This design comes from an exercise in tuning for a short achievable clock period and few clock cycles on the open sky130 flow, not from production work.
At most, simulation tests tie the RTL to the original design; equivalence was not proved.
Not every run is shown, and edits may drop behaviour that the tests do not exercise.
No functional check of the RTL was part of runs 2 to 6.
No activity file was given, so power comes from the tool's default toggle rates.

===== flow/run.sh =====
#!/bin/bash
# synth_recipe.tcl (not shown) runs the flow's synth.tcl, then flattens the netlist and writes it again
# the make line also repeats each setting of config.mk as NAME=value (left out here)
make -C /OpenROAD-flow-scripts/flow DESIGN_CONFIG=/design/flow/config.mk WORK_HOME=/design/flow/orfs CLKGATE_MAP_FILE= SYNTH_SCRIPT=/design/flow/synth_recipe.tcl finish

===== flow/config.mk =====
export PLATFORM = sky130hd
export DESIGN_NAME = MultiCPU
export DESIGN_NICKNAME = MultiCPU
export VERILOG_FILES = /design/flow/design.v
export SDC_FILE = /design/flow/constraint.sdc
export NUM_CORES = 8
export LEC_CHECK = 0
export CAP_MARGIN = 30
export CORE_MARGIN = 2
export CORE_UTILIZATION = 40
export SLEW_MARGIN = 30

===== flow/constraint.sdc =====
create_clock -name core_clock -period 13.0 [get_ports {clk}]
set_input_delay 2.6000 -clock core_clock [delete_from_list [all_inputs] [get_ports {clk}]]
set_output_delay 2.6000 -clock core_clock [all_outputs]
set_load 0.01 [all_outputs]

===== flow/design.v =====
`timescale 1ns / 1ps
module MultiCPU(
    input clk,
    input reset,
    input [31:0] Data_in,
    output mem_w,
    output [2:0] RAMCtrl,
    output [31:0] Data_out,
    output [31:0] Addr_out
    );
    localparam NL = 128;
    integer i;
    reg  [31:0] pcF;
    reg  [10:0] fa;                  
    reg         vD;
    reg  [31:0] irD, pcD, pnD;
    reg  [1:0]  ctrD;
    reg         vE;
    reg  [4:0]  rdE;
    reg  [31:0] opA, opB, immE, tgtE, dataE, pnE, fallE;
    reg         fA, fB;
    reg         oAdd, oSub, oAnd, oOr, oXor, oNor, oSlt, oSltu, oSll, oSr, oImm, sraE;
    reg         ldE, stE;
    reg  [2:0]  ctlE;
    reg         bEq, bNe, bGez, bAlw, bJr;
    reg  [6:0]  pidxE;
    reg  [1:0]  ctrE;
    reg  [4:0]  rdW;
    reg  [31:0] resW;
    reg  [32*32-1:0] rf;             
    reg  [NL-1:0]    cval;
    reg  [32*NL-1:0] cdat;
    reg  [4*NL-1:0]  ctag;
    reg  [NL-1:0]    cctl;           
    reg  [2*NL-1:0]  cctr;           
    reg  [11*NL-1:0] ctgt;           
    wire [6:0]  ix    = pcF[7:1];
    wire        hitC  = cval[ix] && (ctag[ix*4 +: 4] == pcF[11:8]);
    wire        memE  = ldE | stE;
    wire        byp   = !memE && (fa == pcF[11:1]);
    wire        avail = hitC | byp;
    wire [31:0] instF = hitC ? cdat[ix*32 +: 32] : Data_in;
    wire        ptF   = hitC & cctl[ix] & cctr[ix*2+1];
    wire [31:0] pc2F  = pcF + 32'd2;
    wire [31:0] pnF   = ptF ? {pcF[31:12], ctgt[ix*11 +: 11], 1'b0} : pc2F;
    wire [6:0]  fix   = fa[6:0];
    wire        fpres = cval[fix] && (ctag[fix*4 +: 4] == fa[10:7]);
    wire        fillEn = !memE && !fpres;
    wire [5:0]  dop   = Data_in[31:26];
    wire        dBr   = (dop == 6'h04) | (dop == 6'h05) | (dop == 6'h01);
    wire        dJ    = (dop == 6'h02) | (dop == 6'h03);
    wire        dJr   = (dop == 6'h00) && (Data_in[5:1] == 5'b00100);
    wire        pdCtl = dBr | dJ | dJr;
    wire [1:0]  pdCtr = dJ ? 2'b11 : dBr ? (Data_in[15] ? 2'b10 : 2'b01) : 2'b00;
    wire [10:0] pdTgt = dJ ? Data_in[10:0] : (fa + 11'd1 + Data_in[10:0]);
    wire [5:0]  op  = irD[31:26];
    wire [5:0]  fn  = irD[5:0];
    wire [4:0]  rs  = irD[25:21];
    wire [4:0]  rt  = irD[20:16];
    wire [4:0]  rd  = irD[15:11];
    wire [4:0]  sa  = irD[10:6];
    wire [15:0] imm = irD[15:0];
    wire [31:0] simm = {{16{imm[15]}}, imm};
    wire isR    = (op == 6'h00);
    wire isJr   = isR && (fn[5:1] == 5'b00100);      
    wire isJalr = isR && (fn == 6'h09);
    wire isSh   = isR && ((fn == 6'h00) || (fn == 6'h02) || (fn == 6'h03));
    wire isRalu = isR && !isJr;
    wire isIalu = (op == 6'h08) || (op == 6'h0A) || (op == 6'h0B) ||
                  (op == 6'h0C) || (op == 6'h0D) || (op == 6'h0E);
    wire isLui  = (op == 6'h0F);
    wire isLd   = (op[5:3] == 3'b100);
    wire isSt   = (op[5:3] == 3'b101);
    wire isBeq  = (op == 6'h04);
    wire isBne  = (op == 6'h05);
    wire isBgez = (op == 6'h01);
    wire isJ    = (op == 6'h02);
    wire isJal  = (op == 6'h03);
    wire isBr   = isBeq | isBne | isBgez;
    wire [4:0] dst = isRalu ? rd :
                     (isIalu | isLui | isLd) ? rt :
                     (isJal | isJalr | isBgez) ? 5'd31 : 5'd0;
    wire [31:0] rfA = rf[rs*32 +: 32];
    wire [31:0] rfB = rf[rt*32 +: 32];
    wire [31:0] rsV = (rdW != 5'd0 && rdW == rs) ? resW : rfA;
    wire [31:0] rtV = (rdW != 5'd0 && rdW == rt) ? resW : rfB;
    wire hitEs = (rdE != 5'd0) && (rdE == rs);
    wire hitEt = (rdE != 5'd0) && (rdE == rt);
    wire stall = vD && (isLd | isSt | isJr) && (hitEs || (isJr && hitEt));
    wire [31:0] agu  = rsV + (isJr ? rtV : simm);
    wire [31:0] pc2D = pcD + 32'd2;
    wire [31:0] btgt = {pcD[31:1], 1'b1} + {simm[30:0], 1'b1};
    wire [31:0] jtgt = {pc2D[31:27], irD[25:0], 1'b0};
    wire [31:0] tgtD = (isJ | isJal) ? jtgt : isBr ? btgt : agu;
    reg  [2:0] ctlD;
    always @(*) begin
        case (op[2:0])
            3'b011: ctlD = 3'b000;       
            3'b010: ctlD = 3'b001;       
            3'b001: ctlD = 3'b111;       
            3'b000: ctlD = 3'b110;       
            3'b101: ctlD = 3'b101;       
            3'b100: ctlD = 3'b100;       
            default: ctlD = 3'b000;
        endcase
    end
    reg dAdd, dSub, dAnd, dOr, dXor, dNor, dSlt, dSltu, dSll, dSr, dSra;
    always @(*) begin
        {dAdd, dSub, dAnd, dOr, dXor, dNor, dSlt, dSltu, dSll, dSr, dSra} = 11'b0;
        if (isRalu) begin
            case (fn)
                6'h22: dSub = 1'b1;
                6'h24: dAnd = 1'b1;
                6'h25: dOr  = 1'b1;
                6'h26: dXor = 1'b1;
                6'h27: dNor = 1'b1;
                6'h2A: dSlt = 1'b1;
                6'h2B: dSltu = 1'b1;
                6'h04, 6'h00: dSll = 1'b1;
                6'h06, 6'h02: dSr = 1'b1;
                6'h07, 6'h03: begin dSr = 1'b1; dSra = 1'b1; end
                default: dAdd = 1'b1;
            endcase
        end else if (isIalu) begin
            case (op)
                6'h0A: dSlt = 1'b1;
                6'h0B: dSltu = 1'b1;
                6'h0C: dAnd = 1'b1;
                6'h0D: dOr  = 1'b1;
                6'h0E: dXor = 1'b1;
                default: dAdd = 1'b1;
            endcase
        end
    end
    wire [31:0] A = fA ? resW : opA;
    wire [31:0] B = fB ? resW : opB;
    wire [31:0] sumAB = A + B;
    wire [32:0] difAB = {1'b0, A} - {1'b0, B};
    wire        ltu   = difAB[32];
    wire        lts   = (A[31] ^ B[31]) ? A[31] : difAB[31];
    wire        big   = |B[31:5];
    wire [31:0] shl   = big ? 32'd0 : (A << B[4:0]);
    wire        fill  = sraE & A[31];
    wire [63:0] srw   = {{32{fill}}, A} >> B[4:0];
    wire [31:0] shr   = big ? {32{fill}} : srw[31:0];
    wire [31:0] aluR  = ({32{oAdd}} & sumAB) | ({32{oSub}} & difAB[31:0]) |
                        ({32{oAnd}} & (A & B)) | ({32{oOr}} & (A | B)) |
                        ({32{oXor}} & (A ^ B)) | ({32{oNor}} & ~(A | B)) |
                        {31'd0, (oSlt & lts) | (oSltu & ltu)} |
                        ({32{oSll}} & shl) | ({32{oSr}} & shr) |
                        ({32{oImm}} & immE);
    wire [31:0] resE  = ldE ? Data_in : aluR;
    wire        eqAB  = (A == B);
    wire        taken = bAlw | (bEq & eqAB) | (bNe & ~eqAB) | (bGez & ~A[31]);
    wire        eqT   = (tgtE == pnE);
    wire        eqF   = (fallE == pnE);
    wire        misp  = vE & (taken ? ~eqT : ~eqF);
    wire [31:0] redir = taken ? tgtE : fallE;
    wire        updEn = bEq | bNe | bGez | bJr;
    wire [1:0]  updCtr = bJr ? 2'b11 :
                         taken ? ((ctrE == 2'b11) ? 2'b11 : ctrE + 2'd1) :
                                 ((ctrE == 2'b00) ? 2'b00 : ctrE - 2'd1);
    assign Addr_out = memE ? tgtE : {20'd0, fa, 1'b0};
    assign RAMCtrl  = memE ? ctlE : 3'b000;
    assign mem_w    = stE;
    assign Data_out = dataE;
    wire goE = vD && !stall && !misp;
    always @(posedge clk or posedge reset) begin
        if (reset) begin
            pcF <= 32'd0;
            fa  <= 11'd0;
            vD  <= 1'b0;
            vE  <= 1'b0;
            rdE <= 5'd0;
            ldE <= 1'b0;
            stE <= 1'b0;
            bEq <= 1'b0; bNe <= 1'b0; bGez <= 1'b0; bAlw <= 1'b0; bJr <= 1'b0;
            rdW <= 5'd0;
            cval <= {NL{1'b0}};
            rf  <= {32*32{1'b0}};
        end else begin
            if (misp) begin
                vD  <= 1'b0;
                pcF <= redir;
            end else if (!stall) begin
                vD  <= avail;
                if (avail) pcF <= pnF;
            end
            if (misp)
                fa <= redir[11:1];
            else if (!hitC && !byp)
                fa <= pcF[11:1];
            else if (!memE && ((fa - pcF[11:1]) < 11'd64))
                fa <= fa + 11'd1;
            if (fillEn) cval[fix] <= 1'b1;
            vE  <= goE;
            rdE <= goE ? dst : 5'd0;
            ldE <= goE & isLd;
            stE <= goE & isSt;
            bEq <= goE & isBeq;
            bNe <= goE & isBne;
            bGez <= goE & isBgez;
            bAlw <= goE & (isJ | isJal | isJr);
            bJr <= goE & isJr;
            rdW <= rdE;
            for (i = 1; i < 32; i = i + 1)
                if (rdW == i) rf[i*32 +: 32] <= resW;
        end
    end
    always @(posedge clk) begin
        if (!stall) begin
            irD  <= instF;
            pcD  <= pcF;
            pnD  <= pnF;
            ctrD <= hitC ? cctr[ix*2 +: 2] : pdCtr;
        end
        opA   <= rsV;
        opB   <= isSh ? {27'd0, sa} : isIalu ? simm : rtV;
        fA    <= hitEs;
        fB    <= hitEt && !(isSh | isIalu);
        immE  <= isLui ? {imm, 16'd0} : pc2D;
        oImm  <= isLui | isJal | isJalr | isBgez;
        oAdd  <= dAdd; oSub <= dSub; oAnd <= dAnd; oOr <= dOr; oXor <= dXor; oNor <= dNor;
        oSlt  <= dSlt; oSltu <= dSltu; oSll <= dSll; oSr <= dSr; sraE <= dSra;
        tgtE  <= tgtD;
        dataE <= hitEt ? resE : rtV;
        ctlE  <= ctlD;
        pnE   <= pnD;
        fallE <= pc2D;
        pidxE <= pcD[7:1];
        ctrE  <= ctrD;
        resW  <= resE;
        for (i = 0; i < NL; i = i + 1) begin
            if (fillEn && fix == i) begin
                cdat[i*32 +: 32] <= Data_in;
                ctag[i*4 +: 4]   <= fa[10:7];
                cctl[i]          <= pdCtl;
                cctr[i*2 +: 2]   <= pdCtr;
                ctgt[i*11 +: 11] <= pdTgt;
            end else if (updEn && pidxE == i) begin
                cctr[i*2 +: 2]   <= updCtr;
                if (bJr) ctgt[i*11 +: 11] <= tgtE[11:1];
            end
        end
    end
endmodule

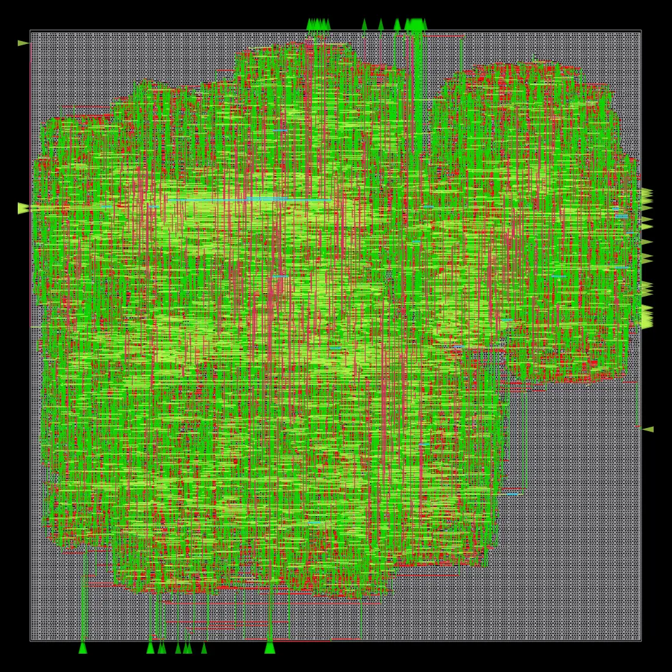
*Signal routing as the flow saved it, run 1*
GRT Total Usage: 25.7%
detailed-route via count: 203314
Max Used Layer: met5
met2 WL post-DR: 564000 um
wire length per cell: 36.8 um

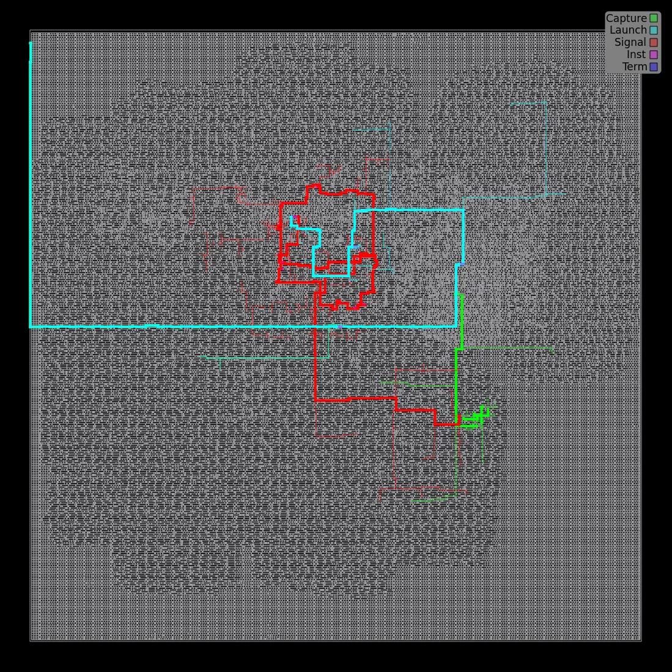
*Path with the least slack, run 1*
Non-Filler Instances: 32478
Final WS setup: 4.82 ns
setup TNS: 0 ns
fin crit period: 8.18 ns
Util after Layout: 44.9%

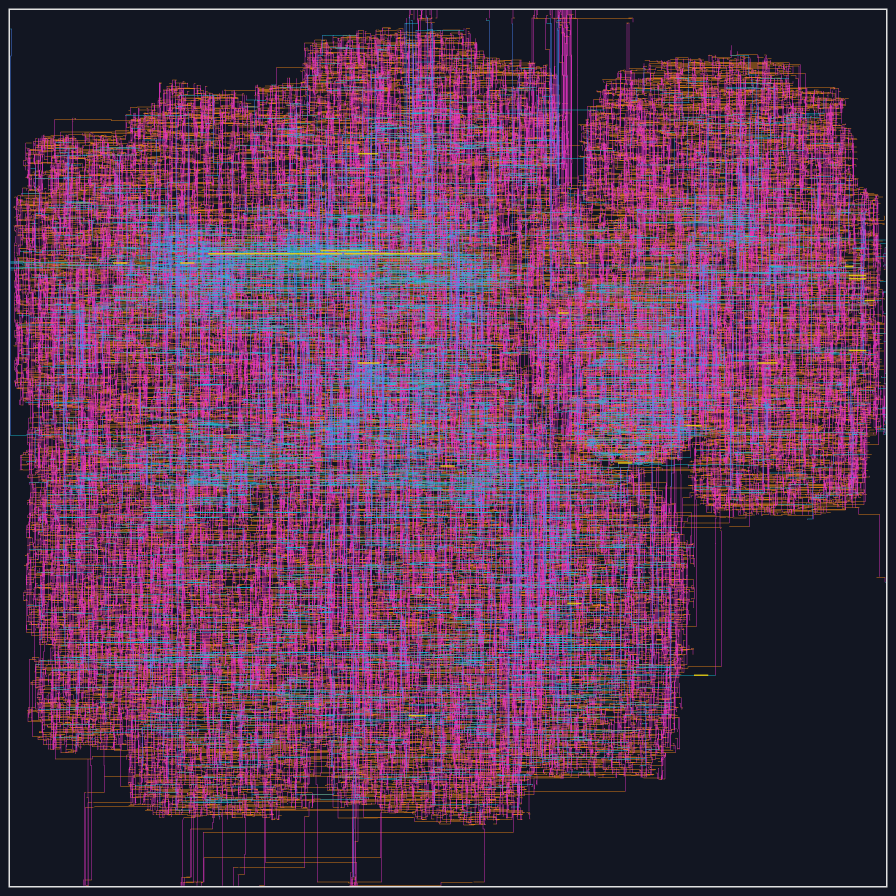
*Signal wires by layer, run 1*
yellow -> met5  # wire length 582 um
magenta -> met2  # wire length 564 mm
orange -> met1  # wire length 465 mm
cyan -> met3  # wire length 114 mm
blue -> met4  # wire length 50.5 mm
WL final: 1190000 um

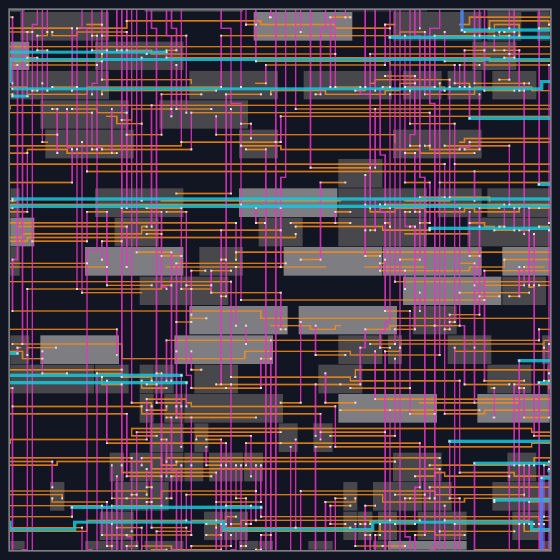
*Zoomed window, run 1*
Region (690, 690) to (740, 740) um. Cells in grey, sequential cells in the stronger grey; small squares are vias.
magenta -> met2
cyan -> met3
orange -> met1
blue -> met4
cells with their middle in the window = 83
most frequent = mux4_2 (16), mux2_2 (13), dfrtp_1 (11)
sequential cells in the window = 12
netlist names of flops here include = rf (11), tgtE (1)

run 1: area by class of cell:
type                            instances  area [sq um]  area share, %
Multi-Input combinational cell       9908        123000           30.4
Sequential cell                      7973        231000           57.2
Tap cell                            11900         14900           3.69
Clock buffer                         1086         22800           5.65
Timing Repair Buffer                  832          7330           1.82
Inverter                              314          1330          0.328
Antenna cell                           46           115         0.0285
Clock inverter                        419          3610          0.894
run 1: layer usage:
metal / GRT usage (%) / part of all wire (%)
met2: 41.0 / 47
met1: 34.7 / 39
met3: 5.75 / 9.5
met4: 9.57 / 4.2
met5: 0.188 / 0.049
run 1: power breakdown:
group	internal (mW)	switching [mW]	total [mW]	leakage [nW]
combinational	12.8	20.0	32.8	51.4
clock	13.5	10.2	23.6	13.0
sequential	30.3	1.63	31.9	77.4
run 1: cell usage after synthesis, types with 273 or more instances:
library cell,count
inv_1,273
a21oi_1,436
dfrtp_1,1182
dfxtp_1,293
o21ai_0,444
mux4_2,2741
clkbuf_1,1172
mux2i_1,724
nor2_1,491
edfxtp_1,6498
mux2_2,2513
nand2_1,506
==> summary.md, run 1 <==
| Metric | Value |
|---|---|
| Hold_buf cts | `0` |
| Largest Register | `cdat` |
| Die H | `954 um` |
| Worst-path maximum fanout | `95` |
| Synth top area share | `54.1%` |
| Synth area leader | `edfxtp_1` |
| Number of synthesized register bits | `7973` |
| Largest family of logic cells by synthesized area | `multiplexers` |
| Worst-Margin Slew | `1.18 ns` |
| Syn Inst Count | `19963` |
| Outcome | `timing/DRC/antenna clean` |
| Most common cell after layout, fill and taps aside | `edfxtp_1` |
| DP Wirelength | `738000 um` |
| Mux contribution to synthesized area | `27.1%` |
| Hold path endpoint | `pnE[2]$_DFF_P_` |
| Root Buffer | `clkbuf_16` |
| Filler cells | `76970` |
| Largest register FFs | `4096` |
| Crit path buf inv count | `5` |
| Clock-pin slew on the worst setup and hold paths | `0.06 ns` |
| Die width | `954 um` |
| Reg2reg end | `cdat[1434]$_DFFE_PP_` |
| CP dominant cell by count | `buf_4` |
| MaxCap Viol Count | `0` |
| Top cells by area, synth | `edfxtp_1 54%, mux4_2 17%, dfrtp_1 8.2%` |
| Vias in the first global route | `201895` |
| Total core area | `0.899 sq mm` |
| Hold_sp | `pnD[2]$_DFFE_PN_` |
| Min-delay worst type | `flop to flop` |
| Distinct cells, synth | `95` |
| Grt total ovfl | `0` |
| Initial drt markers | `27993` |
| Worst setup startpoint | `fa[0]$_DFFE_PP0P_` |
| DR vias/cell | `6.26` |
| Synth Warn # | `1` |
| Crit path DAT | `8.82 ns` |
| Asr flop ratio synth | `14.8%` |
| CTS Sinks | `7973` |
| Tot Pwr | `88.4 mW` |
| Fin area | `0.403 sq mm` |
| Synthesized area per cell | `18.1 sq um` |
| Leak | `142 nW` |
| Crit. End Element | `flop` |
| CTS resizes | `0` |
| Final setup vio count | `0` |
| Slew Viols, Final | `0` |
| Synth Area in Compound Gates | `3.05%` |
| XOR/XNOR Fraction of Synth Area | `0.646%` |
| Critical path data required time | `13.64 ns` |
| Worst reg2reg path depth | `16` |
| Place WS | `4.73 ns` |
| Area delta synth->final | `11.8%` |
| Core Rows | `348` |
| R2r startpoint | `fa[0]$_DFFE_PP0P_` |
| Crit-path slowest cell | `dfrtp_4` |
| Full die area | `0.910 sq mm` |
| Final net count | `20111` |
| Most frequent cells in the layout | `6498 x edfxtp_1, 2741 x mux4_2, 2511 x mux2_2` |
| First-pass GRT wire length | `1650000 um` |
| Routed Antenna Nets | `0` |
| Crit Path Class | `flop to flop` |
| PD cells | `219 mW/mm^2` |
| Post-Synth Simple-Gate Area | `2.22%` |
| Adder-Cell Fraction of Synth Area | `0.711%` |
| Final Cycle Share | `63.0%` |
| Post-CTS Setup Inserts | `0` |
| Element type at the critical path start | `flop` |
| Peak Freq | `122 MHz` |
| PortBufs | `101` |
| Clock Skew | `0.211 ns` |
| Hold violation count in the final report | `0` |
| Crit-path leading delay family | `buffers and inverters` |
| Cell Area, Synth | `0.361 sq mm` |
| I/O Pins | `102` |
| Placed cell count | `30914` |
| EDFF count, synth | `6498` |
| Levels on crit path | `16` |
| Rel. slew slack | `21.2%` |
| Clock latency (worst-skew pair) | `1.20 ns` |
| Routability congestion estimate | `0.949` |
| RSZ-0062 raised after global routing | `false` |
| Inserted Clock Buffers | `848` |
| Crit-path cells | `buf_12 -> mux4_2 -> mux4_2 -> nand2_1 -> a21oi_1 -> a31oi_1 -> o221ai_1 -> xor2_1 -> a211oi_2 -> buf_4 -> nand2b_1 -> buf_4 -> nor3_4 -> nand2_1 -> inv_2 -> buf_4` |
| TritonCTS clock tree | `yes` |
| Initial antenna violation count | `103` |
| Crit path to | `cdat[1434]$_DFFE_PP_` |
| Pin count of the biggest net entering global routing | `159` |
| Post-synthesis sequential area ratio | `63.9%` |
| Clock Path Buffers | `5` |
| Max stage delay on crit path | `0.92 ns` |
| Worst vdd ir | `0.454 mV` |
| Initial core utilization | `40.2%` |
| CTS H-tree depth | `6` |
| Hold_ws | `0.339 ns` |
| DR DRC count | `0` |
| Ys flop type | `edfxtp_1` |
| Top flop regs | `cdat (4096), ctgt (1408), rf (992)` |
| Dpl cell area | `0.377 sq mm` |
| FF-to-FF setup slack | `4.82 ns` |
| Layout cell share with drive strength beyond 1 | `36.8%` |
| Hold Crit Depth | `0` |
Testbench counts for the RTL of run 1, summed over its fixed seeds: cycles 36,785.
## Run 2: what changed since run 1
--- a/flow/design.v
+++ b/flow/design.v
@@ -37,5 +37,5 @@
     wire [6:0]  ix    = pcF[7:1];
     wire        hitC  = cval[ix] && (ctag[ix*4 +: 4] == pcF[11:8]);
-    wire        memE  = ldE | stE;
+    reg         memE;                
     wire        byp   = !memE && (fa == pcF[11:1]);
     wire        avail = hitC | byp;
@@ -47,11 +47,18 @@
     wire        fpres = cval[fix] && (ctag[fix*4 +: 4] == fa[10:7]);
     wire        fillEn = !memE && !fpres;
+    reg         fv;
+    reg  [10:0] fad;
+    reg  [31:0] fdat;
+    wire [5:0]  fop   = fdat[31:26];
+    wire        fBr   = (fop == 6'h04) | (fop == 6'h05) | (fop == 6'h01);
+    wire        fJ    = (fop == 6'h02) | (fop == 6'h03);
+    wire        fJr   = (fop == 6'h00) && (fdat[5:1] == 5'b00100);
+    wire        pdCtl = fBr | fJ | fJr;
+    wire [1:0]  pdCtr = fJ ? 2'b11 : fBr ? (fdat[15] ? 2'b10 : 2'b01) : 2'b00;
+    wire [10:0] pdTgt = fJ ? fdat[10:0] : (fad + 11'd1 + fdat[10:0]);
     wire [5:0]  dop   = Data_in[31:26];
     wire        dBr   = (dop == 6'h04) | (dop == 6'h05) | (dop == 6'h01);
     wire        dJ    = (dop == 6'h02) | (dop == 6'h03);
-    wire        dJr   = (dop == 6'h00) && (Data_in[5:1] == 5'b00100);
-    wire        pdCtl = dBr | dJ | dJr;
-    wire [1:0]  pdCtr = dJ ? 2'b11 : dBr ? (Data_in[15] ? 2'b10 : 2'b01) : 2'b00;
-    wire [10:0] pdTgt = dJ ? Data_in[10:0] : (fa + 11'd1 + Data_in[10:0]);
+    wire [1:0]  bpCtr = dJ ? 2'b11 : dBr ? (Data_in[15] ? 2'b10 : 2'b01) : 2'b00;
     wire [5:0]  op  = irD[31:26];
     wire [5:0]  fn  = irD[5:0];
@@ -157,10 +164,16 @@
     wire        misp  = vE & (taken ? ~eqT : ~eqF);
     wire [31:0] redir = taken ? tgtE : fallE;
+    wire        fok   = taken ? (tgtE == pcF) : (fallE == pcF);
+    wire        rdr   = misp & ~fok;
     wire        updEn = bEq | bNe | bGez | bJr;
     wire [1:0]  updCtr = bJr ? 2'b11 :
                          taken ? ((ctrE == 2'b11) ? 2'b11 : ctrE + 2'd1) :
                                  ((ctrE == 2'b00) ? 2'b00 : ctrE - 2'd1);
-    assign Addr_out = memE ? tgtE : {20'd0, fa, 1'b0};
-    assign RAMCtrl  = memE ? ctlE : 3'b000;
+    wire [10:0] fan = (!hitC && !byp) ? pcF[11:1] :
+                      (!memE && ((fa - pcF[11:1]) < 11'd64)) ? fa + 11'd1 : fa;
+    wire        selMem = vD && !stall && (isLd | isSt);
+    reg  [31:0] aout;
+    assign Addr_out = aout;
+    assign RAMCtrl  = ctlE;
     assign mem_w    = stE;
     assign Data_out = dataE;
@@ -170,4 +183,8 @@
             pcF <= 32'd0;
             fa  <= 11'd0;
+            memE <= 1'b0;
+            aout <= 32'd0;
+            ctlE <= 3'b000;
+            fv  <= 1'b0;
             vD  <= 1'b0;
             vE  <= 1'b0;
@@ -180,18 +197,17 @@
             rf  <= {32*32{1'b0}};
         end else begin
-            if (misp) begin
+            if (rdr) begin
                 vD  <= 1'b0;
                 pcF <= redir;
-            end else if (!stall) begin
+            end else if (!stall || misp) begin
                 vD  <= avail;
                 if (avail) pcF <= pnF;
             end
-            if (misp)
-                fa <= redir[11:1];
-            else if (!hitC && !byp)
-                fa <= pcF[11:1];
-            else if (!memE && ((fa - pcF[11:1]) < 11'd64))
-                fa <= fa + 11'd1;
-            if (fillEn) cval[fix] <= 1'b1;
+            fa   <= fan;
+            memE <= selMem;
+            aout <= selMem ? tgtD : {20'd0, fan, 1'b0};
+            ctlE <= selMem ? ctlD : 3'b000;
+            fv <= fillEn;
+            if (fv) cval[fad[6:0]] <= 1'b1;
             vE  <= goE;
             rdE <= goE ? dst : 5'd0;
@@ -209,9 +225,9 @@
     end
     always @(posedge clk) begin
-        if (!stall) begin
+        if (!stall || misp) begin
             irD  <= instF;
             pcD  <= pcF;
             pnD  <= pnF;
-            ctrD <= hitC ? cctr[ix*2 +: 2] : pdCtr;
+            ctrD <= hitC ? cctr[ix*2 +: 2] : bpCtr;
         end
         opA   <= rsV;
@@ -225,5 +241,4 @@
         tgtE  <= tgtD;
         dataE <= hitEt ? resE : rtV;
-        ctlE  <= ctlD;
         pnE   <= pnD;
         fallE <= pc2D;
@@ -231,8 +246,10 @@
         ctrE  <= ctrD;
         resW  <= resE;
+        fad   <= fa;
+        fdat  <= Data_in;
         for (i = 0; i < NL; i = i + 1) begin
-            if (fillEn && fix == i) begin
-                cdat[i*32 +: 32] <= Data_in;
-                ctag[i*4 +: 4]   <= fa[10:7];
+            if (fv && fad[6:0] == i) begin
+                cdat[i*32 +: 32] <= fdat;
+                ctag[i*4 +: 4]   <= fad[10:7];
                 cctl[i]          <= pdCtl;
                 cctr[i*2 +: 2]   <= pdCtr;
==> flow/flow/run.sh (new file) <==
#!/bin/bash
set -euo pipefail
cd "$(dirname "$0")/.."
MARGIN=$(cat flow/setup_margin.txt)
bash standard.sh SETUP_SLACK_MARGIN=$MARGIN finish > flow_make.log 2>&1
==> flow/flow/setup_margin.txt (new file) <==
8.5
==> flow/standard.sh (new file) <==
#!/bin/bash
# synth_recipe.tcl (not shown) runs the flow's synth.tcl, then flattens the netlist and writes it again
# the make line also repeats each setting of config.mk as NAME=value (left out here)
make -C /OpenROAD-flow-scripts/flow DESIGN_CONFIG=/design/flow/config.mk WORK_HOME=/design/flow/orfs CLKGATE_MAP_FILE= SYNTH_SCRIPT=/design/flow/synth_recipe.tcl "${@:-finish}"
removed: flow/run.sh
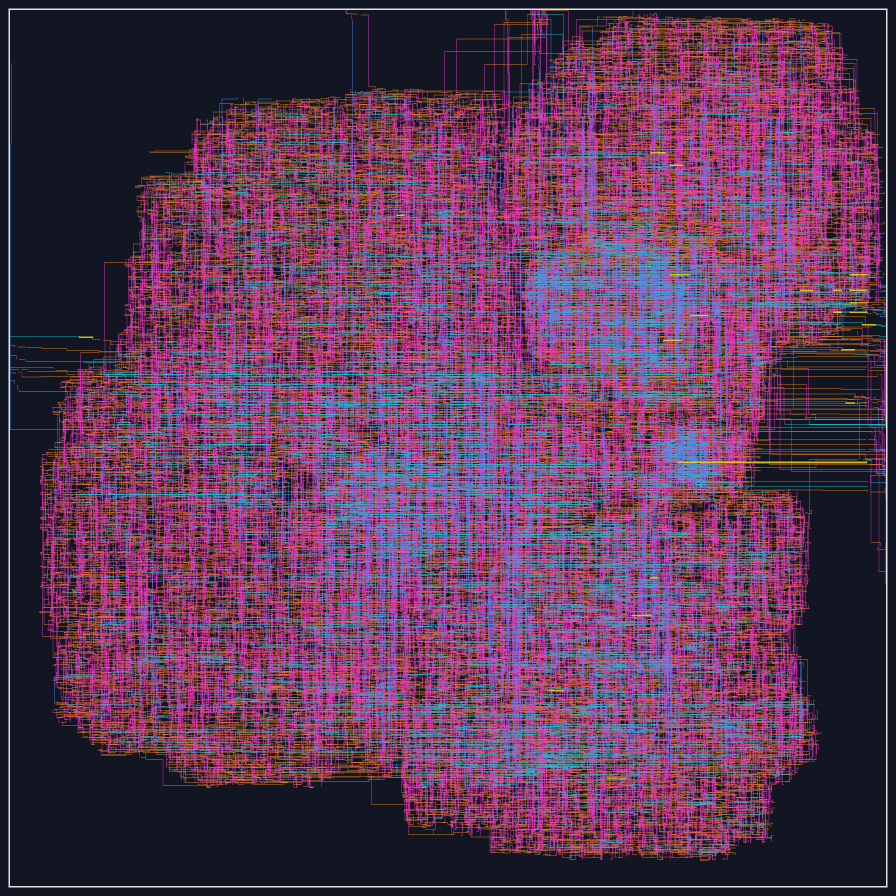
*Signal wires by layer, run 2*
yellow -> met5  # wire length 507 um
magenta -> met2  # wire length 562 mm
blue -> met4  # wire length 57.1 mm
cyan -> met3  # wire length 143 mm
orange -> met1  # wire length 484 mm
wire length per cell: 35.8 um
GRT Total Usage: 26.5%

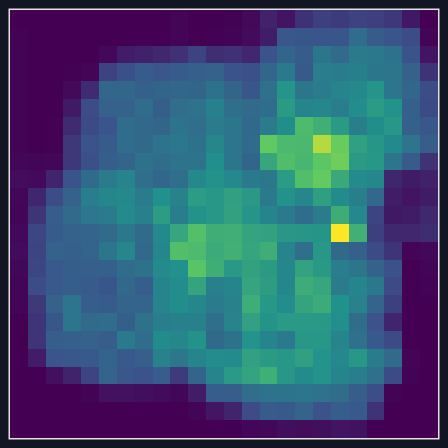
*Wire density map, run 2*
24 x 24 tiles, from dark purple (low) to yellow (high), scaled to the fullest tile. Values are wire area over tile area, all layers added.
fullest tile = 0.81
mean over tiles = 0.24
emptiest ninth of the die = top left
WL final: 1250000 um
detailed-route via count: 219550

==> summary.md, run 2 <==
| Metric | Value |
|---|---|
| Levels on crit path | `22` |
| Worst setup startpoint | `irD[17]$_DFFE_PN_` |
| FF-to-FF setup slack | `7.63 ns` |
| Routed Antenna Nets | `0` |
| Synth area leader | `edfxtp_1` |
| Leak | `149 nW` |
| Syn Inst Count | `21791` |
| First-pass GRT wire length | `1710000 um` |
| Tot Pwr | `91.8 mW` |
| Total core area | `0.897 sq mm` |
| CTS resizes | `1463` |
| Final WS setup | `7.63 ns` |
| Crit path to | `aout[31]$_DFF_PP0_` |
| Hold Crit Depth | `0` |
| Worst-path maximum fanout | `7` |
| Final net count | `22430` |
| Power Combinational | `36.4 mW` |
| EDFF count, synth | `6498` |
| Crit Path Class | `flop to flop` |
| Layer with the highest usage | `met2` |
| Layout cell share with drive strength beyond 1 | `33.3%` |
| TritonCTS clock tree | `yes` |
| Root Buffer | `clkbuf_16` |
| Top cells by area, synth | `edfxtp_1 54%, mux4_2 18%, dfrtp_1 8.5%` |
| Worst vdd ir | `0.179 mV` |
| Final Cycle Share | `41.3%` |
| Max stage delay on crit path | `0.49 ns` |
| MaxCap Viol Count | `0` |
| CTS Sinks | `8050` |
| Hold_ws | `0.314 ns` |
| Synth top area share | `54.2%` |
| Hold violation count in the final report | `0` |
| Min-delay worst type | `flop to flop` |
| Sequential Power Share | `34.4%` |
| Number of synthesized register bits | `8050` |
| Int Power | `58.8 mW` |
| Adder-Cell Fraction of Synth Area | `0.717%` |
| Setup TNS | `0 ns` |
| Most frequent cell after synthesis | `edfxtp_1` |
| Crit-path cells | `buf_6 -> buf_16 -> buf_16 -> nor2b_4 -> buf_12 -> buf_12 -> a22o_1 -> mux4_2 -> mux2i_4 -> a21oi_2 -> mux2_4 -> ha_4 -> nand3_4 -> o21ai_2 -> a21o_1 -> nand2_2 -> o41a_1 -> a211oi_4 -> a311o_1 -> xor2_1 -> o21ai_1 -> and2_1` |
| DR DRC count | `0` |
| CTS H-tree depth | `6` |
| Reg2reg end | `aout[31]$_DFF_PP0_` |
| Switching pwr | `33.1 mW` |
| Worst-Margin Slew | `1.14 ns` |
| Crit-path slowest cell | `mux4_2` |
| Crit path buf inv count | `5` |
| Place WS | `5.31 ns` |
| Worst reg2reg path depth | `22` |
| PD cells | `219 mW/mm^2` |
| Distinct cells, synth | `99` |
| Rel. slew slack | `22.1%` |
| Synthesized area per cell | `16.5 sq um` |
| Fin area | `0.419 sq mm` |
| Initial drt markers | `33905` |
| PortBufs | `101` |
| Largest Register | `cdat` |
| Post-synthesis sequential area ratio | `64.5%` |
| Combinational share of power | `39.6%` |
| Pin count of the biggest net entering global routing | `165` |
| Max Used Layer | `met5` |
| Most frequent cells in the layout | `6498 x edfxtp_1, 2824 x mux4_2, 1922 x nand2_1` |
| Crit-path leading delay family | `compound AO/OA/AOI/OAI gates` |
| RSZ-0062 raised after global routing | `true` |
| GR Util met1 | `37.5%` |
| Core Rows | `348` |
| Grt total ovfl | `0` |
| Element type at the critical path start | `flop` |
| Non-Filler Instances | `34849` |
| Die width | `953 um` |
| Cell Area, Synth | `0.360 sq mm` |
| Post-CTS Setup Inserts | `334` |
| Area delta synth->final | `16.3%` |
| Outcome | `timing/DRC/antenna clean` |
| Initial core utilization | `40.1%` |
| Routability congestion estimate | `0.956` |
| Util after Layout | `46.7%` |
| I/O Pins | `102` |
| Synth Warn # | `1` |
| Post-synth top cells | `6498 x edfxtp_1, 2819 x mux4_2, 1983 x nand2_1, 1874 x o21ai_0, 1435 x clkbuf_1` |
| Top flop regs | `cdat (4096), ctgt (1408), rf (992)` |
| DR vias/cell | `6.30` |
| Mux contribution to synthesized area | `22.4%` |
| Inserted Clock Buffers | `829` |
| Crit. End Element | `flop` |
| Fin crit period | `5.37 ns` |
| DP Wirelength | `721000 um` |
| Largest register FFs | `4096` |
| Global routing usage on met3 | `5.91%` |
| Vias in the first global route | `209717` |
| R2r startpoint | `irD[17]$_DFFE_PN_` |
| Initial antenna violation count | `100` |
| Final setup vio count | `0` |
| Hold path endpoint | `pnE[30]$_DFF_P_` |
| XOR/XNOR Fraction of Synth Area | `0.669%` |
| Placed cell count | `32623` |
| Largest family of logic cells by synthesized area | `multiplexers` |
| Clock Path Buffers | `4` |
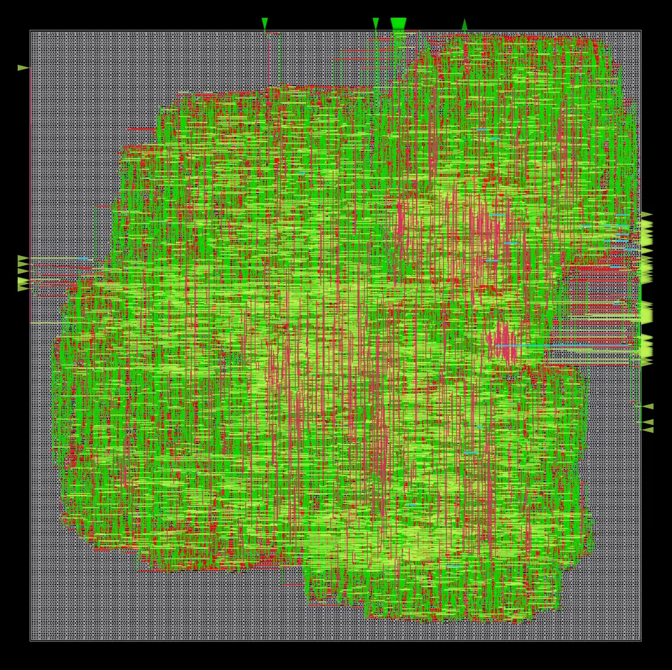
*Signal routing as the flow saved it, run 2*
met2 WL post-DR: 562000 um
Met1 Routed Length: 484000 um
met3 wire len: 143000 um

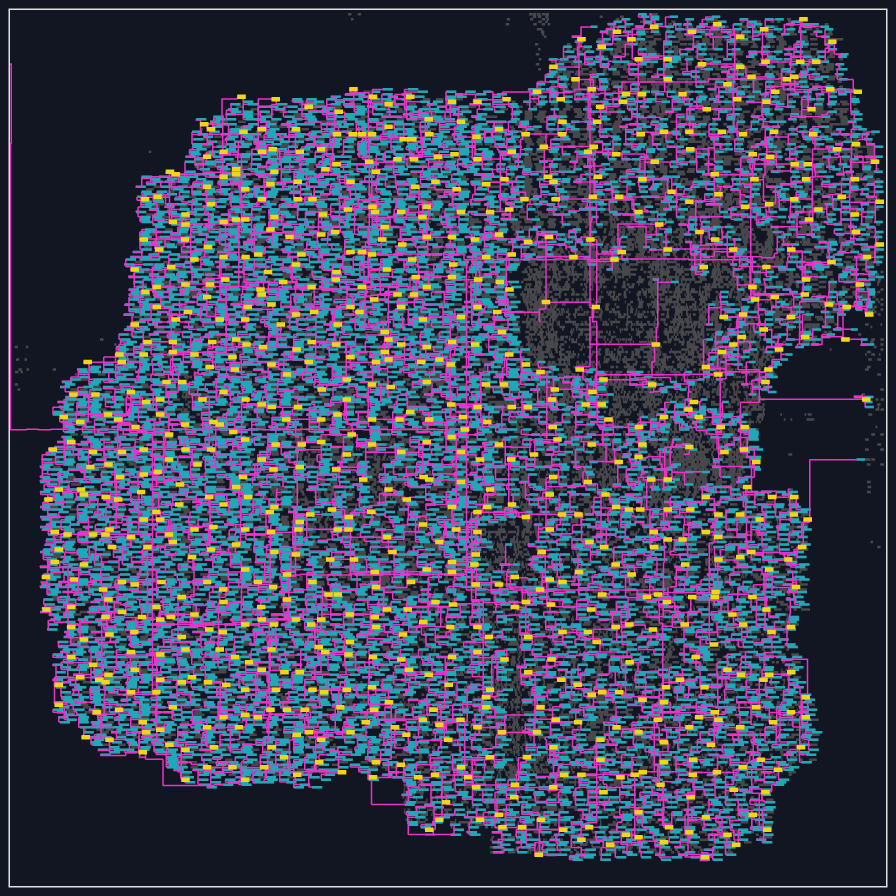
*Routed clock nets over the placement, run 2*
cyan -> flip-flops  # count 8050
yellow -> cells driving clock nets  # count 829
magenta -> clock wires  # length 97.7 mm
routed clock nets = 830
Clock Power Share: 26.0%
clock group power: 23.9 mW
Clock Skew: 0.125 ns
clock latency (worst-skew pair): 1.24 ns

## run 2: changes by cell type in the layout (fill, tap and decap cells not counted), sizes merged, moves of 88 or more
cell and change:
a21o -88, a21oi +186, buf +632, mux2 -1419, mux2i -332, mux4 +93, nand2 +1444, nor2 +226
o21ai +1427, o21bai +105
## run 2: logic make-up (layout without fill, tap and decap cells)
kind of cell	after synthesis	count (layout)
AO/OA/AOI/OAI	3338	3345
XOR/XNOR	275	275
adder cells (fa/ha/maj)	203	203
buffers and inverters	2313	3416
flip-flops	8050	8050
multiplexers	4367	4367
other	0	43
AND/OR/NAND/NOR	3245	3250
## run 2: cell type report
cell class | count | area, sq um
Timing Repair inverter | 2 | 13.8
Clock buffer | 1092 | 22300
Clock inverter | 450 | 4600
Timing Repair Buffer | 1547 | 18600
Inverter | 325 | 1340
Multi-Input combinational cell | 11440 | 124000
Tap cell | 11900 | 14900
Fill cell | 75165 | 479000
Sequential cell | 8050 | 233000
Antenna cell | 43 | 108
## Run 3: files that changed since run 2, shown whole
==> flow/design.v <==
`timescale 1ns / 1ps
module CpuAdd #(parameter W = 32) (
    input  [W-1:0] a,
    input  [W-1:0] b,
    input          cin,
    output [W-1:0] s,
    output         cout
    );
    localparam L = $clog2(W);
    wire [W-1:0] p0 = a ^ b;
    wire [W-1:0] g0 = a & b;
    wire [(L+1)*W-1:0] G, P;
    assign G[W-1:0] = {g0[W-1:1], g0[0] | (p0[0] & cin)};
    assign P[W-1:0] = p0;
    genvar k, i;
    generate
        for (k = 0; k < L; k = k + 1) begin : lvl
            for (i = 0; i < W; i = i + 1) begin : bt
                if (i >= (1 << k)) begin : comb
                    assign G[(k+1)*W + i] = G[k*W + i] | (P[k*W + i] & G[k*W + i - (1 << k)]);
                    assign P[(k+1)*W + i] = P[k*W + i] & P[k*W + i - (1 << k)];
                end else begin : ps
                    assign G[(k+1)*W + i] = G[k*W + i];
                    assign P[(k+1)*W + i] = P[k*W + i];
                end
            end
        end
    endgenerate
    wire [W-1:0] c = {G[L*W +: W-1], cin};      
    assign s    = p0 ^ c;
    assign cout = G[L*W + W-1];
endmodule
`timescale 1ns / 1ps
module CpuAlu(
    input  [31:0] A,
    input  [31:0] B,
    input  [31:0] imm,           
    input  [4:0]  sh,            
    input         big,           
    input         oAdd, oSub, oAnd, oOr, oXor, oNor, oSlt, oSltu, oSll, oSr, oSra, oImm,
    output [31:0] res,
    output [31:0] sum
    );
    wire [31:0] dif;
    wire        cs, cd;
    CpuAdd #(32) addS(.a(A), .b(B),  .cin(1'b0), .s(sum), .cout(cs));
    CpuAdd #(32) addD(.a(A), .b(~B), .cin(1'b1), .s(dif), .cout(cd));
    wire        ltu  = ~cd;
    wire        lts  = (A[31] ^ B[31]) ? A[31] : dif[31];
    wire [31:0] shl  = big ? 32'd0 : (A << sh);
    wire        fill = oSra & A[31];
    wire [63:0] srw  = {{32{fill}}, A} >> sh;
    wire [31:0] shr  = big ? {32{fill}} : srw[31:0];
    assign res = ({32{oAdd}} & sum) | ({32{oSub}} & dif) |
                 ({32{oAnd}} & (A & B)) | ({32{oOr}} & (A | B)) |
                 ({32{oXor}} & (A ^ B)) | ({32{oNor}} & ~(A | B)) |
                 {31'd0, (oSlt & lts) | (oSltu & ltu)} |
                 ({32{oSll}} & shl) | ({32{oSr}} & shr) |
                 ({32{oImm}} & imm);
endmodule
`timescale 1ns / 1ps
module CpuRd(
    input  [32*32-1:0] rf,       
    input  [4:0]       r,
    input  [31:1]      oh,       
    input  [4:0]       rdW0,
    input  [31:0]      resW0,
    input  [4:0]       rdW1,
    input  [31:0]      resW1,
    output [31:0]      v
    );
    reg [31:0] acc;
    integer k;
    always @(*) begin
        acc = 32'd0;
        for (k = 1; k < 32; k = k + 1)
            acc = acc | ({32{oh[k]}} & rf[k*32 +: 32]);
    end
    wire w1 = (rdW1 != 5'd0) && (rdW1 == r);
    wire w0 = (rdW0 != 5'd0) && (rdW0 == r) && !w1;
    assign v = ({32{w1}} & resW1) | ({32{w0}} & resW0) | ({32{!w1 && !w0}} & acc);
endmodule
`timescale 1ns / 1ps
module CpuDec(
    input  [31:0] ir,
    output [4:0]  rs,
    output [4:0]  rt,
    output [4:0]  dst,           
    output        usesRs,
    output        usesRt,
    output        isLd,
    output        isSt,
    output        isJr,          
    output        isJ,           
    output        isBeq,
    output        isBne,
    output        isBgez,
    output        isBr,          
    output        isCtl,         
    output        isSh,          
    output        isIalu,
    output        isLui,
    output        oImm,          
    output [31:0] simm,
    output [2:0]  ctl,           
    output [5:0]  fk,            
    output        oAdd, oSub, oAnd, oOr, oXor, oNor, oSlt, oSltu, oSll, oSr, oSra
    );
    wire [5:0] op = ir[31:26];
    wire [5:0] fn = ir[5:0];
    assign rs   = ir[25:21];
    assign rt   = ir[20:16];
    assign simm = {{16{ir[15]}}, ir[15:0]};
    wire isR    = (op == 6'h00);
    assign isJr   = isR && (fn[5:1] == 5'b00100);
    wire   isJalr = isR && (fn == 6'h09);
    assign isSh   = isR && ((fn == 6'h00) || (fn == 6'h02) || (fn == 6'h03));
    wire   isRalu = isR && !isJr;
    assign isIalu = (op == 6'h08) || (op == 6'h0A) || (op == 6'h0B) ||
                    (op == 6'h0C) || (op == 6'h0D) || (op == 6'h0E);
    assign isLui  = (op == 6'h0F);
    assign isLd   = (op[5:3] == 3'b100);
    assign isSt   = (op[5:3] == 3'b101);
    assign isBeq  = (op == 6'h04);
    assign isBne  = (op == 6'h05);
    assign isBgez = (op == 6'h01);
    wire   isJ0   = (op == 6'h02);
    wire   isJal  = (op == 6'h03);
    assign isJ    = isJ0 | isJal;
    assign isBr   = isBeq | isBne | isBgez;
    assign isCtl  = isBr | isJ | isJr;
    assign oImm   = isLui | isJal | isJalr | isBgez;
    assign dst = isRalu ? ir[15:11] :
                 (isIalu | isLui | isLd) ? rt :
                 (isJal | isJalr | isBgez) ? 5'd31 : 5'd0;
    assign usesRs = !(isLui | isJ);
    assign usesRt = (isRalu && !isSh) | isBeq | isBne | isSt | isJr;
    reg [2:0] c;
    always @(*) begin
        case (op[2:0])
            3'b011: c = 3'b000;      
            3'b010: c = 3'b001;      
            3'b001: c = 3'b111;      
            3'b000: c = 3'b110;      
            3'b101: c = 3'b101;      
            3'b100: c = 3'b100;      
            default: c = 3'b000;
        endcase
    end
    assign ctl = c;
    reg a, s, n, o, x, nr, lt, ltu, sl, sr, sra;
    always @(*) begin
        {a, s, n, o, x, nr, lt, ltu, sl, sr, sra} = 11'b0;
        if (isRalu) begin
            case (fn)
                6'h22: s = 1'b1;
                6'h24: n = 1'b1;
                6'h25: o = 1'b1;
                6'h26: x = 1'b1;
                6'h27: nr = 1'b1;
                6'h2A: lt = 1'b1;
                6'h2B: ltu = 1'b1;
                6'h04, 6'h00: sl = 1'b1;
                6'h06, 6'h02: sr = 1'b1;
                6'h07, 6'h03: begin sr = 1'b1; sra = 1'b1; end
                default: a = 1'b1;
            endcase
        end else if (isIalu) begin
            case (op)
                6'h0A: lt = 1'b1;
                6'h0B: ltu = 1'b1;
                6'h0C: n = 1'b1;
                6'h0D: o = 1'b1;
                6'h0E: x = 1'b1;
                default: a = 1'b1;
            endcase
        end
    end
    assign fk = {s | x, a & isIalu, n, isSh, o, 1'b0};
    assign {oAdd, oSub, oAnd, oOr, oXor, oNor, oSlt, oSltu, oSll, oSr, oSra} =
           {a, s, n, o, x, nr, lt, ltu, sl, sr, sra};
endmodule
`timescale 1ns / 1ps
module MultiCPU(
    input clk,
    input reset,
    input [31:0] Data_in,
    output mem_w,
    output [2:0] RAMCtrl,
    output [31:0] Data_out,
    output [31:0] Addr_out
    );
    localparam LB = 5;               
    localparam NB = 1 << LB;         
    localparam TW = 10 - LB;         
    localparam LIM = 40;             
    integer i, e;
    reg  [31:0] pcF;
    reg  [10:0] fa;                  
    reg         mpend;
    reg  [31:0] mpc;
    reg         memE;                
    reg  [31:0] aout;
    reg  [2:0]  ctlE;
    reg         v0, v1;
    reg  [31:0] ir0, ir1, pc0, pc1, pn0, pn1;
    reg  [31:1] os0, ot0, os1, ot1;   
    reg  [4:0]  rdE0, rdE1;
    reg  [31:0] opA0, opB0, imE0, opA1, opB1, imE1;
    reg         fA0w0, fA0w1, fB0w0, fB0w1, fA1w0, fA1w1, fB1w0, fB1w1;
    reg         fA0r, fB0r, fA1r, fB1r;   
    reg  [4:0]  shE0, shE1;          
    reg         bgE0, bgE1;
    reg         fS0w0, fS0w1, fS1w0, fS1w1;
    reg  [11:0] fnE0, fnE1;          
    reg         ldE0, ldE1, stE0, stE1;
    reg  [31:0] opD0, opD1;          
    reg         fD0w0, fD0w1, fD1w0, fD1w1;
    reg  [2:0]  ctlS;                
    reg         stW;                 
    reg  [31:0] dataW;
    reg         jrw;
    reg  [31:0] jrX, jrY;
    reg         bEq, bNe, bGez, bAlw, bJr, cslot;
    reg         bSh;                 
    reg         bNv;                 
    reg         vE1;                 
    reg         nc;                  
    reg  [31:0] tgtE, fallE, pnE;
    reg  [10:0] pidxE;               
    reg         fusE;
    reg  [5:0]  kE;
    reg  [31:0] kq;
    reg  [4:0]  rdW0, rdW1;
    reg  [31:0] resW0, resW1;
    reg  [32*32-1:0] rf;             
    reg         rstq;
    reg  [NB-1:0]    cv0, cv1;
    reg  [TW*NB-1:0] cg0, cg1;       
    reg  [32*NB-1:0] cd0, cd1;
    localparam NE = 8;
    reg  [NE-1:0]    bv;
    reg  [11*NE-1:0] bpc, btg;
    reg  [11*NE-1:0] bpm;            
    reg  [2*NE-1:0]  bct;
    reg  [2:0]       brr;            
    reg         fv;
    reg  [10:0] fad;
    reg  [31:0] fdat;
    wire [10:0] iF   = pcF[11:1];
    wire [LB-1:0] x1 = iF[LB:1];
    wire [LB-1:0] x0 = iF[LB:1] + iF[0];
    wire [31:0] pc2F = pcF + 32'd2;
    wire [31:0] pc4F = pcF + 32'd4;
    wire [TW-1:0] tg2 = iF[10:LB+1] + {{(TW-1){1'b0}}, &iF[LB:0]};   
    wire        rv0 = cv0[x0];
    wire [TW-1:0] rg0 = cg0[x0*TW +: TW];
    wire [31:0] rd0 = cd0[x0*32 +: 32];
    wire        rv1 = cv1[x1];
    wire [TW-1:0] rg1 = cg1[x1*TW +: TW];
    wire [31:0] rd1 = cd1[x1*32 +: 32];
    wire        sw   = iF[0];
    wire        ev0  = sw ? rv1 : rv0;
    wire [TW-1:0] eg0 = sw ? rg1 : rg0;
    wire [31:0] ed0  = sw ? rd1 : rd0;
    wire        ev1  = sw ? rv0 : rv1;
    wire [TW-1:0] eg1 = sw ? rg0 : rg1;
    wire [31:0] ed1  = sw ? rd0 : rd1;
    wire        hit0 = ev0 && (eg0 == iF[10:LB+1]);
    wire        hit1 = ev1 && (eg1 == tg2);
    wire        byp  = !memE && (fa == iF);
    wire        fv0  = (hit0 | byp) & !mpend;
    wire [31:0] fi0  = byp ? Data_in : ed0;
    reg  [31:1] ofs0, oft0, ofs1, oft1;
    always @(*) begin
        for (e = 1; e < 32; e = e + 1) begin
            ofs0[e] = (fi0[25:21] == e);
            oft0[e] = (fi0[20:16] == e);
            ofs1[e] = (ed1[25:21] == e);
            oft1[e] = (ed1[20:16] == e);
        end
    end
    reg         pt0, pt1;
    reg  [10:0] et0, et1;
    always @(*) begin
        pt0 = 1'b0; pt1 = 1'b0; et0 = 11'd0; et1 = 11'd0;
        for (e = 0; e < NE; e = e + 1) begin
            if (bv[e] && bpc[e*11 +: 11] == iF) begin
                pt0 = pt0 | bct[e*2+1];
                et0 = et0 | btg[e*11 +: 11];
            end
            if (bv[e] && bpm[e*11 +: 11] == iF) begin
                pt1 = pt1 | bct[e*2+1];
                et1 = et1 | btg[e*11 +: 11];
            end
        end
    end
    wire        fv1  = fv0 & !pt0 & hit1 & !byp;
    wire [31:0] pnF0 = pt0 ? {pcF[31:12], et0, 1'b0} : pc2F;
    wire [31:0] pnF1 = pt1 ? {pc2F[31:12], et1, 1'b0} : pc4F;
    wire        fpres = fa[0] ? (cv1[fa[LB:1]] && (cg1[fa[LB:1]*TW +: TW] == fa[10:LB+1]))
                              : (cv0[fa[LB:1]] && (cg0[fa[LB:1]*TW +: TW] == fa[10:LB+1]));
    wire        fillEn = !memE && !fpres;
    wire [4:0]  rsa, rta, dsa, rsb, rtb, dsb;
    wire        uRsa, uRta, ldA, stA, jrA, jA, beqA, bneA, bgzA, brA, ctA, shA, iaA, luA, imA;
    wire        uRsb, uRtb, ldB, stB, jrB, jB, beqB, bneB, bgzB, brB, ctB, shB, iaB, luB, imB;
    wire [31:0] simA, simB;
    wire [2:0]  mcA, mcB;
    wire [10:0] fnA, fnB;
    wire [5:0]  fkA, fkB;
    CpuDec decA(.ir(ir0), .rs(rsa), .rt(rta), .dst(dsa), .usesRs(uRsa), .usesRt(uRta),
                .isLd(ldA), .isSt(stA), .isJr(jrA), .isJ(jA), .isBeq(beqA), .isBne(bneA),
                .isBgez(bgzA), .isBr(brA), .isCtl(ctA), .isSh(shA), .isIalu(iaA), .isLui(luA),
                .oImm(imA), .simm(simA), .ctl(mcA), .fk(fkA),
                .oAdd(fnA[10]), .oSub(fnA[9]), .oAnd(fnA[8]), .oOr(fnA[7]), .oXor(fnA[6]),
                .oNor(fnA[5]), .oSlt(fnA[4]), .oSltu(fnA[3]), .oSll(fnA[2]), .oSr(fnA[1]),
                .oSra(fnA[0]));
    CpuDec decB(.ir(ir1), .rs(rsb), .rt(rtb), .dst(dsb), .usesRs(uRsb), .usesRt(uRtb),
                .isLd(ldB), .isSt(stB), .isJr(jrB), .isJ(jB), .isBeq(beqB), .isBne(bneB),
                .isBgez(bgzB), .isBr(brB), .isCtl(ctB), .isSh(shB), .isIalu(iaB), .isLui(luB),
                .oImm(imB), .simm(simB), .ctl(mcB), .fk(fkB),
                .oAdd(fnB[10]), .oSub(fnB[9]), .oAnd(fnB[8]), .oOr(fnB[7]), .oXor(fnB[6]),
                .oNor(fnB[5]), .oSlt(fnB[4]), .oSltu(fnB[3]), .oSll(fnB[2]), .oSr(fnB[1]),
                .oSra(fnB[0]));
    wire [31:0] rsVa, rtVa, rsVb, rtVb;
    CpuRd rpa(.rf(rf), .r(rsa), .oh(os0), .rdW0(rdW0), .resW0(resW0), .rdW1(rdW1), .resW1(resW1), .v(rsVa));
    CpuRd rpb(.rf(rf), .r(rta), .oh(ot0), .rdW0(rdW0), .resW0(resW0), .rdW1(rdW1), .resW1(resW1), .v(rtVa));
    CpuRd rpc(.rf(rf), .r(rsb), .oh(os1), .rdW0(rdW0), .resW0(resW0), .rdW1(rdW1), .resW1(resW1), .v(rsVb));
    CpuRd rpd(.rf(rf), .r(rtb), .oh(ot1), .rdW0(rdW0), .resW0(resW0), .rdW1(rdW1), .resW1(resW1), .v(rtVb));
    wire hE0sa = (rdE0 != 5'd0) && (rdE0 == rsa);
    wire hE1sa = (rdE1 != 5'd0) && (rdE1 == rsa);
    wire hE0ta = (rdE0 != 5'd0) && (rdE0 == rta);
    wire hE1ta = (rdE1 != 5'd0) && (rdE1 == rta);
    wire hE0sb = (rdE0 != 5'd0) && (rdE0 == rsb);
    wire hE1sb = (rdE1 != 5'd0) && (rdE1 == rsb);
    wire hE0tb = (rdE0 != 5'd0) && (rdE0 == rtb);
    wire hE1tb = (rdE1 != 5'd0) && (rdE1 == rtb);
    wire stInE = stE0 | stE1;
    wire agiA = ((ldA | jrA) && (hE0sa || hE1sa || (jrA && (hE0ta || hE1ta)))) || (ldA && stInE);
    wire agiB = ((ldB | jrB) && (hE0sb || hE1sb || (jrB && (hE0tb || hE1tb)))) || (ldB && stInE);
    wire slowA = jrA && (rta != 5'd0);       
    wire slowB = jrB && (rtb != 5'd0);
    wire memA = ldA | stA;
    wire memB = ldB | stB;
    wire vsA = (fnA[2] | fnA[1]) & !shA;     
    wire vsB = (fnB[2] | fnB[1]) & !shB;
    wire rawBA = (dsa != 5'd0) && ((uRsb && rsb == dsa) || (uRtb && rtb == dsa));
    wire fuseB = (beqB | bneB) && (dsa != 5'd0) && (|fkA) &&
                 ((rsb == dsa && rtb == 5'd0) || (rtb == dsa && rsb == 5'd0));
    wire iss0 = v0 && !agiA && !(slowA && !jrw);
    wire iss1 = iss0 && v1 && !agiB && !slowB && (!rawBA || fuseB) &&
                !(memA && memB && !(ldA && stB)) && !(ctA && ctB);
    wire [31:0] pc2a, pc2b, btgA, btgB, jrS;
    wire [11:0] ldAdA, ldAdB;
    wire        c1, c2, c3, c4, c5, c6, c7;
    CpuAdd #(12) agA(.a(rsVa[11:0]), .b(simA[11:0]), .cin(1'b0), .s(ldAdA), .cout(c1));
    CpuAdd #(12) agB(.a(rsVb[11:0]), .b(simB[11:0]), .cin(1'b0), .s(ldAdB), .cout(c2));
    CpuAdd #(32) agJ(.a(jrX), .b(jrY), .cin(1'b0), .s(jrS), .cout(c7));
    CpuAdd #(32) inA(.a(pc0), .b(32'd2), .cin(1'b0), .s(pc2a), .cout(c3));
    CpuAdd #(32) inB(.a(pc1), .b(32'd2), .cin(1'b0), .s(pc2b), .cout(c4));
    CpuAdd #(32) btA(.a({pc0[31:1], 1'b1}), .b({simA[30:0], 1'b1}), .cin(1'b0), .s(btgA), .cout(c5));
    CpuAdd #(32) btB(.a({pc1[31:1], 1'b1}), .b({simB[30:0], 1'b1}), .cin(1'b0), .s(btgB), .cout(c6));
    wire [31:0] tgtA  = jA ? {pc2a[31:27], ir0[25:0], 1'b0} : brA ? btgA : jrw ? jrS : rsVa;
    wire [31:0] tgtB  = jB ? {pc2b[31:27], ir1[25:0], 1'b0} : brB ? btgB : rsVb;
    wire [31:0] A0 = ({32{fA0w1}} & resW1) | ({32{fA0w0}} & resW0) | ({32{fA0r}} & opA0);
    wire [31:0] B0 = ({32{fB0w1}} & resW1) | ({32{fB0w0}} & resW0) | ({32{fB0r}} & opB0);
    wire [31:0] A1 = ({32{fA1w1}} & resW1) | ({32{fA1w0}} & resW0) | ({32{fA1r}} & opA1);
    wire [31:0] B1 = ({32{fB1w1}} & resW1) | ({32{fB1w0}} & resW0) | ({32{fB1r}} & opB1);
    wire [31:0] alu0, alu1, sum0, sum1;
    wire [4:0]  sh0 = fS0w1 ? resW1[4:0] : fS0w0 ? resW0[4:0] : shE0;
    wire [4:0]  sh1 = fS1w1 ? resW1[4:0] : fS1w0 ? resW0[4:0] : shE1;
    wire        bg0 = fS0w1 ? |resW1[31:5] : fS0w0 ? |resW0[31:5] : bgE0;
    wire        bg1 = fS1w1 ? |resW1[31:5] : fS1w0 ? |resW0[31:5] : bgE1;
    CpuAlu alA(.A(A0), .B(B0), .imm(imE0), .sh(sh0), .big(bg0),
               .oAdd(fnE0[11]), .oSub(fnE0[10]), .oAnd(fnE0[9]), .oOr(fnE0[8]), .oXor(fnE0[7]),
               .oNor(fnE0[6]), .oSlt(fnE0[5]), .oSltu(fnE0[4]), .oSll(fnE0[3]), .oSr(fnE0[2]),
               .oSra(fnE0[1]), .oImm(fnE0[0]), .res(alu0), .sum(sum0));
    CpuAlu alB(.A(A1), .B(B1), .imm(imE1), .sh(sh1), .big(bg1),
               .oAdd(fnE1[11]), .oSub(fnE1[10]), .oAnd(fnE1[9]), .oOr(fnE1[8]), .oXor(fnE1[7]),
               .oNor(fnE1[6]), .oSlt(fnE1[5]), .oSltu(fnE1[4]), .oSll(fnE1[3]), .oSr(fnE1[2]),
               .oSra(fnE1[1]), .oImm(fnE1[0]), .res(alu1), .sum(sum1));
    wire [31:0] resE0 = ldE0 ? Data_in : alu0;
    wire [31:0] resE1 = ldE1 ? Data_in : alu1;
    wire [31:0] D0    = fD0w1 ? resW1 : fD0w0 ? resW0 : opD0;
    wire [31:0] D1    = fD1w1 ? resW1 : fD1w0 ? resW0 : opD1;
    wire        condF = (kE[5] & (A0 == B0)) | (kE[4] & (A0 == kq)) |
                        (kE[3] & ((A0 & B0) == 32'd0)) | (kE[2] & ((A0 & kq) == 32'd0)) |
                        (kE[1] & ((A0 | B0) == 32'd0));
    wire        eqC   = fusE ? condF : cslot ? (A1 == B1) : (A0 == B0);
    wire        sgC   = cslot ? A1[31] : A0[31];
    wire        taken = bAlw | (bEq & eqC) | (bNe & ~eqC) | (bGez & ~sgC);
    wire        vC    = bEq | bNe | bGez | bAlw | bNv;
    wire        eqT   = (tgtE == pnE);
    wire        eqF   = (fallE == pnE);
    wire        shAct = bSh & eqF & (cslot | ~vE1);
    wire        misp  = vC & (taken ? (~eqT & ~shAct) : ~eqF);
    wire        shTk  = shAct & taken;
    wire        null0 = shTk | nc;                    
    wire [31:0] redir = taken ? tgtE : fallE;
    wire        kill1 = misp & ~cslot;
    reg         updEn, updAlw, updTk;
    reg  [10:0] updIdx, updTgt;
    reg  [NE-1:0] um;
    reg  [1:0]  uct;
    always @(*) begin
        uct = 2'b00;
        for (e = 0; e < NE; e = e + 1) begin
            um[e] = bv[e] && (bpc[e*11 +: 11] == updIdx);
            if (um[e]) uct = uct | bct[e*2 +: 2];
        end
    end
    wire        uhit = |um;
    wire [1:0]  unew = updAlw ? 2'b11 :
                       updTk ? ((uct == 2'b11) ? 2'b11 : uct + 2'd1) :
                               ((uct == 2'b00) ? 2'b00 : uct - 2'd1);
    wire keep2  = v0 && !iss0 && v1;         
    wire keepS0 = v0 && !iss0 && !v1;        
    wire shift1 = iss0 && !iss1 && v1;       
    wire r1     = keepS0 | shift1;
    wire r0     = !keep2 && !r1;
    wire e0     = r0 || r1;
    wire e1     = r0 && !byp && !pt0;
    wire [31:0] pcSpec = e1 ? pnF1 : e0 ? pnF0 : pcF;
    wire mev    = !mpend && ((e0 && !(hit0 | byp)) || (e1 && !hit1));
    wire [31:0] pcFix  = (hit0 | byp) ? pc2F : pcF;
    wire [10:0] fan = mpend ? fa :
                      (!hit0 && !byp) ? iF :
                      (e1 && !hit1) ? pc2F[11:1] :
                      (!memE && ((fa - iF) < LIM)) ? fa + 11'd1 : fa;
    wire        selLd  = (iss0 && ldA) || (iss1 && ldB);
    wire        selCtl = (iss0 && ctA) || (iss1 && ctB);
    wire        cA     = iss0 && ctA;        
    wire        go0    = iss0 && !misp && !null0;
    wire        go1    = iss1 && !misp;
    wire        goC    = selCtl && !misp && !(cA && null0);
    always @(posedge clk or posedge reset) begin
        if (reset) begin
            pcF  <= 32'd0;
            fa   <= 11'd0;
            fv   <= 1'b0;
            mpend <= 1'b0;
            mpc  <= 32'd0;
            memE <= 1'b0;
            aout <= 32'd0;
            ctlE <= 3'b000;
            stW  <= 1'b0;
            jrw  <= 1'b0;
            v0   <= 1'b0;
            v1   <= 1'b0;
            rdE0 <= 5'd0;
            rdE1 <= 5'd0;
            ldE0 <= 1'b0;
            ldE1 <= 1'b0;
            stE0 <= 1'b0;
            stE1 <= 1'b0;
            bEq <= 1'b0; bNe <= 1'b0; bGez <= 1'b0; bAlw <= 1'b0; bJr <= 1'b0;
            bNv <= 1'b0; vE1 <= 1'b0; nc <= 1'b0;
            updEn <= 1'b0;
            bv    <= {NE{1'b0}};
            brr   <= 3'd0;
            rdW0 <= 5'd0;
            rdW1 <= 5'd0;
            cv0  <= {NB{1'b0}};
            cv1  <= {NB{1'b0}};
        end else begin
            if (misp) begin
                pcF <= redir;
                v0  <= 1'b0;
                v1  <= 1'b0;
            end else begin
                pcF <= mpend ? mpc : pcSpec;
                v0 <= keep2 | r1 | fv0;
                v1 <= keep2 | (r1 ? fv0 : fv1);
            end
            mpend <= !misp && mev;
            mpc   <= pcFix;
            fa   <= fan;
            memE <= stInE | selLd;
            aout <= stE0 ? sum0 : stE1 ? sum1 :
                    selLd ? {20'd0, (iss0 && ldA) ? ldAdA : ldAdB} : {20'd0, fan, 1'b0};
            ctlE <= stInE ? ctlS : selLd ? ((iss0 && ldA) ? mcA : mcB) : 3'b000;
            stW  <= stE0 | (stE1 & ~kill1);
            jrw  <= !misp && v0 && slowA && !agiA && !jrw;
            fv   <= fillEn;
            if (fv) begin
                if (fad[0]) cv1[fad[LB:1]] <= 1'b1;
                else        cv0[fad[LB:1]] <= 1'b1;
            end
            rdE0 <= go0 ? dsa : 5'd0;
            rdE1 <= go1 ? dsb : 5'd0;
            ldE0 <= go0 & ldA;
            ldE1 <= go1 & ldB;
            stE0 <= go0 & stA;
            stE1 <= go1 & stB;
            bEq  <= goC & (cA ? beqA : beqB);
            bNe  <= goC & (cA ? bneA : bneB);
            bGez <= goC & (cA ? bgzA : bgzB);
            bAlw <= goC & (cA ? (jA | jrA) : (jB | jrB));
            bJr  <= goC & (cA ? jrA : jrB);
            bNv  <= iss0 && !misp && cA && null0;
            vE1  <= go1;
            nc   <= !misp && null0 && !iss0;
            updEn <= (bEq | bNe | bGez | bAlw) & ~shAct;
            if (updEn && !uhit && updTk) begin
                bv[brr] <= 1'b1;
                brr <= brr + 3'd1;
            end
            rdW0 <= rdE0;
            rdW1 <= kill1 ? 5'd0 : rdE1;
        end
    end
    always @(posedge clk) begin
        rstq <= reset;
        if (rstq)
            rf <= {32*32{1'b0}};
        else
            for (i = 1; i < 32; i = i + 1) begin
                if (rdW1 == i)      rf[i*32 +: 32] <= resW1;
                else if (rdW0 == i) rf[i*32 +: 32] <= resW0;
            end
    end
    always @(posedge clk) begin
        if (r0) begin
            ir0 <= fi0;  pc0 <= pcF;  pn0 <= pnF0; os0 <= ofs0; ot0 <= oft0;
            ir1 <= ed1;  pc1 <= pc2F; pn1 <= pnF1; os1 <= ofs1; ot1 <= oft1;
        end else if (r1) begin
            if (shift1) begin
                ir0 <= ir1; pc0 <= pc1; pn0 <= pn1; os0 <= os1; ot0 <= ot1;
            end
            ir1 <= fi0;  pc1 <= pcF;  pn1 <= pnF0; os1 <= ofs0; ot1 <= oft0;
        end
        opA0 <= rsVa;
        opB0 <= shA ? {27'd0, ir0[10:6]} : (iaA | stA) ? simA : rtVa;
        opD0 <= rtVa;
        fD0w1 <= hE1ta;
        fD0w0 <= hE0ta && !hE1ta;
        imE0 <= luA ? {ir0[15:0], 16'd0} : pc2a;
        fA0w1 <= hE1sa;
        fA0w0 <= hE0sa && !hE1sa;
        fA0r  <= !hE0sa && !hE1sa;
        fB0w1 <= hE1ta && !(shA | iaA | stA);
        fB0w0 <= hE0ta && !hE1ta && !(shA | iaA | stA);
        fB0r  <= !(hE0ta || hE1ta) || (shA | iaA | stA);
        shE0  <= shA ? ir0[10:6] : rtVa[4:0];
        bgE0  <= !shA && (|rtVa[31:5]);
        fS0w1 <= hE1ta && vsA;
        fS0w0 <= hE0ta && !hE1ta && vsA;
        fnE0 <= {fnA, imA};
        opA1 <= rsVb;
        opB1 <= shB ? {27'd0, ir1[10:6]} : (iaB | stB) ? simB : rtVb;
        opD1 <= rtVb;
        fD1w1 <= hE1tb;
        fD1w0 <= hE0tb && !hE1tb;
        ctlS <= (iss0 && stA) ? mcA : mcB;
        if (v0 && slowA && !jrw) begin
            jrX <= rsVa;
            jrY <= rtVa;
        end
        imE1 <= luB ? {ir1[15:0], 16'd0} : pc2b;
        fA1w1 <= hE1sb;
        fA1w0 <= hE0sb && !hE1sb;
        fA1r  <= !hE0sb && !hE1sb;
        fB1w1 <= hE1tb && !(shB | iaB | stB);
        fB1w0 <= hE0tb && !hE1tb && !(shB | iaB | stB);
        fB1r  <= !(hE0tb || hE1tb) || (shB | iaB | stB);
        shE1  <= shB ? ir1[10:6] : rtVb[4:0];
        bgE1  <= !shB && (|rtVb[31:5]);
        fS1w1 <= hE1tb && vsB;
        fS1w0 <= hE0tb && !hE1tb && vsB;
        fnE1 <= {fnB, imB};
        dataW <= stE0 ? D0 : D1;
        cslot <= !cA;
        fusE  <= !cA && fuseB && !null0;
        bSh   <= cA ? (brA && ir0[15:0] == 16'd1) : (brB && ir1[15:0] == 16'd1);
        kE    <= fkA;
        kq    <= fkA[4] ? (32'd0 - simA) : fnA[2] ? (32'hFFFFFFFF >> ir0[10:6]) : (32'hFFFFFFFF << ir0[10:6]);
        tgtE  <= cA ? tgtA : tgtB;
        fallE <= cA ? pc2a : pc2b;
        pnE   <= cA ? pn0 : pn1;
        pidxE <= cA ? pc0[11:1] : pc1[11:1];
        resW0 <= resE0;
        resW1 <= resE1;
        for (i = 0; i < NE; i = i + 1) begin
            if (updEn && uhit && um[i]) begin
                bct[i*2 +: 2] <= unew;
                if (updTk) btg[i*11 +: 11] <= updTgt;
            end else if (updEn && !uhit && updTk && brr == i) begin
                bpc[i*11 +: 11] <= updIdx;
                bpm[i*11 +: 11] <= updIdx - 11'd1;
                btg[i*11 +: 11] <= updTgt;
                bct[i*2 +: 2]   <= updAlw ? 2'b11 : 2'b10;
            end
        end
        updAlw <= bAlw;
        updTk  <= taken;
        updIdx <= pidxE;
        updTgt <= tgtE[11:1];
        fad  <= fa;
        fdat <= Data_in;
        for (i = 0; i < NB; i = i + 1) begin
            if (fv && fad[0] == 1'b0 && fad[LB:1] == i) begin
                cd0[i*32 +: 32] <= fdat;
                cg0[i*TW +: TW] <= fad[10:LB+1];
            end
            if (fv && fad[0] == 1'b1 && fad[LB:1] == i) begin
                cd1[i*32 +: 32] <= fdat;
                cg1[i*TW +: TW] <= fad[10:LB+1];
            end
        end
    end
    assign Addr_out = aout;
    assign RAMCtrl  = ctlE;
    assign mem_w    = stW;
    assign Data_out = dataW;
endmodule
==> flow/flow/setup_margin.txt <==
8.0
==> flow/config.mk <==
export PLATFORM = sky130hd
export DESIGN_NAME = MultiCPU
export DESIGN_NICKNAME = MultiCPU
export VERILOG_FILES = /design/flow/design.v
export SDC_FILE = /design/flow/constraint.sdc
export NUM_CORES = 8
export LEC_CHECK = 0
export CAP_MARGIN = 30
export CELL_PAD_IN_SITES_DETAIL_PLACEMENT = 1
export CELL_PAD_IN_SITES_GLOBAL_PLACEMENT = 1
export CORE_MARGIN = 2
export CORE_UTILIZATION = 40
export SLEW_MARGIN = 30
export SYNTH_HIERARCHICAL = 1
export SYNTH_MINIMUM_KEEP_SIZE = 0
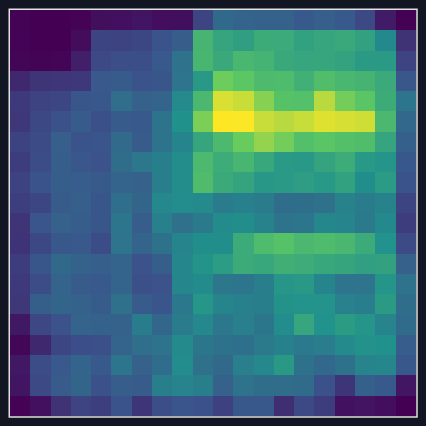
*Wire density map, run 3*
Drawn at 0.5 px/um. 20 x 20 tiles, from dark purple (low) to yellow (high), scaled to the fullest tile. Values are wire area over tile area, all layers added.
nearly empty tiles = 3.5%
mean over tiles = 0.38
fullest tile = 0.97
tiles over half the peak = 28%
emptiest ninth of the die = top left
detailed-route via count: 227580
wire length per cell: 43.4 um
GRT Total Usage: 40.6%

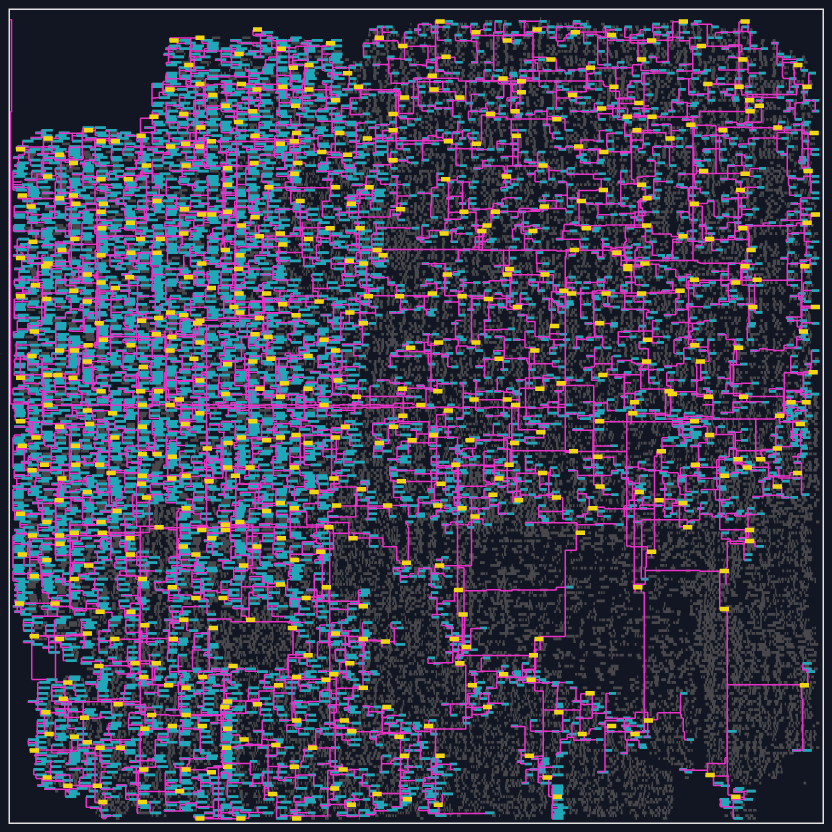
*Routed clock nets over the placement, run 3*
Drawn at 1 px/um.
magenta -> clock wires  # length 69.4 mm
cyan -> flip-flops  # count 4870
yellow -> cells driving clock nets  # count 564
routed clock nets = 565
clock latency (worst-skew pair): 1.16 ns
Clock Power Share: 23.8%
clock group power: 16.3 mW
Clock Skew: 0.0784 ns

==> summary.md, run 3 <==
| Metric | Value |
|---|---|
| Core Rows | `296` |
| Clock Path Buffers | `4` |
| Worst-Margin Slew | `1.27 ns` |
| Pin count of the biggest net entering global routing | `192` |
| Worst setup startpoint | `os0[25]$_DFFE_PP_` |
| PD cells | `227 mW/mm^2` |
| Die width | `812 um` |
| Crit path to | `aout[9]$_DFF_PP0_` |
| Sequential Power Share | `29.9%` |
| Die H | `812 um` |
| Top flop regs | `cd0 (1024), cd1 (1024), rf (992)` |
| Hold_sp | `pidxE[6]$_DFF_P_` |
| Crit Path Class | `flop to flop` |
| RSZ-0062 raised after global routing | `true` |
| Critical path data required time | `14.01 ns` |
| Clock-pin slew on the worst setup and hold paths | `0.06 ns` |
| DR DRC count | `0` |
| Met2 WL post-DR | `566000 um` |
| Worst-path maximum fanout | `32` |
| Root Buffer | `clkbuf_16` |
| Dpl cell area | `0.274 sq mm` |
| Grt total ovfl | `0` |
| Slew Viols, Final | `0` |
| Most frequent cells in the layout | `3028 x edfxtp_1, 1771 x nor2_1, 1712 x nand2_1` |
| Hold Crit Depth | `0` |
| Cell Area, Synth | `0.261 sq mm` |
| Vias in the first global route | `216875` |
| Hold_ws | `0.323 ns` |
| Crit path buf inv count | `2` |
| R2r startpoint | `os0[25]$_DFFE_PP_` |
| Hold_buf cts | `0` |
| Int Power | `37.8 mW` |
| Final setup vio count | `0` |
| Min-delay worst type | `flop to flop` |
| Max Used Layer | `met5` |
| Combinational share of power | `46.3%` |
| Worst reg2reg path depth | `15` |
| CTS H-tree depth | `6` |
| TritonCTS clock tree | `yes` |
| Crit-path slowest cell | `nand4_1` |
| First-pass GRT wire length | `1870000 um` |
| Initial core utilization | `40.2%` |
| Final net count | `23578` |
| Outcome | `timing/DRC/antenna clean` |
| Hold path endpoint | `updIdx[6]$_DFF_P_` |
| Most common cell after layout, fill and taps aside | `edfxtp_1` |
| Switching pwr | `30.8 mW` |
| Hold violation count in the final report | `0` |
| Switch share | `44.9%` |
| Crit-path leading delay family | `compound AO/OA/AOI/OAI gates` |
| Crit-path cells | `buf_6 -> a222oi_1 -> nand4_1 -> nor4_4 -> o31ai_1 -> buf_4 -> ha_4 -> nand2_1 -> nand4b_1 -> o21ai_0 -> a211oi_1 -> o311ai_2 -> a222oi_1 -> nor2_1 -> a221o_1` |
| Placed cell count | `30666` |
| DP Wirelength | `908000 um` |
| Layout cell share with drive strength beyond 1 | `17.9%` |
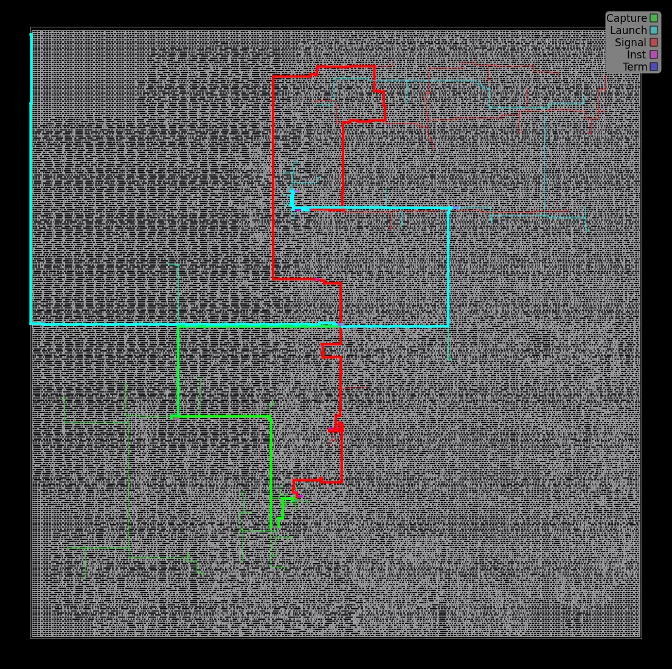
*Path with the least slack, run 3*
Final WS setup: 7.55 ns
Util after Layout: 46.3%
Non-Filler Instances: 32175
fin crit period: 5.45 ns

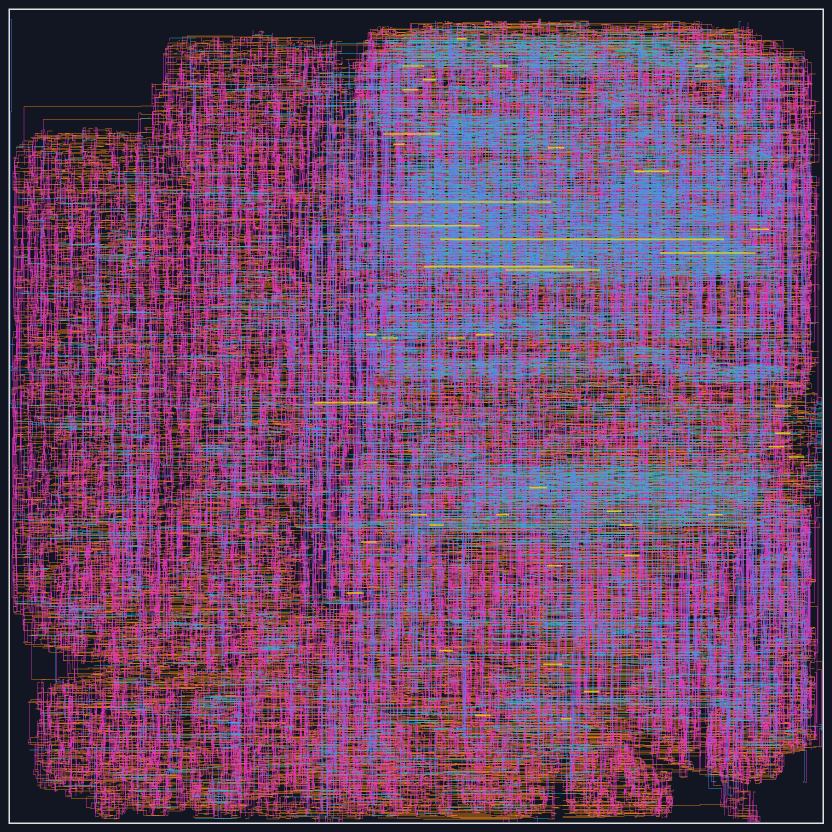
*Signal wires by layer, run 3*
Drawn at 1 px/um.
cyan -> met3  # wire length 170 mm
orange -> met1  # wire length 547 mm
yellow -> met5  # wire length 1460 um
blue -> met4  # wire length 110 mm
magenta -> met2  # wire length 566 mm
WL final: 1400000 um

==> run 3: cell count changes in the layout (fill, tap and decap cells not counted), moves of 520 or more <==
cell	change
mux2_2	-967
dfrtp_1	-987
mux2i_1	+1231
edfxtp_1	-3470
mux4_2	-1958
o21ai_0	-1327
nand4_1	+520
a22oi_1	+1074
a211oi_1	+1088
dfxtp_1	+1241
nor2_1	+1110
==> run 3: power by group through the flow <==
stage / logic (mW) / registers, mW / clock network, mW
CTS: 29.7 / 20.4 / 16.4
global route: 32.2 / 20.5 / 16.9
detailed placement: 28.2 / 20.8 / 0
floorplan: 16.7 / 19.6 / 0
global placement: 27.9 / 20.8 / 0
finish: 31.7 / 20.5 / 16.3
==> run 3: cell type report <==
class,instances,area (sq um),area share [%]
Antenna cell,126,315,0.105
Timing Repair inverter,1,5.00,0.00166
Clock inverter,250,2880,0.955
Inverter,416,1670,0.554
Tap cell,8642,10800,3.59
Clock buffer,760,15600,5.17
Timing Repair Buffer,1406,13700,4.55
Multi-Input combinational cell,15704,127000,42.2
Sequential cell,4870,129000,42.9
==> run 3: layer usage <==
layer	vias up	global-route usage [%]
li1	89726	-
met1	117477	53.4
met2	16075	56.7
met3	4217	14.1
met4	85	25.8
met5	-	0.920
## Run 4: large edit since run 3, in outline
flow/design.v: 615 -> 671 lines; modules unchanged: 1
  CpuInc: new, 8 lines
  CpuExe: new, 51 lines
  CpuRd: edited, 21 -> 21 lines
  CpuAgu: new, 27 lines
  MultiCPU: edited, 432 -> 460 lines
  removed: CpuAdd, CpuAlu
==> module CpuExe as of run 4 <==
module CpuExe(
    input  [31:0] opA,           
    input  [31:0] opB,
    input  [31:0] resW0,         
    input  [31:0] resW1,
    input         fAw1, fAw0, fAr,   
    input         fBw1, fBw0, fBr,
    input  [4:0]  shE,           
    input         bgE,
    input         fSw1, fSw0,    
    input  [31:0] imm,           
    input         oAdd, oSub, oAnd, oOr, oXor, oNor, oSlt, oSltu, oSll, oSr, oSra, oImm,
    input         ld,            
    input  [31:0] Data_in,
    input  [5:0]  k,             
    input  [31:0] kq,
    output [31:0] res,
    output [31:0] resR,          
    output [31:0] resS,
    output [31:0] sum,           
    output        eq,            
    output        sgn,           
    output        condF          
    );
    wire [31:0] A = fAw1 ? resW1 : fAw0 ? resW0 : opA;
    wire [31:0] B = fBw1 ? resW1 : fBw0 ? resW0 : opB;
    wire [4:0]  sh  = fSw1 ? resW1[4:0] : fSw0 ? resW0[4:0] : shE;
    wire        big = fSw1 ? |resW1[31:5] : fSw0 ? |resW0[31:5] : bgE;
    assign sum = A + B;
    wire [32:0] dif = {1'b0, A} - {1'b0, B};
    wire        ltu  = dif[32];
    wire        lts  = (A[31] ^ B[31]) ? A[31] : dif[31];
    wire [31:0] shl  = big ? 32'd0 : (A << sh);
    wire        fill = oSra & A[31];
    wire [63:0] srw  = {{32{fill}}, A} >> sh;
    wire [31:0] shr  = big ? {32{fill}} : srw[31:0];
    wire [31:0] alu = ({32{oAdd}} & sum) | ({32{oSub}} & dif[31:0]) |
                      ({32{oAnd}} & (A & B)) | ({32{oOr}} & (A | B)) |
                      ({32{oXor}} & (A ^ B)) | ({32{oNor}} & ~(A | B)) |
                      {31'd0, (oSlt & lts) | (oSltu & ltu)} |
                      ({32{oSll}} & shl) | ({32{oSr}} & shr) |
                      ({32{oImm}} & imm);
    assign res  = alu | ({32{ld}} & Data_in);
    assign resR = alu | ({32{ld}} & Data_in);
    assign resS = alu | ({32{ld}} & Data_in);
    assign eq    = (A == B);
    assign sgn   = A[31];
    assign condF = (k[5] & (A == B)) | (k[4] & (A == kq)) |
                   (k[3] & ((A & B) == 32'd0)) | (k[2] & ((A & kq) == 32'd0)) |
                   (k[1] & ((A | B) == 32'd0));
endmodule
==> module CpuAgu as of run 4 <==
module CpuAgu(
    input  [32*32-1:0] rf,
    input  [4:0]       r,
    input  [31:1]      oh,
    input  [4:0]       rdW0,
    input  [31:0]      resW0,
    input  [4:0]       rdW1,
    input  [31:0]      resW1,
    input  [11:0]      off,
    output [31:0]      v,
    output [11:0]      ad
    );
    reg [31:0] acc;
    integer k;
    always @(*) begin
        acc = 32'd0;
        for (k = 1; k < 32; k = k + 1)
            acc = acc | ({32{oh[k]}} & rf[k*32 +: 32]);
    end
    wire w1 = (rdW1 != 5'd0) && (rdW1 == r);
    wire w0 = (rdW0 != 5'd0) && (rdW0 == r) && !w1;
    assign v  = w1 ? resW1 : w0 ? resW0 : acc;
    wire [11:0] ad1 = resW1[11:0] + off;
    wire [11:0] ad0 = resW0[11:0] + off;
    wire [11:0] adr = acc[11:0] + off;
    assign ad = w1 ? ad1 : w0 ? ad0 : adr;
endmodule
==> module CpuRd as of run 4 <==
module CpuRd(
    input  [32*32-1:0] rf,       
    input  [4:0]       r,
    input  [31:1]      oh,
    input  [4:0]       rdW0,
    input  [31:0]      resW0,
    input  [4:0]       rdW1,
    input  [31:0]      resW1,
    output [31:0]      v
    );
    reg [31:0] acc;
    integer k;
    always @(*) begin
        acc = 32'd0;
        for (k = 1; k < 32; k = k + 1)
            acc = acc | ({32{oh[k]}} & rf[k*32 +: 32]);
    end
    wire w1 = (rdW1 != 5'd0) && (rdW1 == r);
    wire w0 = (rdW0 != 5'd0) && (rdW0 == r) && !w1;
    assign v = w1 ? resW1 : w0 ? resW0 : acc;
endmodule
==> module CpuInc as of run 4 <==
module CpuInc(
    input  [31:0] pc,
    output [31:0] p2,
    output [31:0] p4
    );
    assign p2 = pc + 32'd2;
    assign p4 = pc + 32'd4;
endmodule
==> flow/flow/setup_margin.txt (replaced) <==
8.3
--- a/flow/config.mk
+++ b/flow/config.mk
@@ -11,4 +11,5 @@
 export CORE_MARGIN = 2
 export CORE_UTILIZATION = 40
+export PLACE_DENSITY = 0.55
 export SLEW_MARGIN = 30
 export SYNTH_HIERARCHICAL = 1
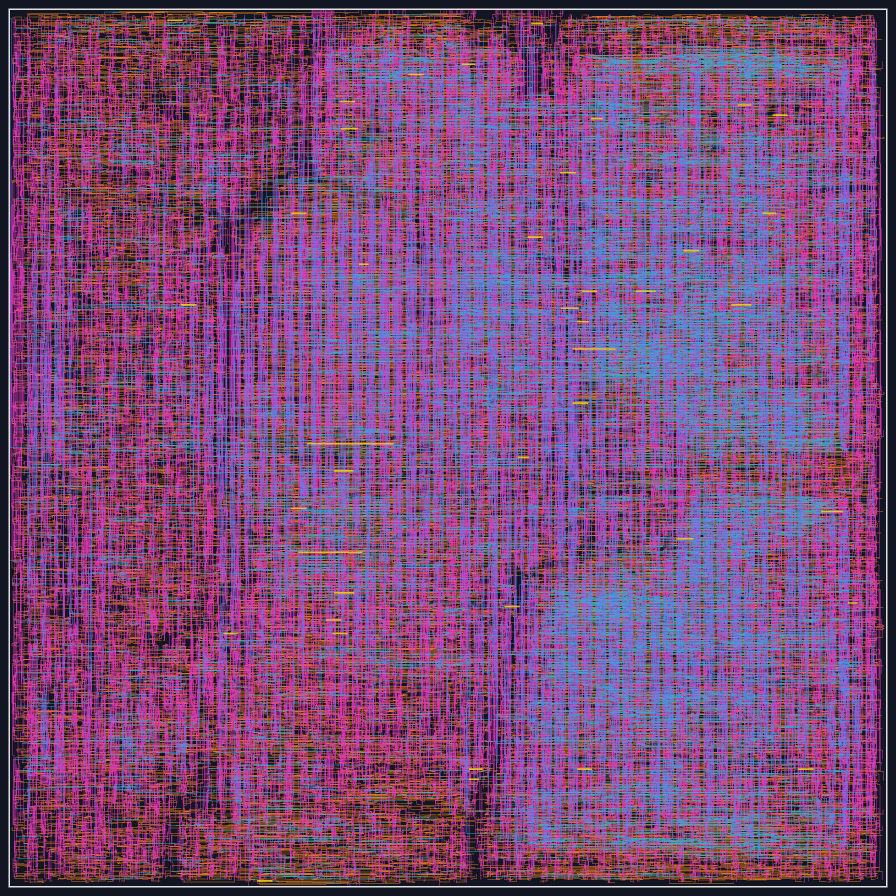
*Signal wires by layer, run 4*
magenta -> met2  # wire length 797 mm
blue -> met4  # wire length 202 mm
orange -> met1  # wire length 677 mm
yellow -> met5  # wire length 706 um
cyan -> met3  # wire length 185 mm
detailed-route via count: 275008
WL final: 1860000 um
wire length per cell: 47.7 um

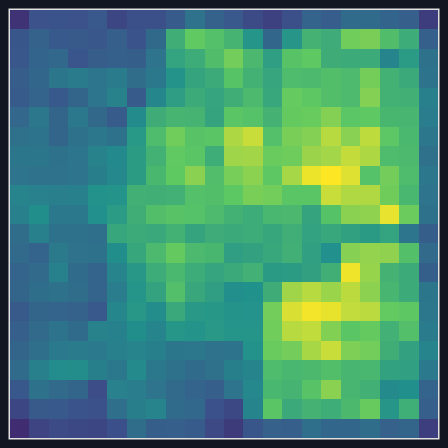
*Wire density map, run 4*
22 x 22 tiles, from dark purple (low) to yellow (high), scaled to the fullest tile. Values are wire area over tile area, all layers added.
mean over tiles = 0.43
fullest tile = 0.80
tiles over half the peak = 53%
GRT Total Usage: 46.1%

==> summary.md, run 4 <==
| Metric | Value |
|---|---|
| Biggest consumer | `combinational logic` |
| Clock Skew | `0.100 ns` |
| CP dominant cell by count | `buf_12` |
| Max stage delay on crit path | `0.64 ns` |
| Layout cell share with drive strength beyond 1 | `17.9%` |
| CTS Sinks | `5991` |
| Die H | `879 um` |
| First-pass GRT wire length | `2440000 um` |
| Routability congestion estimate | `1.03` |
| Peak Freq | `196 MHz` |
| Most frequent cells in the layout | `3028 x edfxtp_1, 3015 x nor2_1, 2834 x mux2i_1` |
| Area delta synth->final | `16.8%` |
| Crit-path cells | `buf_12 -> buf_12 -> mux2i_1 -> o21a_1 -> ha_4 -> nand4_1 -> or4_4 -> nor4_4 -> a41oi_2 -> nand3_2 -> a21oi_4 -> o21ai_4 -> mux2i_2 -> a21oi_4 -> buf_12 -> nor3_4 -> buf_6 -> buf_12 -> a31oi_1 -> a22o_1` |
| Drt pass-1 iters | `13` |
| Combinational share of power | `45.8%` |
| Worst-path maximum fanout | `8` |
| Full die area | `0.773 sq mm` |
| Cell Area, Synth | `0.306 sq mm` |
| Grt total ovfl | `0` |
| Power Combinational | `37.4 mW` |
| Leak | `132 nW` |
| Die width | `879 um` |
| P_seq | `24.3 mW` |
| CTS resizes | `1136` |
| Crit-path slowest cell | `or4_4` |
| Crit-path leading delay family | `simple AND/OR/NAND/NOR gates` |
| Rel. slew slack | `11.7%` |
| Clock Path Buffers | `4` |
| Post-CTS Setup Inserts | `372` |
| Hold_ws | `0.327 ns` |
| Top flop regs | `cd0 (1024), cd1 (1024)` |
| Crit path DAT | `6.18 ns` |
| Clock group power | `20.1 mW` |
| Final net count | `28159` |
| Sequential Power Share | `29.7%` |
| Levels on crit path | `20` |
| Vias in the first global route | `262118` |
| Routed Antenna Nets | `0` |
| Tot Pwr | `81.8 mW` |
| Syn Inst Count | `27957` |
| Outcome | `timing/DRC/antenna clean` |
| Switch share | `44.3%` |
| Inserted Clock Buffers | `688` |
| Most common cell after layout, fill and taps aside | `edfxtp_1` |
| TritonCTS clock tree | `yes` |
| Pin count of the biggest net entering global routing | `186` |
| Critical path data required time | `14.09 ns` |
| DR DRC count | `0` |
| Clock-pin slew on the worst setup and hold paths | `0.06 ns` |
| MaxCap Viol Count | `0` |
| Placed cell count | `36617` |
| DP Wirelength | `1170000 um` |
| Fin area | `0.358 sq mm` |
| CTS H-tree depth | `6` |
| Final WS setup | `7.91 ns` |
| Non-Filler Instances | `39001` |
| Core Rows | `321` |
| Hold violation count in the final report | `0` |
| Place WS | `5.61 ns` |
| Slew Viols, Final | `0` |
| Hold Crit Depth | `0` |
| Final setup vio count | `0` |
| Clock latency (worst-skew pair) | `1.25 ns` |
| Clock Power Share | `24.5%` |
| I/O Pins | `102` |
| Synth Warn # | `10` |
| RSZ-0062 raised after global routing | `true` |
| Hold_buf cts | `0` |
| Total core area | `0.764 sq mm` |
| Worst vdd ir | `0.175 mV` |
| Initial drt markers | `40289` |
| Initial core utilization | `40.1%` |
| Crit. End Element | `flop` |
| Setup TNS | `0 ns` |
| PD cells | `229 mW/mm^2` |
| Worst reg2reg path depth | `20` |
| Initial antenna violation count | `264` |
| Crit path buf inv count | `5` |
| Crit Path Class | `flop to flop` |
| Final Cycle Share | `39.2%` |
| Switching pwr | `36.3 mW` |
| Int Power | `45.6 mW` |
| Dpl cell area | `0.321 sq mm` |
| Filler cells | `79628` |
| DR vias/cell | `7.05` |
| Root Buffer | `clkbuf_16` |
| Min-delay worst type | `flop to flop` |
| Synthesized area per cell | `11.0 sq um` |
| Worst-Margin Slew | `1.32 ns` |
| Element type at the critical path start | `flop` |
| PortBufs | `101` |
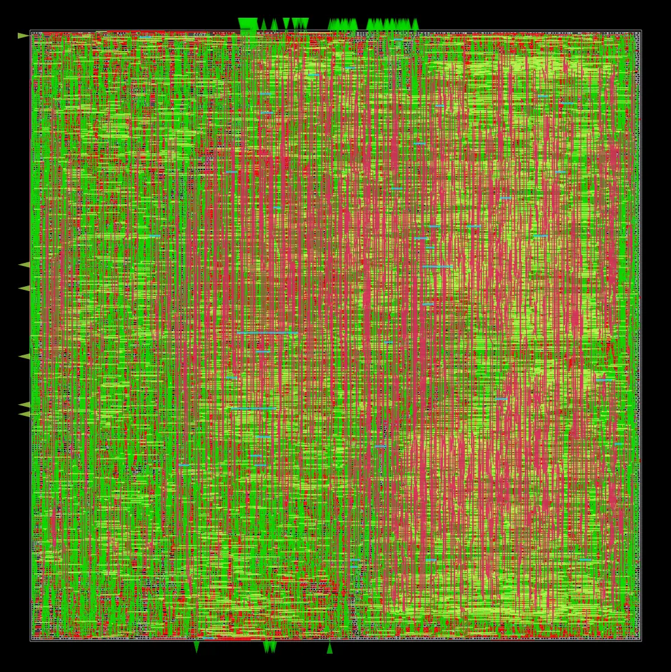
*Signal routing as the flow saved it, run 4*
met2 WL post-DR: 797000 um
Met1 Routed Length: 677000 um

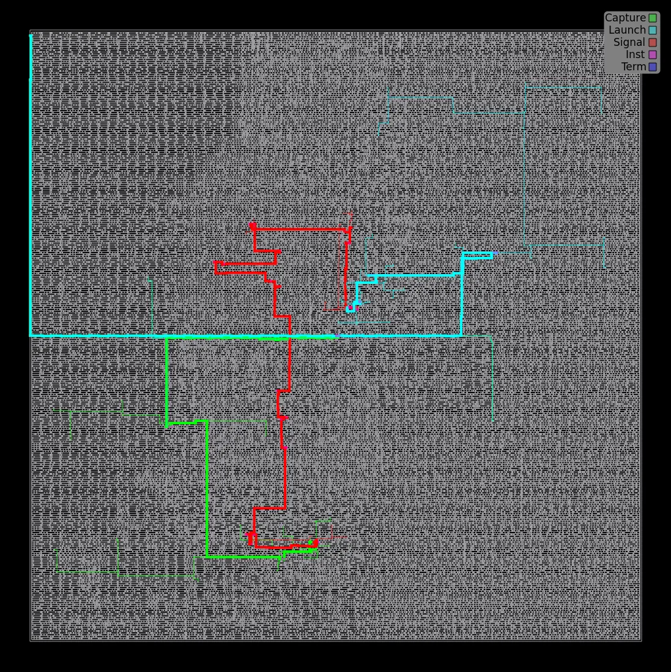
*Path with the least slack, run 4*
Util after Layout: 46.9%
fin crit period: 5.09 ns

-- run 4: metal layers --
metal	global-route usage (%)	vias to the layer above	share of wire [%]
li1	-	107000	-
met1	55.0	142125	36
met2	67.7	19119	43
met3	12.6	6682	9.9
met4	42.0	82	11
met5	0.418	-	0.038
-- run 4: worst paths after layout --
check | startpoint | to | slack, ns
worst max-delay path | fB0w0$_DFF_P_ | pcF[20]$_DFFE_PP0P_ | 7.91
worst max register to register | fB0w0$_DFF_P_ | pcF[20]$_DFFE_PP0P_ | 7.91
min in group asynchronous | reset | mpc[31]$_DFF_PP0_ | 1.82
worst min-delay path | pidxE[8]$_DFF_P_ | updIdx[8]$_DFF_P_ | 0.33
worst min register to register | pidxE[8]$_DFF_P_ | updIdx[8]$_DFF_P_ | 0.33
max in group asynchronous | reset | aout[10]$_DFF_PP0_ | 9.84
-- run 4: final cells by class --
cell class	instances	area (sq um)	share of cell area, %
inverter	441	1740	0.487
clock buffer	968	19500	5.46
clock inverter	296	3100	0.866
tap	10174	12700	3.56
timing repair buffer	1908	19700	5.51
multi-input combinational	18708	148000	41.4
antenna	515	1290	0.360
sequential	5991	152000	42.4
## Run 5: what changed since run 4
--- a/flow/config.mk
+++ b/flow/config.mk
@@ -11,5 +11,5 @@
 export CORE_MARGIN = 2
 export CORE_UTILIZATION = 40
-export PLACE_DENSITY = 0.55
+export MIN_ROUTING_LAYER = met2
 export SLEW_MARGIN = 30
 export SYNTH_HIERARCHICAL = 1
==> summary.md, run 5 <==
| Metric | Value |
|---|---|
| Outcome | `aborted with a tool error` |
| Failing step | `global routing (5_1_grt)` |
| Error msg | `[ERROR GRT-0116] Global routing finished with congestion. Check the congestion regions in the DRC Viewer.` |
| Vias in the first global route | `405476` |
| Pin count of the biggest net entering global routing | `180` |
| Synth Warn # | `10` |
| Inserted Clock Buffers | `681` |
| Post-CTS Setup Inserts | `324` |
| PortBufs | `101` |
| Routability congestion estimate | `1.17` |
| Grt total ovfl | `58` |
| I/O Pins | `102` |
| CTS resizes | `1216` |
| DP Wirelength | `1220000 um` |
| Synthesized area per cell | `11.0 sq um` |
| Die H | `879 um` |
| CTS H-tree depth | `6` |
| Root Buffer | `clkbuf_16` |
| Initial core utilization | `40.1%` |
| GRT Total Usage | `73.8%` |
| Clock Path Buffers | `4` |
| First-pass GRT wire length | `2650000 um` |
| Cell Area, Synth | `0.306 sq mm` |
| Core Rows | `321` |
| Hold_buf cts | `0` |
| Die width | `879 um` |
| Placed cell count | `36676` |
| Dpl cell area | `0.321 sq mm` |
| Syn Inst Count | `27957` |
## run 5: power by group through the flow
| stage | clock, mW | sequential, mW | combinational (mW) |
|---|---|---|---|
| 2_1_floorplan | 0 | 23.2 | 17.2 |
| 4_1_cts | 20.1 | 24.3 | 35.6 |
| 3_5_place_dp | 0 | 24.9 | 31.7 |
| 3_3_place_gp | 0 | 24.9 | 31.4 |
## run 5: layer usage
layer / overflow / GRT usage (%)
met1: - / -
met2: 2 / 78.3
met3: 25 / 81.2
met4: 27 / 55.9
met5: 4 / 57.4
## run 5: metrics by stage
step | setup slack (ns) | util [%] | power (mW)
after CTS | 7.96 | 46.4 | 80.0
after detailed placement | 5.45 | 42.1 | 56.6
after global placement | 5.42 | 41.9 | 56.3
after floorplan | 7.49 | - | 40.4
## run 5: worst min-delay path by stage
stage | cells after the start | startpoint | end | slack, ns
global placement | 0 | pidxE[8]$_DFF_P_ | updIdx[8]$_DFF_P_ | 0.31
floorplan | 0 | pidxE[0]$_DFF_P_ | updIdx[0]$_DFF_P_ | 0.31
detailed placement | 0 | pidxE[9]$_DFF_P_ | updIdx[9]$_DFF_P_ | 0.31
CTS | 0 | pidxE[8]$_DFF_P_ | updIdx[8]$_DFF_P_ | 0.31
## Run 6: what changed since run 5
--- a/flow/design.v
+++ b/flow/design.v
@@ -8,4 +8,35 @@
     assign p4 = pc + 32'd4;
 endmodule
+module CpuAdd #(parameter W = 32) (
+    input  [W-1:0] a,
+    input  [W-1:0] b,
+    input          cin,
+    output [W-1:0] s,
+    output         cout
+    );
+    localparam L = $clog2(W);
+    wire [W-1:0] p0 = a ^ b;
+    wire [W-1:0] g0 = a & b;
+    wire [(L+1)*W-1:0] G, P;
+    assign G[W-1:0] = {g0[W-1:1], g0[0] | (p0[0] & cin)};
+    assign P[W-1:0] = p0;
+    genvar k, i;
+    generate
+        for (k = 0; k < L; k = k + 1) begin : lvl
+            for (i = 0; i < W; i = i + 1) begin : bt
+                if (i >= (1 << k)) begin : comb
+                    assign G[(k+1)*W + i] = G[k*W + i] | (P[k*W + i] & G[k*W + i - (1 << k)]);
+                    assign P[(k+1)*W + i] = P[k*W + i] & P[k*W + i - (1 << k)];
+                end else begin : ps
+                    assign G[(k+1)*W + i] = G[k*W + i];
+                    assign P[(k+1)*W + i] = P[k*W + i];
+                end
+            end
+        end
+    endgenerate
+    wire [W-1:0] c = {G[L*W +: W-1], cin};      
+    assign s    = p0 ^ c;
+    assign cout = G[L*W + W-1];
+endmodule
 `timescale 1ns / 1ps
 module CpuExe(
@@ -14,4 +45,6 @@
     input  [31:0] resW0,         
     input  [31:0] resW1,
+    input  [31:0] cW0,           
+    input  [31:0] cW1,
     input         fAw1, fAw0, fAr,   
     input         fBw1, fBw0, fBr,
@@ -37,7 +70,9 @@
     wire [4:0]  sh  = fSw1 ? resW1[4:0] : fSw0 ? resW0[4:0] : shE;
     wire        big = fSw1 ? |resW1[31:5] : fSw0 ? |resW0[31:5] : bgE;
-    assign sum = A + B;
-    wire [32:0] dif = {1'b0, A} - {1'b0, B};
-    wire        ltu  = dif[32];
+    wire [31:0] dif;
+    wire        cs, cd;
+    CpuAdd #(32) adS(.a(A), .b(B),  .cin(1'b0), .s(sum), .cout(cs));
+    CpuAdd #(32) adD(.a(A), .b(~B), .cin(1'b1), .s(dif), .cout(cd));
+    wire        ltu  = ~cd;
     wire        lts  = (A[31] ^ B[31]) ? A[31] : dif[31];
     wire [31:0] shl  = big ? 32'd0 : (A << sh);
@@ -45,5 +80,5 @@
     wire [63:0] srw  = {{32{fill}}, A} >> sh;
     wire [31:0] shr  = big ? {32{fill}} : srw[31:0];
-    wire [31:0] alu = ({32{oAdd}} & sum) | ({32{oSub}} & dif[31:0]) |
+    wire [31:0] alu = ({32{oAdd}} & sum) | ({32{oSub}} & dif) |
                       ({32{oAnd}} & (A & B)) | ({32{oOr}} & (A | B)) |
                       ({32{oXor}} & (A ^ B)) | ({32{oNor}} & ~(A | B)) |
@@ -54,9 +89,20 @@
     assign resR = alu | ({32{ld}} & Data_in);
     assign resS = alu | ({32{ld}} & Data_in);
-    assign eq    = (A == B);
-    assign sgn   = A[31];
-    assign condF = (k[5] & (A == B)) | (k[4] & (A == kq)) |
-                   (k[3] & ((A & B) == 32'd0)) | (k[2] & ((A & kq) == 32'd0)) |
-                   (k[1] & ((A | B) == 32'd0));
+    wire e_rr = (opA == opB), e_r0 = (opA == cW0), e_r1 = (opA == cW1);
+    wire e_0r = (cW0 == opB), e_1r = (cW1 == opB), e_01 = (cW0 == cW1);
+    assign eq = (fAr  & ((fBr & e_rr) | (fBw0 & e_r0) | (fBw1 & e_r1))) |
+                (fAw0 & ((fBr & e_0r) | fBw0 | (fBw1 & e_01))) |
+                (fAw1 & ((fBr & e_1r) | (fBw0 & e_01) | fBw1));
+    assign sgn = A[31];
+    wire kq_r = (opA == kq), kq_0 = (cW0 == kq), kq_1 = (cW1 == kq);
+    wire eqK  = (fAr & kq_r) | (fAw0 & kq_0) | (fAw1 & kq_1);
+    wire an_r = ((opA & opB) == 32'd0), an_0 = ((cW0 & opB) == 32'd0), an_1 = ((cW1 & opB) == 32'd0);
+    wire zAB  = (fAr & an_r) | (fAw0 & an_0) | (fAw1 & an_1);
+    wire ak_r = ((opA & kq) == 32'd0), ak_0 = ((cW0 & kq) == 32'd0), ak_1 = ((cW1 & kq) == 32'd0);
+    wire zAK  = (fAr & ak_r) | (fAw0 & ak_0) | (fAw1 & ak_1);
+    wire z_r  = (opA == 32'd0), z_0 = (cW0 == 32'd0), z_1 = (cW1 == 32'd0), zb_r = (opB == 32'd0);
+    wire zA   = (fAr & z_r) | (fAw0 & z_0) | (fAw1 & z_1);
+    wire zB   = (fBr & zb_r) | (fBw0 & z_0) | (fBw1 & z_1);
+    assign condF = (k[5] & eq) | (k[4] & eqK) | (k[3] & zAB) | (k[2] & zAK) | (k[1] & zA & zB);
 endmodule
 `timescale 1ns / 1ps
@@ -104,7 +150,9 @@
     wire w0 = (rdW0 != 5'd0) && (rdW0 == r) && !w1;
     assign v  = w1 ? resW1 : w0 ? resW0 : acc;
-    wire [11:0] ad1 = resW1[11:0] + off;
-    wire [11:0] ad0 = resW0[11:0] + off;
-    wire [11:0] adr = acc[11:0] + off;
+    wire [11:0] ad1, ad0, adr;
+    wire        c1, c0, cr;
+    CpuAdd #(12) a1(.a(resW1[11:0]), .b(off), .cin(1'b0), .s(ad1), .cout(c1));
+    CpuAdd #(12) a0(.a(resW0[11:0]), .b(off), .cin(1'b0), .s(ad0), .cout(c0));
+    CpuAdd #(12) ar(.a(acc[11:0]),   .b(off), .cin(1'b0), .s(adr), .cout(cr));
     assign ad = w1 ? ad1 : w0 ? ad0 : adr;
 endmodule
@@ -205,5 +253,5 @@
         end
     end
-    assign fk = {s | x, a & isIalu, n, isSh, o, 1'b0};
+    assign fk = {s | x, a & isIalu, n & isIalu, isSh, o, 1'b0};
     assign {oAdd, oSub, oAnd, oOr, oXor, oNor, oSlt, oSltu, oSll, oSr, oSra} =
            {a, s, n, o, x, nr, lt, ltu, sl, sr, sra};
@@ -395,5 +443,5 @@
     wire [31:0] resE0, resE1, sum0, sum1;
     wire        eq0, eq1, sg0, sg1, condF, cf1;
-    CpuExe ex0(.opA(opA0), .opB(opB0), .resW0(resW0), .resW1(resW1),
+    CpuExe ex0(.opA(opA0), .opB(opB0), .resW0(resW0), .resW1(resW1), .cW0(resS0), .cW1(resS1),
                .fAw1(fA0w1), .fAw0(fA0w0), .fAr(fA0r), .fBw1(fB0w1), .fBw0(fB0w0), .fBr(fB0r),
                .shE(shE0), .bgE(bgE0), .fSw1(fS0w1), .fSw0(fS0w0), .imm(imE0),
@@ -402,5 +450,5 @@
                .oSra(fnE0[1]), .oImm(fnE0[0]), .ld(ldE0), .Data_in(Data_in), .k(kE), .kq(kq),
                .res(resE0), .resR(resER0), .resS(resES0), .sum(sum0), .eq(eq0), .sgn(sg0), .condF(condF));
-    CpuExe ex1(.opA(opA1), .opB(opB1), .resW0(resW0), .resW1(resW1),
+    CpuExe ex1(.opA(opA1), .opB(opB1), .resW0(resW0), .resW1(resW1), .cW0(resR0), .cW1(resR1),
                .fAw1(fA1w1), .fAw0(fA1w0), .fAr(fA1r), .fBw1(fB1w1), .fBw0(fB1w0), .fBr(fB1r),
                .shE(shE1), .bgE(bgE1), .fSw1(fS1w1), .fSw0(fS1w0), .imm(imE1),
--- a/flow/config.mk
+++ b/flow/config.mk
@@ -11,5 +11,5 @@
 export CORE_MARGIN = 2
 export CORE_UTILIZATION = 40
-export MIN_ROUTING_LAYER = met2
+export PLACE_DENSITY = 0.55
 export SLEW_MARGIN = 30
 export SYNTH_HIERARCHICAL = 1
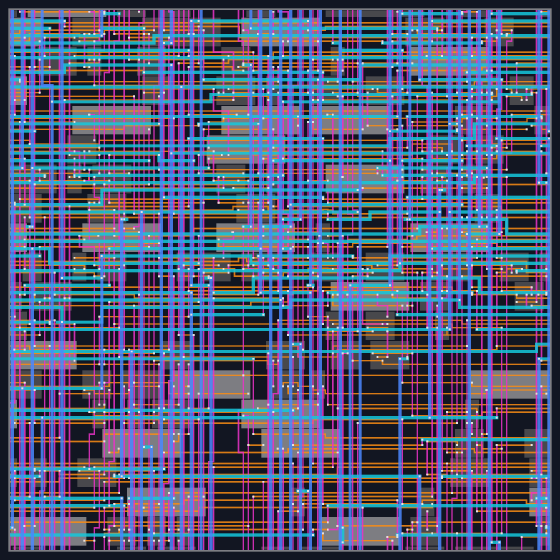
*Zoomed window, run 6*
Region (647, 647) to (697, 697) um. Cells in grey, sequential cells in the stronger grey; small squares are vias.
blue -> met4
cyan -> met3
orange -> met1
magenta -> met2
cells with their middle in the window = 92
most frequent = dfxtp_1 (20), mux2i_1 (18), nor2_1 (18)
sequential cells in the window = 20
netlist names of flops here include = rg (20)

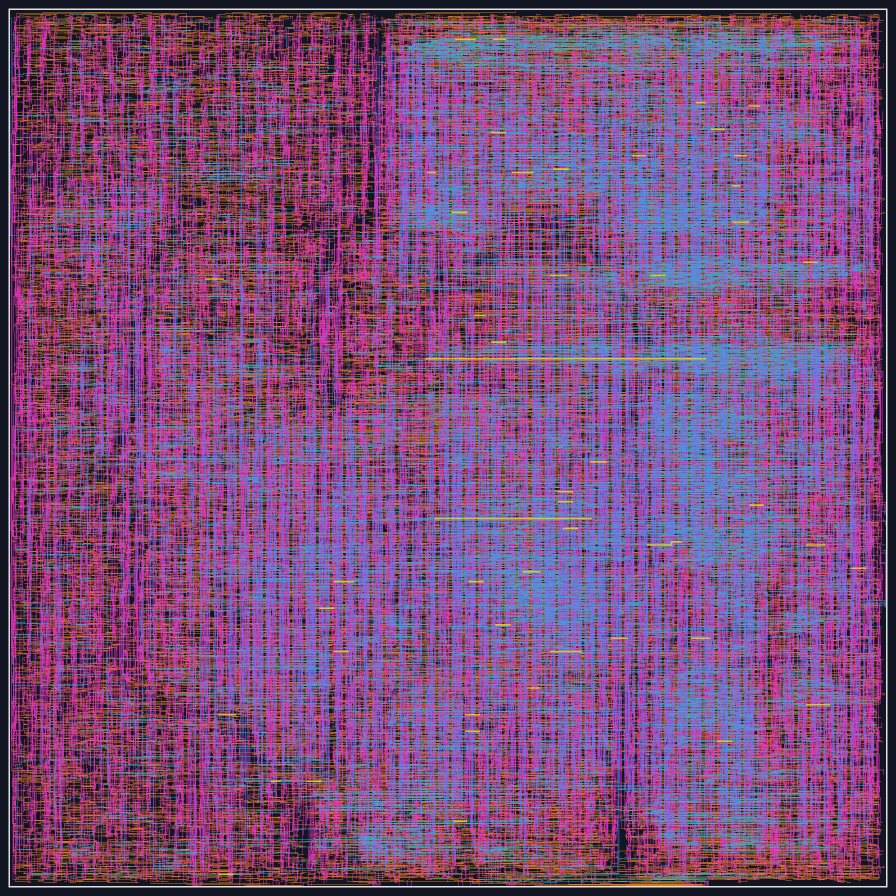
*Signal wires by layer, run 6*
magenta -> met2  # wire length 820 mm
blue -> met4  # wire length 209 mm
yellow -> met5  # wire length 1150 um
orange -> met1  # wire length 710 mm
cyan -> met3  # wire length 211 mm
wire length per cell: 48.1 um
WL final: 1950000 um
GRT Total Usage: 46.5%
detailed-route via count: 288863

==> summary.md, run 6 <==
| Metric | Value |
|---|---|
| Outcome | `timing/DRC/antenna clean` |
| Setup TNS | `0 ns` |
| DR DRC count | `0` |
| Syn Inst Count | `29100` |
| Min-delay worst type | `flop to flop` |
| Hold_buf cts | `0` |
| Post-CTS Setup Inserts | `330` |
| I/O Pins | `102` |
| Util after Layout | `47.4%` |
| MaxCap Viol Count | `0` |
| Routability congestion estimate | `1.07` |
| Core Rows | `327` |
| Crit-path leading delay family | `compound AO/OA/AOI/OAI gates` |
| Synthesized area per cell | `10.9 sq um` |
| Peak Freq | `198 MHz` |
| Most common cell after layout, fill and taps aside | `edfxtp_1` |
| Clock Skew | `0.125 ns` |
| Inserted Clock Buffers | `695` |
| Reg2reg end | `pcF[19]$_DFFE_PP0P_` |
| Rel. slew slack | `11.0%` |
| Max stage delay on crit path | `0.90 ns` |
| Crit path to | `pcF[19]$_DFFE_PP0P_` |
| Crit-path slowest cell | `o211ai_1` |
| CTS resizes | `1346` |
| Worst-path maximum fanout | `34` |
| Die H | `895 um` |
| Initial antenna violation count | `288` |
| Levels on crit path | `18` |
| Crit Path Class | `flop to flop` |
| TritonCTS clock tree | `yes` |
| CP dominant cell by count | `buf_6` |
| Element type at the critical path start | `flop` |
| R2r startpoint | `resR1[20]$_DFF_P_` |
| Worst-Margin Slew | `1.34 ns` |
| Final WS setup | `7.96 ns` |
| Clock-pin slew on the worst setup and hold paths | `0.07 ns` |
| Fin area | `0.375 sq mm` |
| Worst setup startpoint | `resR1[20]$_DFF_P_` |
| FF-to-FF setup slack | `7.96 ns` |
| Fin crit period | `5.04 ns` |
| Total core area | `0.793 sq mm` |
| PD cells | `229 mW/mm^2` |
| Hold Crit Depth | `0` |
| Pin count of the biggest net entering global routing | `207` |
| Top flop regs | `cd0 (1024), cd1 (1024)` |
| Multi-input logic area | `0.162 sq mm` |
| Crit. End Element | `flop` |
| Placed cell count | `38233` |
| CTS H-tree depth | `6` |
| Crit path buf inv count | `5` |
| Crit-path cells | `buf_6 -> xor2_1 -> nor4_1 -> nand4_1 -> nor2_2 -> a221oi_2 -> o211ai_1 -> mux2i_1 -> nor2_1 -> a21oi_4 -> o21ai_4 -> buf_6 -> buf_6 -> mux2i_4 -> buf_12 -> buf_12 -> mux2i_1 -> a221oi_2` |
| Final Cycle Share | `38.8%` |
| Register area | `0.152 sq mm` |
| First-pass GRT wire length | `2550000 um` |
| DP Wirelength | `1260000 um` |
| Layout cell share with drive strength beyond 1 | `19.1%` |
| Leak | `142 nW` |
| RSZ-0062 raised after global routing | `true` |
| DR vias/cell | `7.13` |
| Clock latency (worst-skew pair) | `1.23 ns` |
| Worst vdd ir | `0.197 mV` |
| Crit path DAT | `6.02 ns` |
| Die width | `895 um` |
| Root Buffer | `clkbuf_16` |
| Initial drt markers | `41546` |
| CTS Sinks | `5995` |
| Vias in the first global route | `274710` |
| Tot Pwr | `85.9 mW` |
| Critical path data required time | `13.98 ns` |
| Cell Area, Synth | `0.318 sq mm` |
| Synth Warn # | `10` |
| Most frequent cells in the layout | `3028 x edfxtp_1, 2965 x mux2i_1, 2838 x nor2_1` |
| Full die area | `0.802 sq mm` |
| Hold_sp | `pidxE[9]$_DFF_P_` |
| Non-Filler Instances | `40523` |
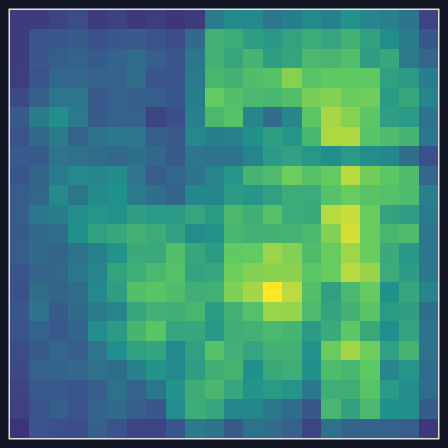
*Wire density map, run 6*
22 x 22 tiles, from dark purple (low) to yellow (high), scaled to the fullest tile. Values are wire area over tile area, all layers added.
densest ninth of the die = right middle
fullest tile = 0.88
emptiest ninth of the die = top left
tiles over half the peak = 49%
mean over tiles = 0.44

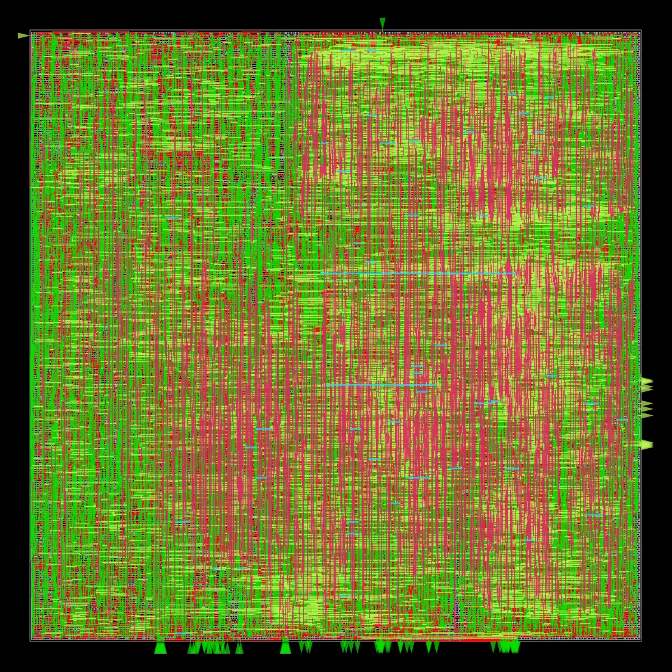
*Signal routing as the flow saved it, run 6*
met2 WL post-DR: 820000 um
met3 wire len: 211000 um

## run 6: routing by layer
layer	wire length, um	vias to the layer above	GRT usage, %
met5	1150	-	0
met4	209000	98	41.0
met3	211000	7262	14.1
met2	820000	20974	67.6
met1	710000	148517	55.7
li1	-	112012	-
## run 6: area by class of cell
type	instances	share of cell area [%]
antenna	356	0.237
clock buffer	936	5.17
clock inverter	333	1.17
inverter	350	0.382
multi-input combinational	19968	43.2
sequential	5995	40.5
tap	10528	3.51
timing repair buffer	2056	5.82
timing repair inverter	1	0.00233
## run 6: worst register-to-register path, stage by stage (launching register included)
cell      delay (ns)
dfxtp_1         0.45
buf_6           0.38
xor2_1          0.17
nor4_1          0.20
nand4_1         0.19
nor2_2          0.21
a221oi_2        0.10
o211ai_1        0.90
mux2i_1         0.18
nor2_1          0.23
a21oi_4         0.10
o21ai_4         0.31
buf_6           0.15
buf_6           0.11
mux2i_4         0.24
buf_12          0.18
buf_12          0.20
mux2i_1         0.44
a221oi_2        0.13
## run 6: where the power goes
group | internal, mW | switching [mW] | total [mW]
logic | 13.0 | 27.0 | 40.0
registers | 22.3 | 2.75 | 25.0
clock network | 11.8 | 9.01 | 20.8

==> notes/layouts.md <==
Pictures saved along the way, in no particular order.

Routed clock nets over the placement.
panel A
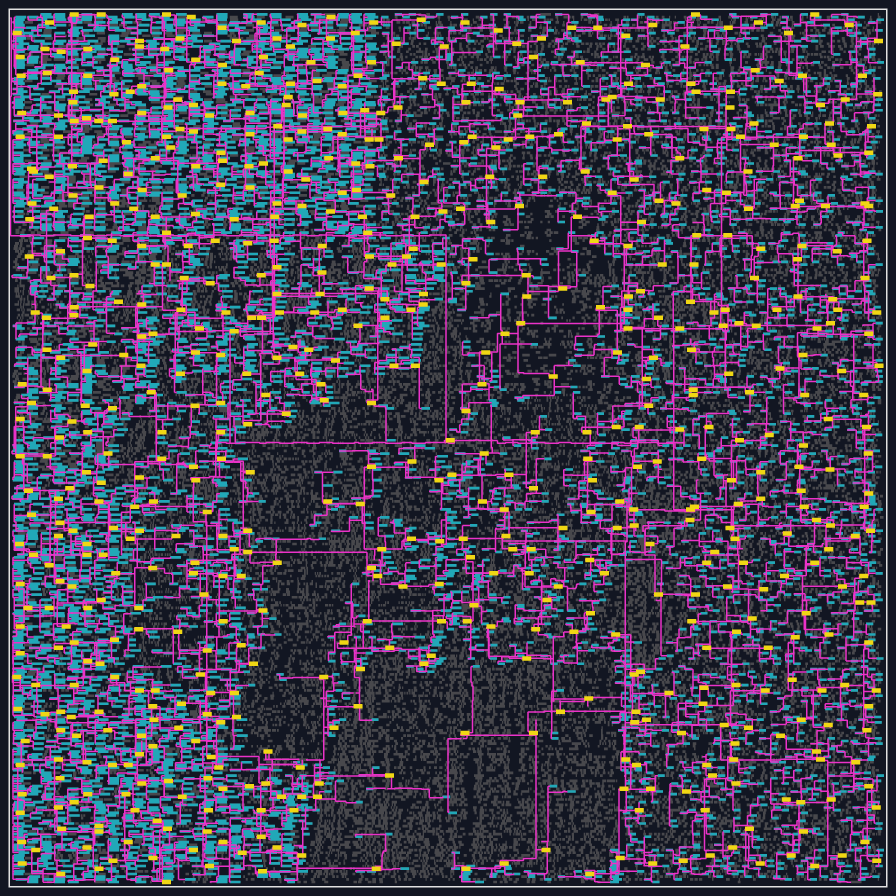
panel B
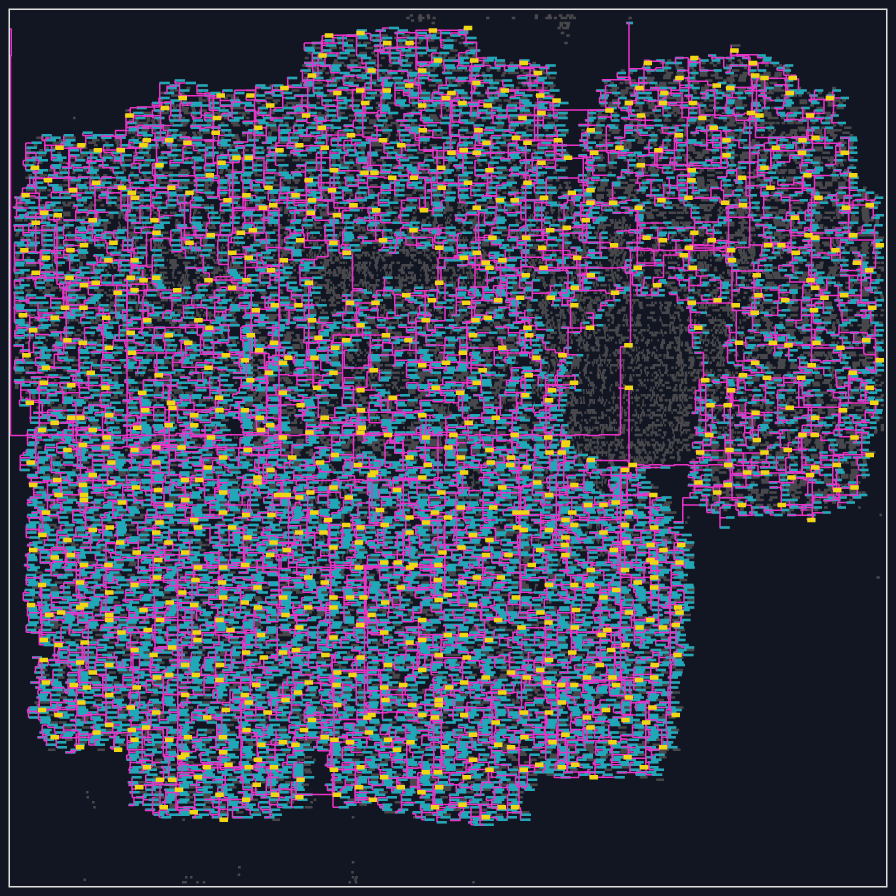
panel C
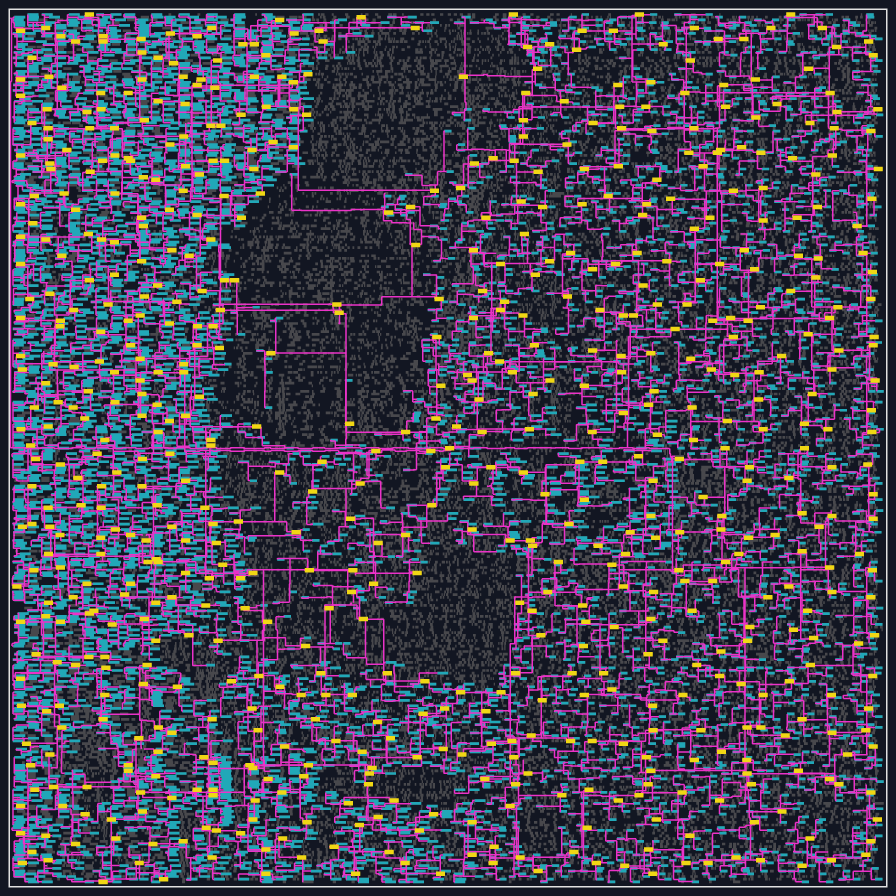
- panel B = run 1
- panel C = run 4
- panel A = run 6
The one with the most sequential cells is panel B.


==> screenshots <==
Zoomed window.
Plate I
Region (634, 634) to (684, 684) um. Cells in grey, sequential cells in the stronger grey; small squares are vias.
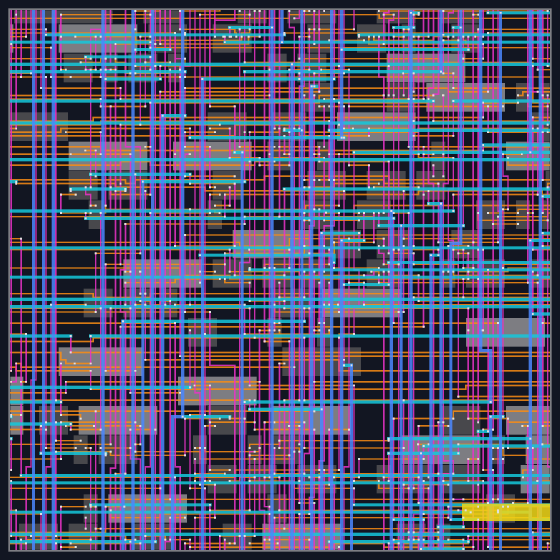
Plate II
Region (584, 584) to (634, 634) um. Cells in grey, sequential cells in the stronger grey; small squares are vias.
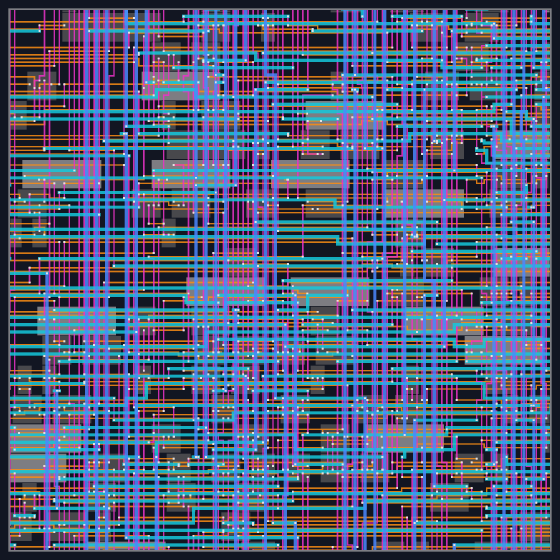
Plate III
Region (689, 689) to (739, 739) um. Cells in grey, sequential cells in the stronger grey; small squares are vias.
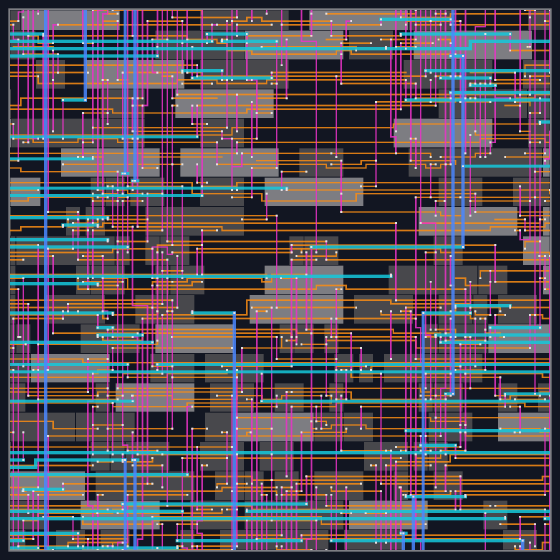
Plate III: run 2
Plate I: run 4
Plate II: run 3

Key to Plate I:
cyan -> met3
blue -> met4
yellow -> met5
magenta -> met2
orange -> met1
cells with their middle in the window = 94
most frequent = nor2_1 (20), a211oi_1 (20), dfxtp_1 (18)
sequential cells in the window = 19
netlist names of flops here include = rg (18), resS0 (1)

## port drivers added, routing unchanged
The flow's constraints put no driver on any port. The routed layouts listed below were extracted and timed again, unchanged, in two steps. Step 1: set_driving_cell puts a clkbuf_16 on clk and a buf_2 on each other input, an assumption about the parent block. Step 2 adds t to the input delays and takes it off the output delays; t is the mean of the earliest and latest rising clock arrival at the registers after step 1. Input paths then give back, and output paths get back, about the clock's delay inside the block. Three values: ideal ports, drivers, drivers and shift; two values: the first two.
| run | shift t [ns] | slack for setup (ns) | worst setup path at the end | latest minus earliest clock arrival (ns) | worst register clock-pin slew, ns |
|---|---|---|---|---|---|
| run 1 | 1.248 | 4.815 / 4.815 / 4.815 | register to register | 0.218 / 0.218 | 0.07 / 0.07 |
| run 2 | 1.322 | 7.629 / 7.629 / 7.494 | input to register | 0.140 / 0.140 | 0.08 / 0.08 |
| run 3 | 1.254 | 7.554 / 7.554 / 7.554 | register to register | 0.086 / 0.086 | 0.08 / 0.08 |
| run 4 | 1.366 | 7.910 / 7.910 / 7.068 | input to register | 0.100 / 0.100 | 0.09 / 0.09 |
| run 6 | 1.339 | 7.955 / 7.955 / 7.277 | input to register | 0.138 / 0.138 | 0.08 / 0.08 |
After both steps setup and hold are still met in every run listed. The setup slack of run 4, which loses most, moves by 0.000 ns with the drivers and by -0.842 ns with both steps.
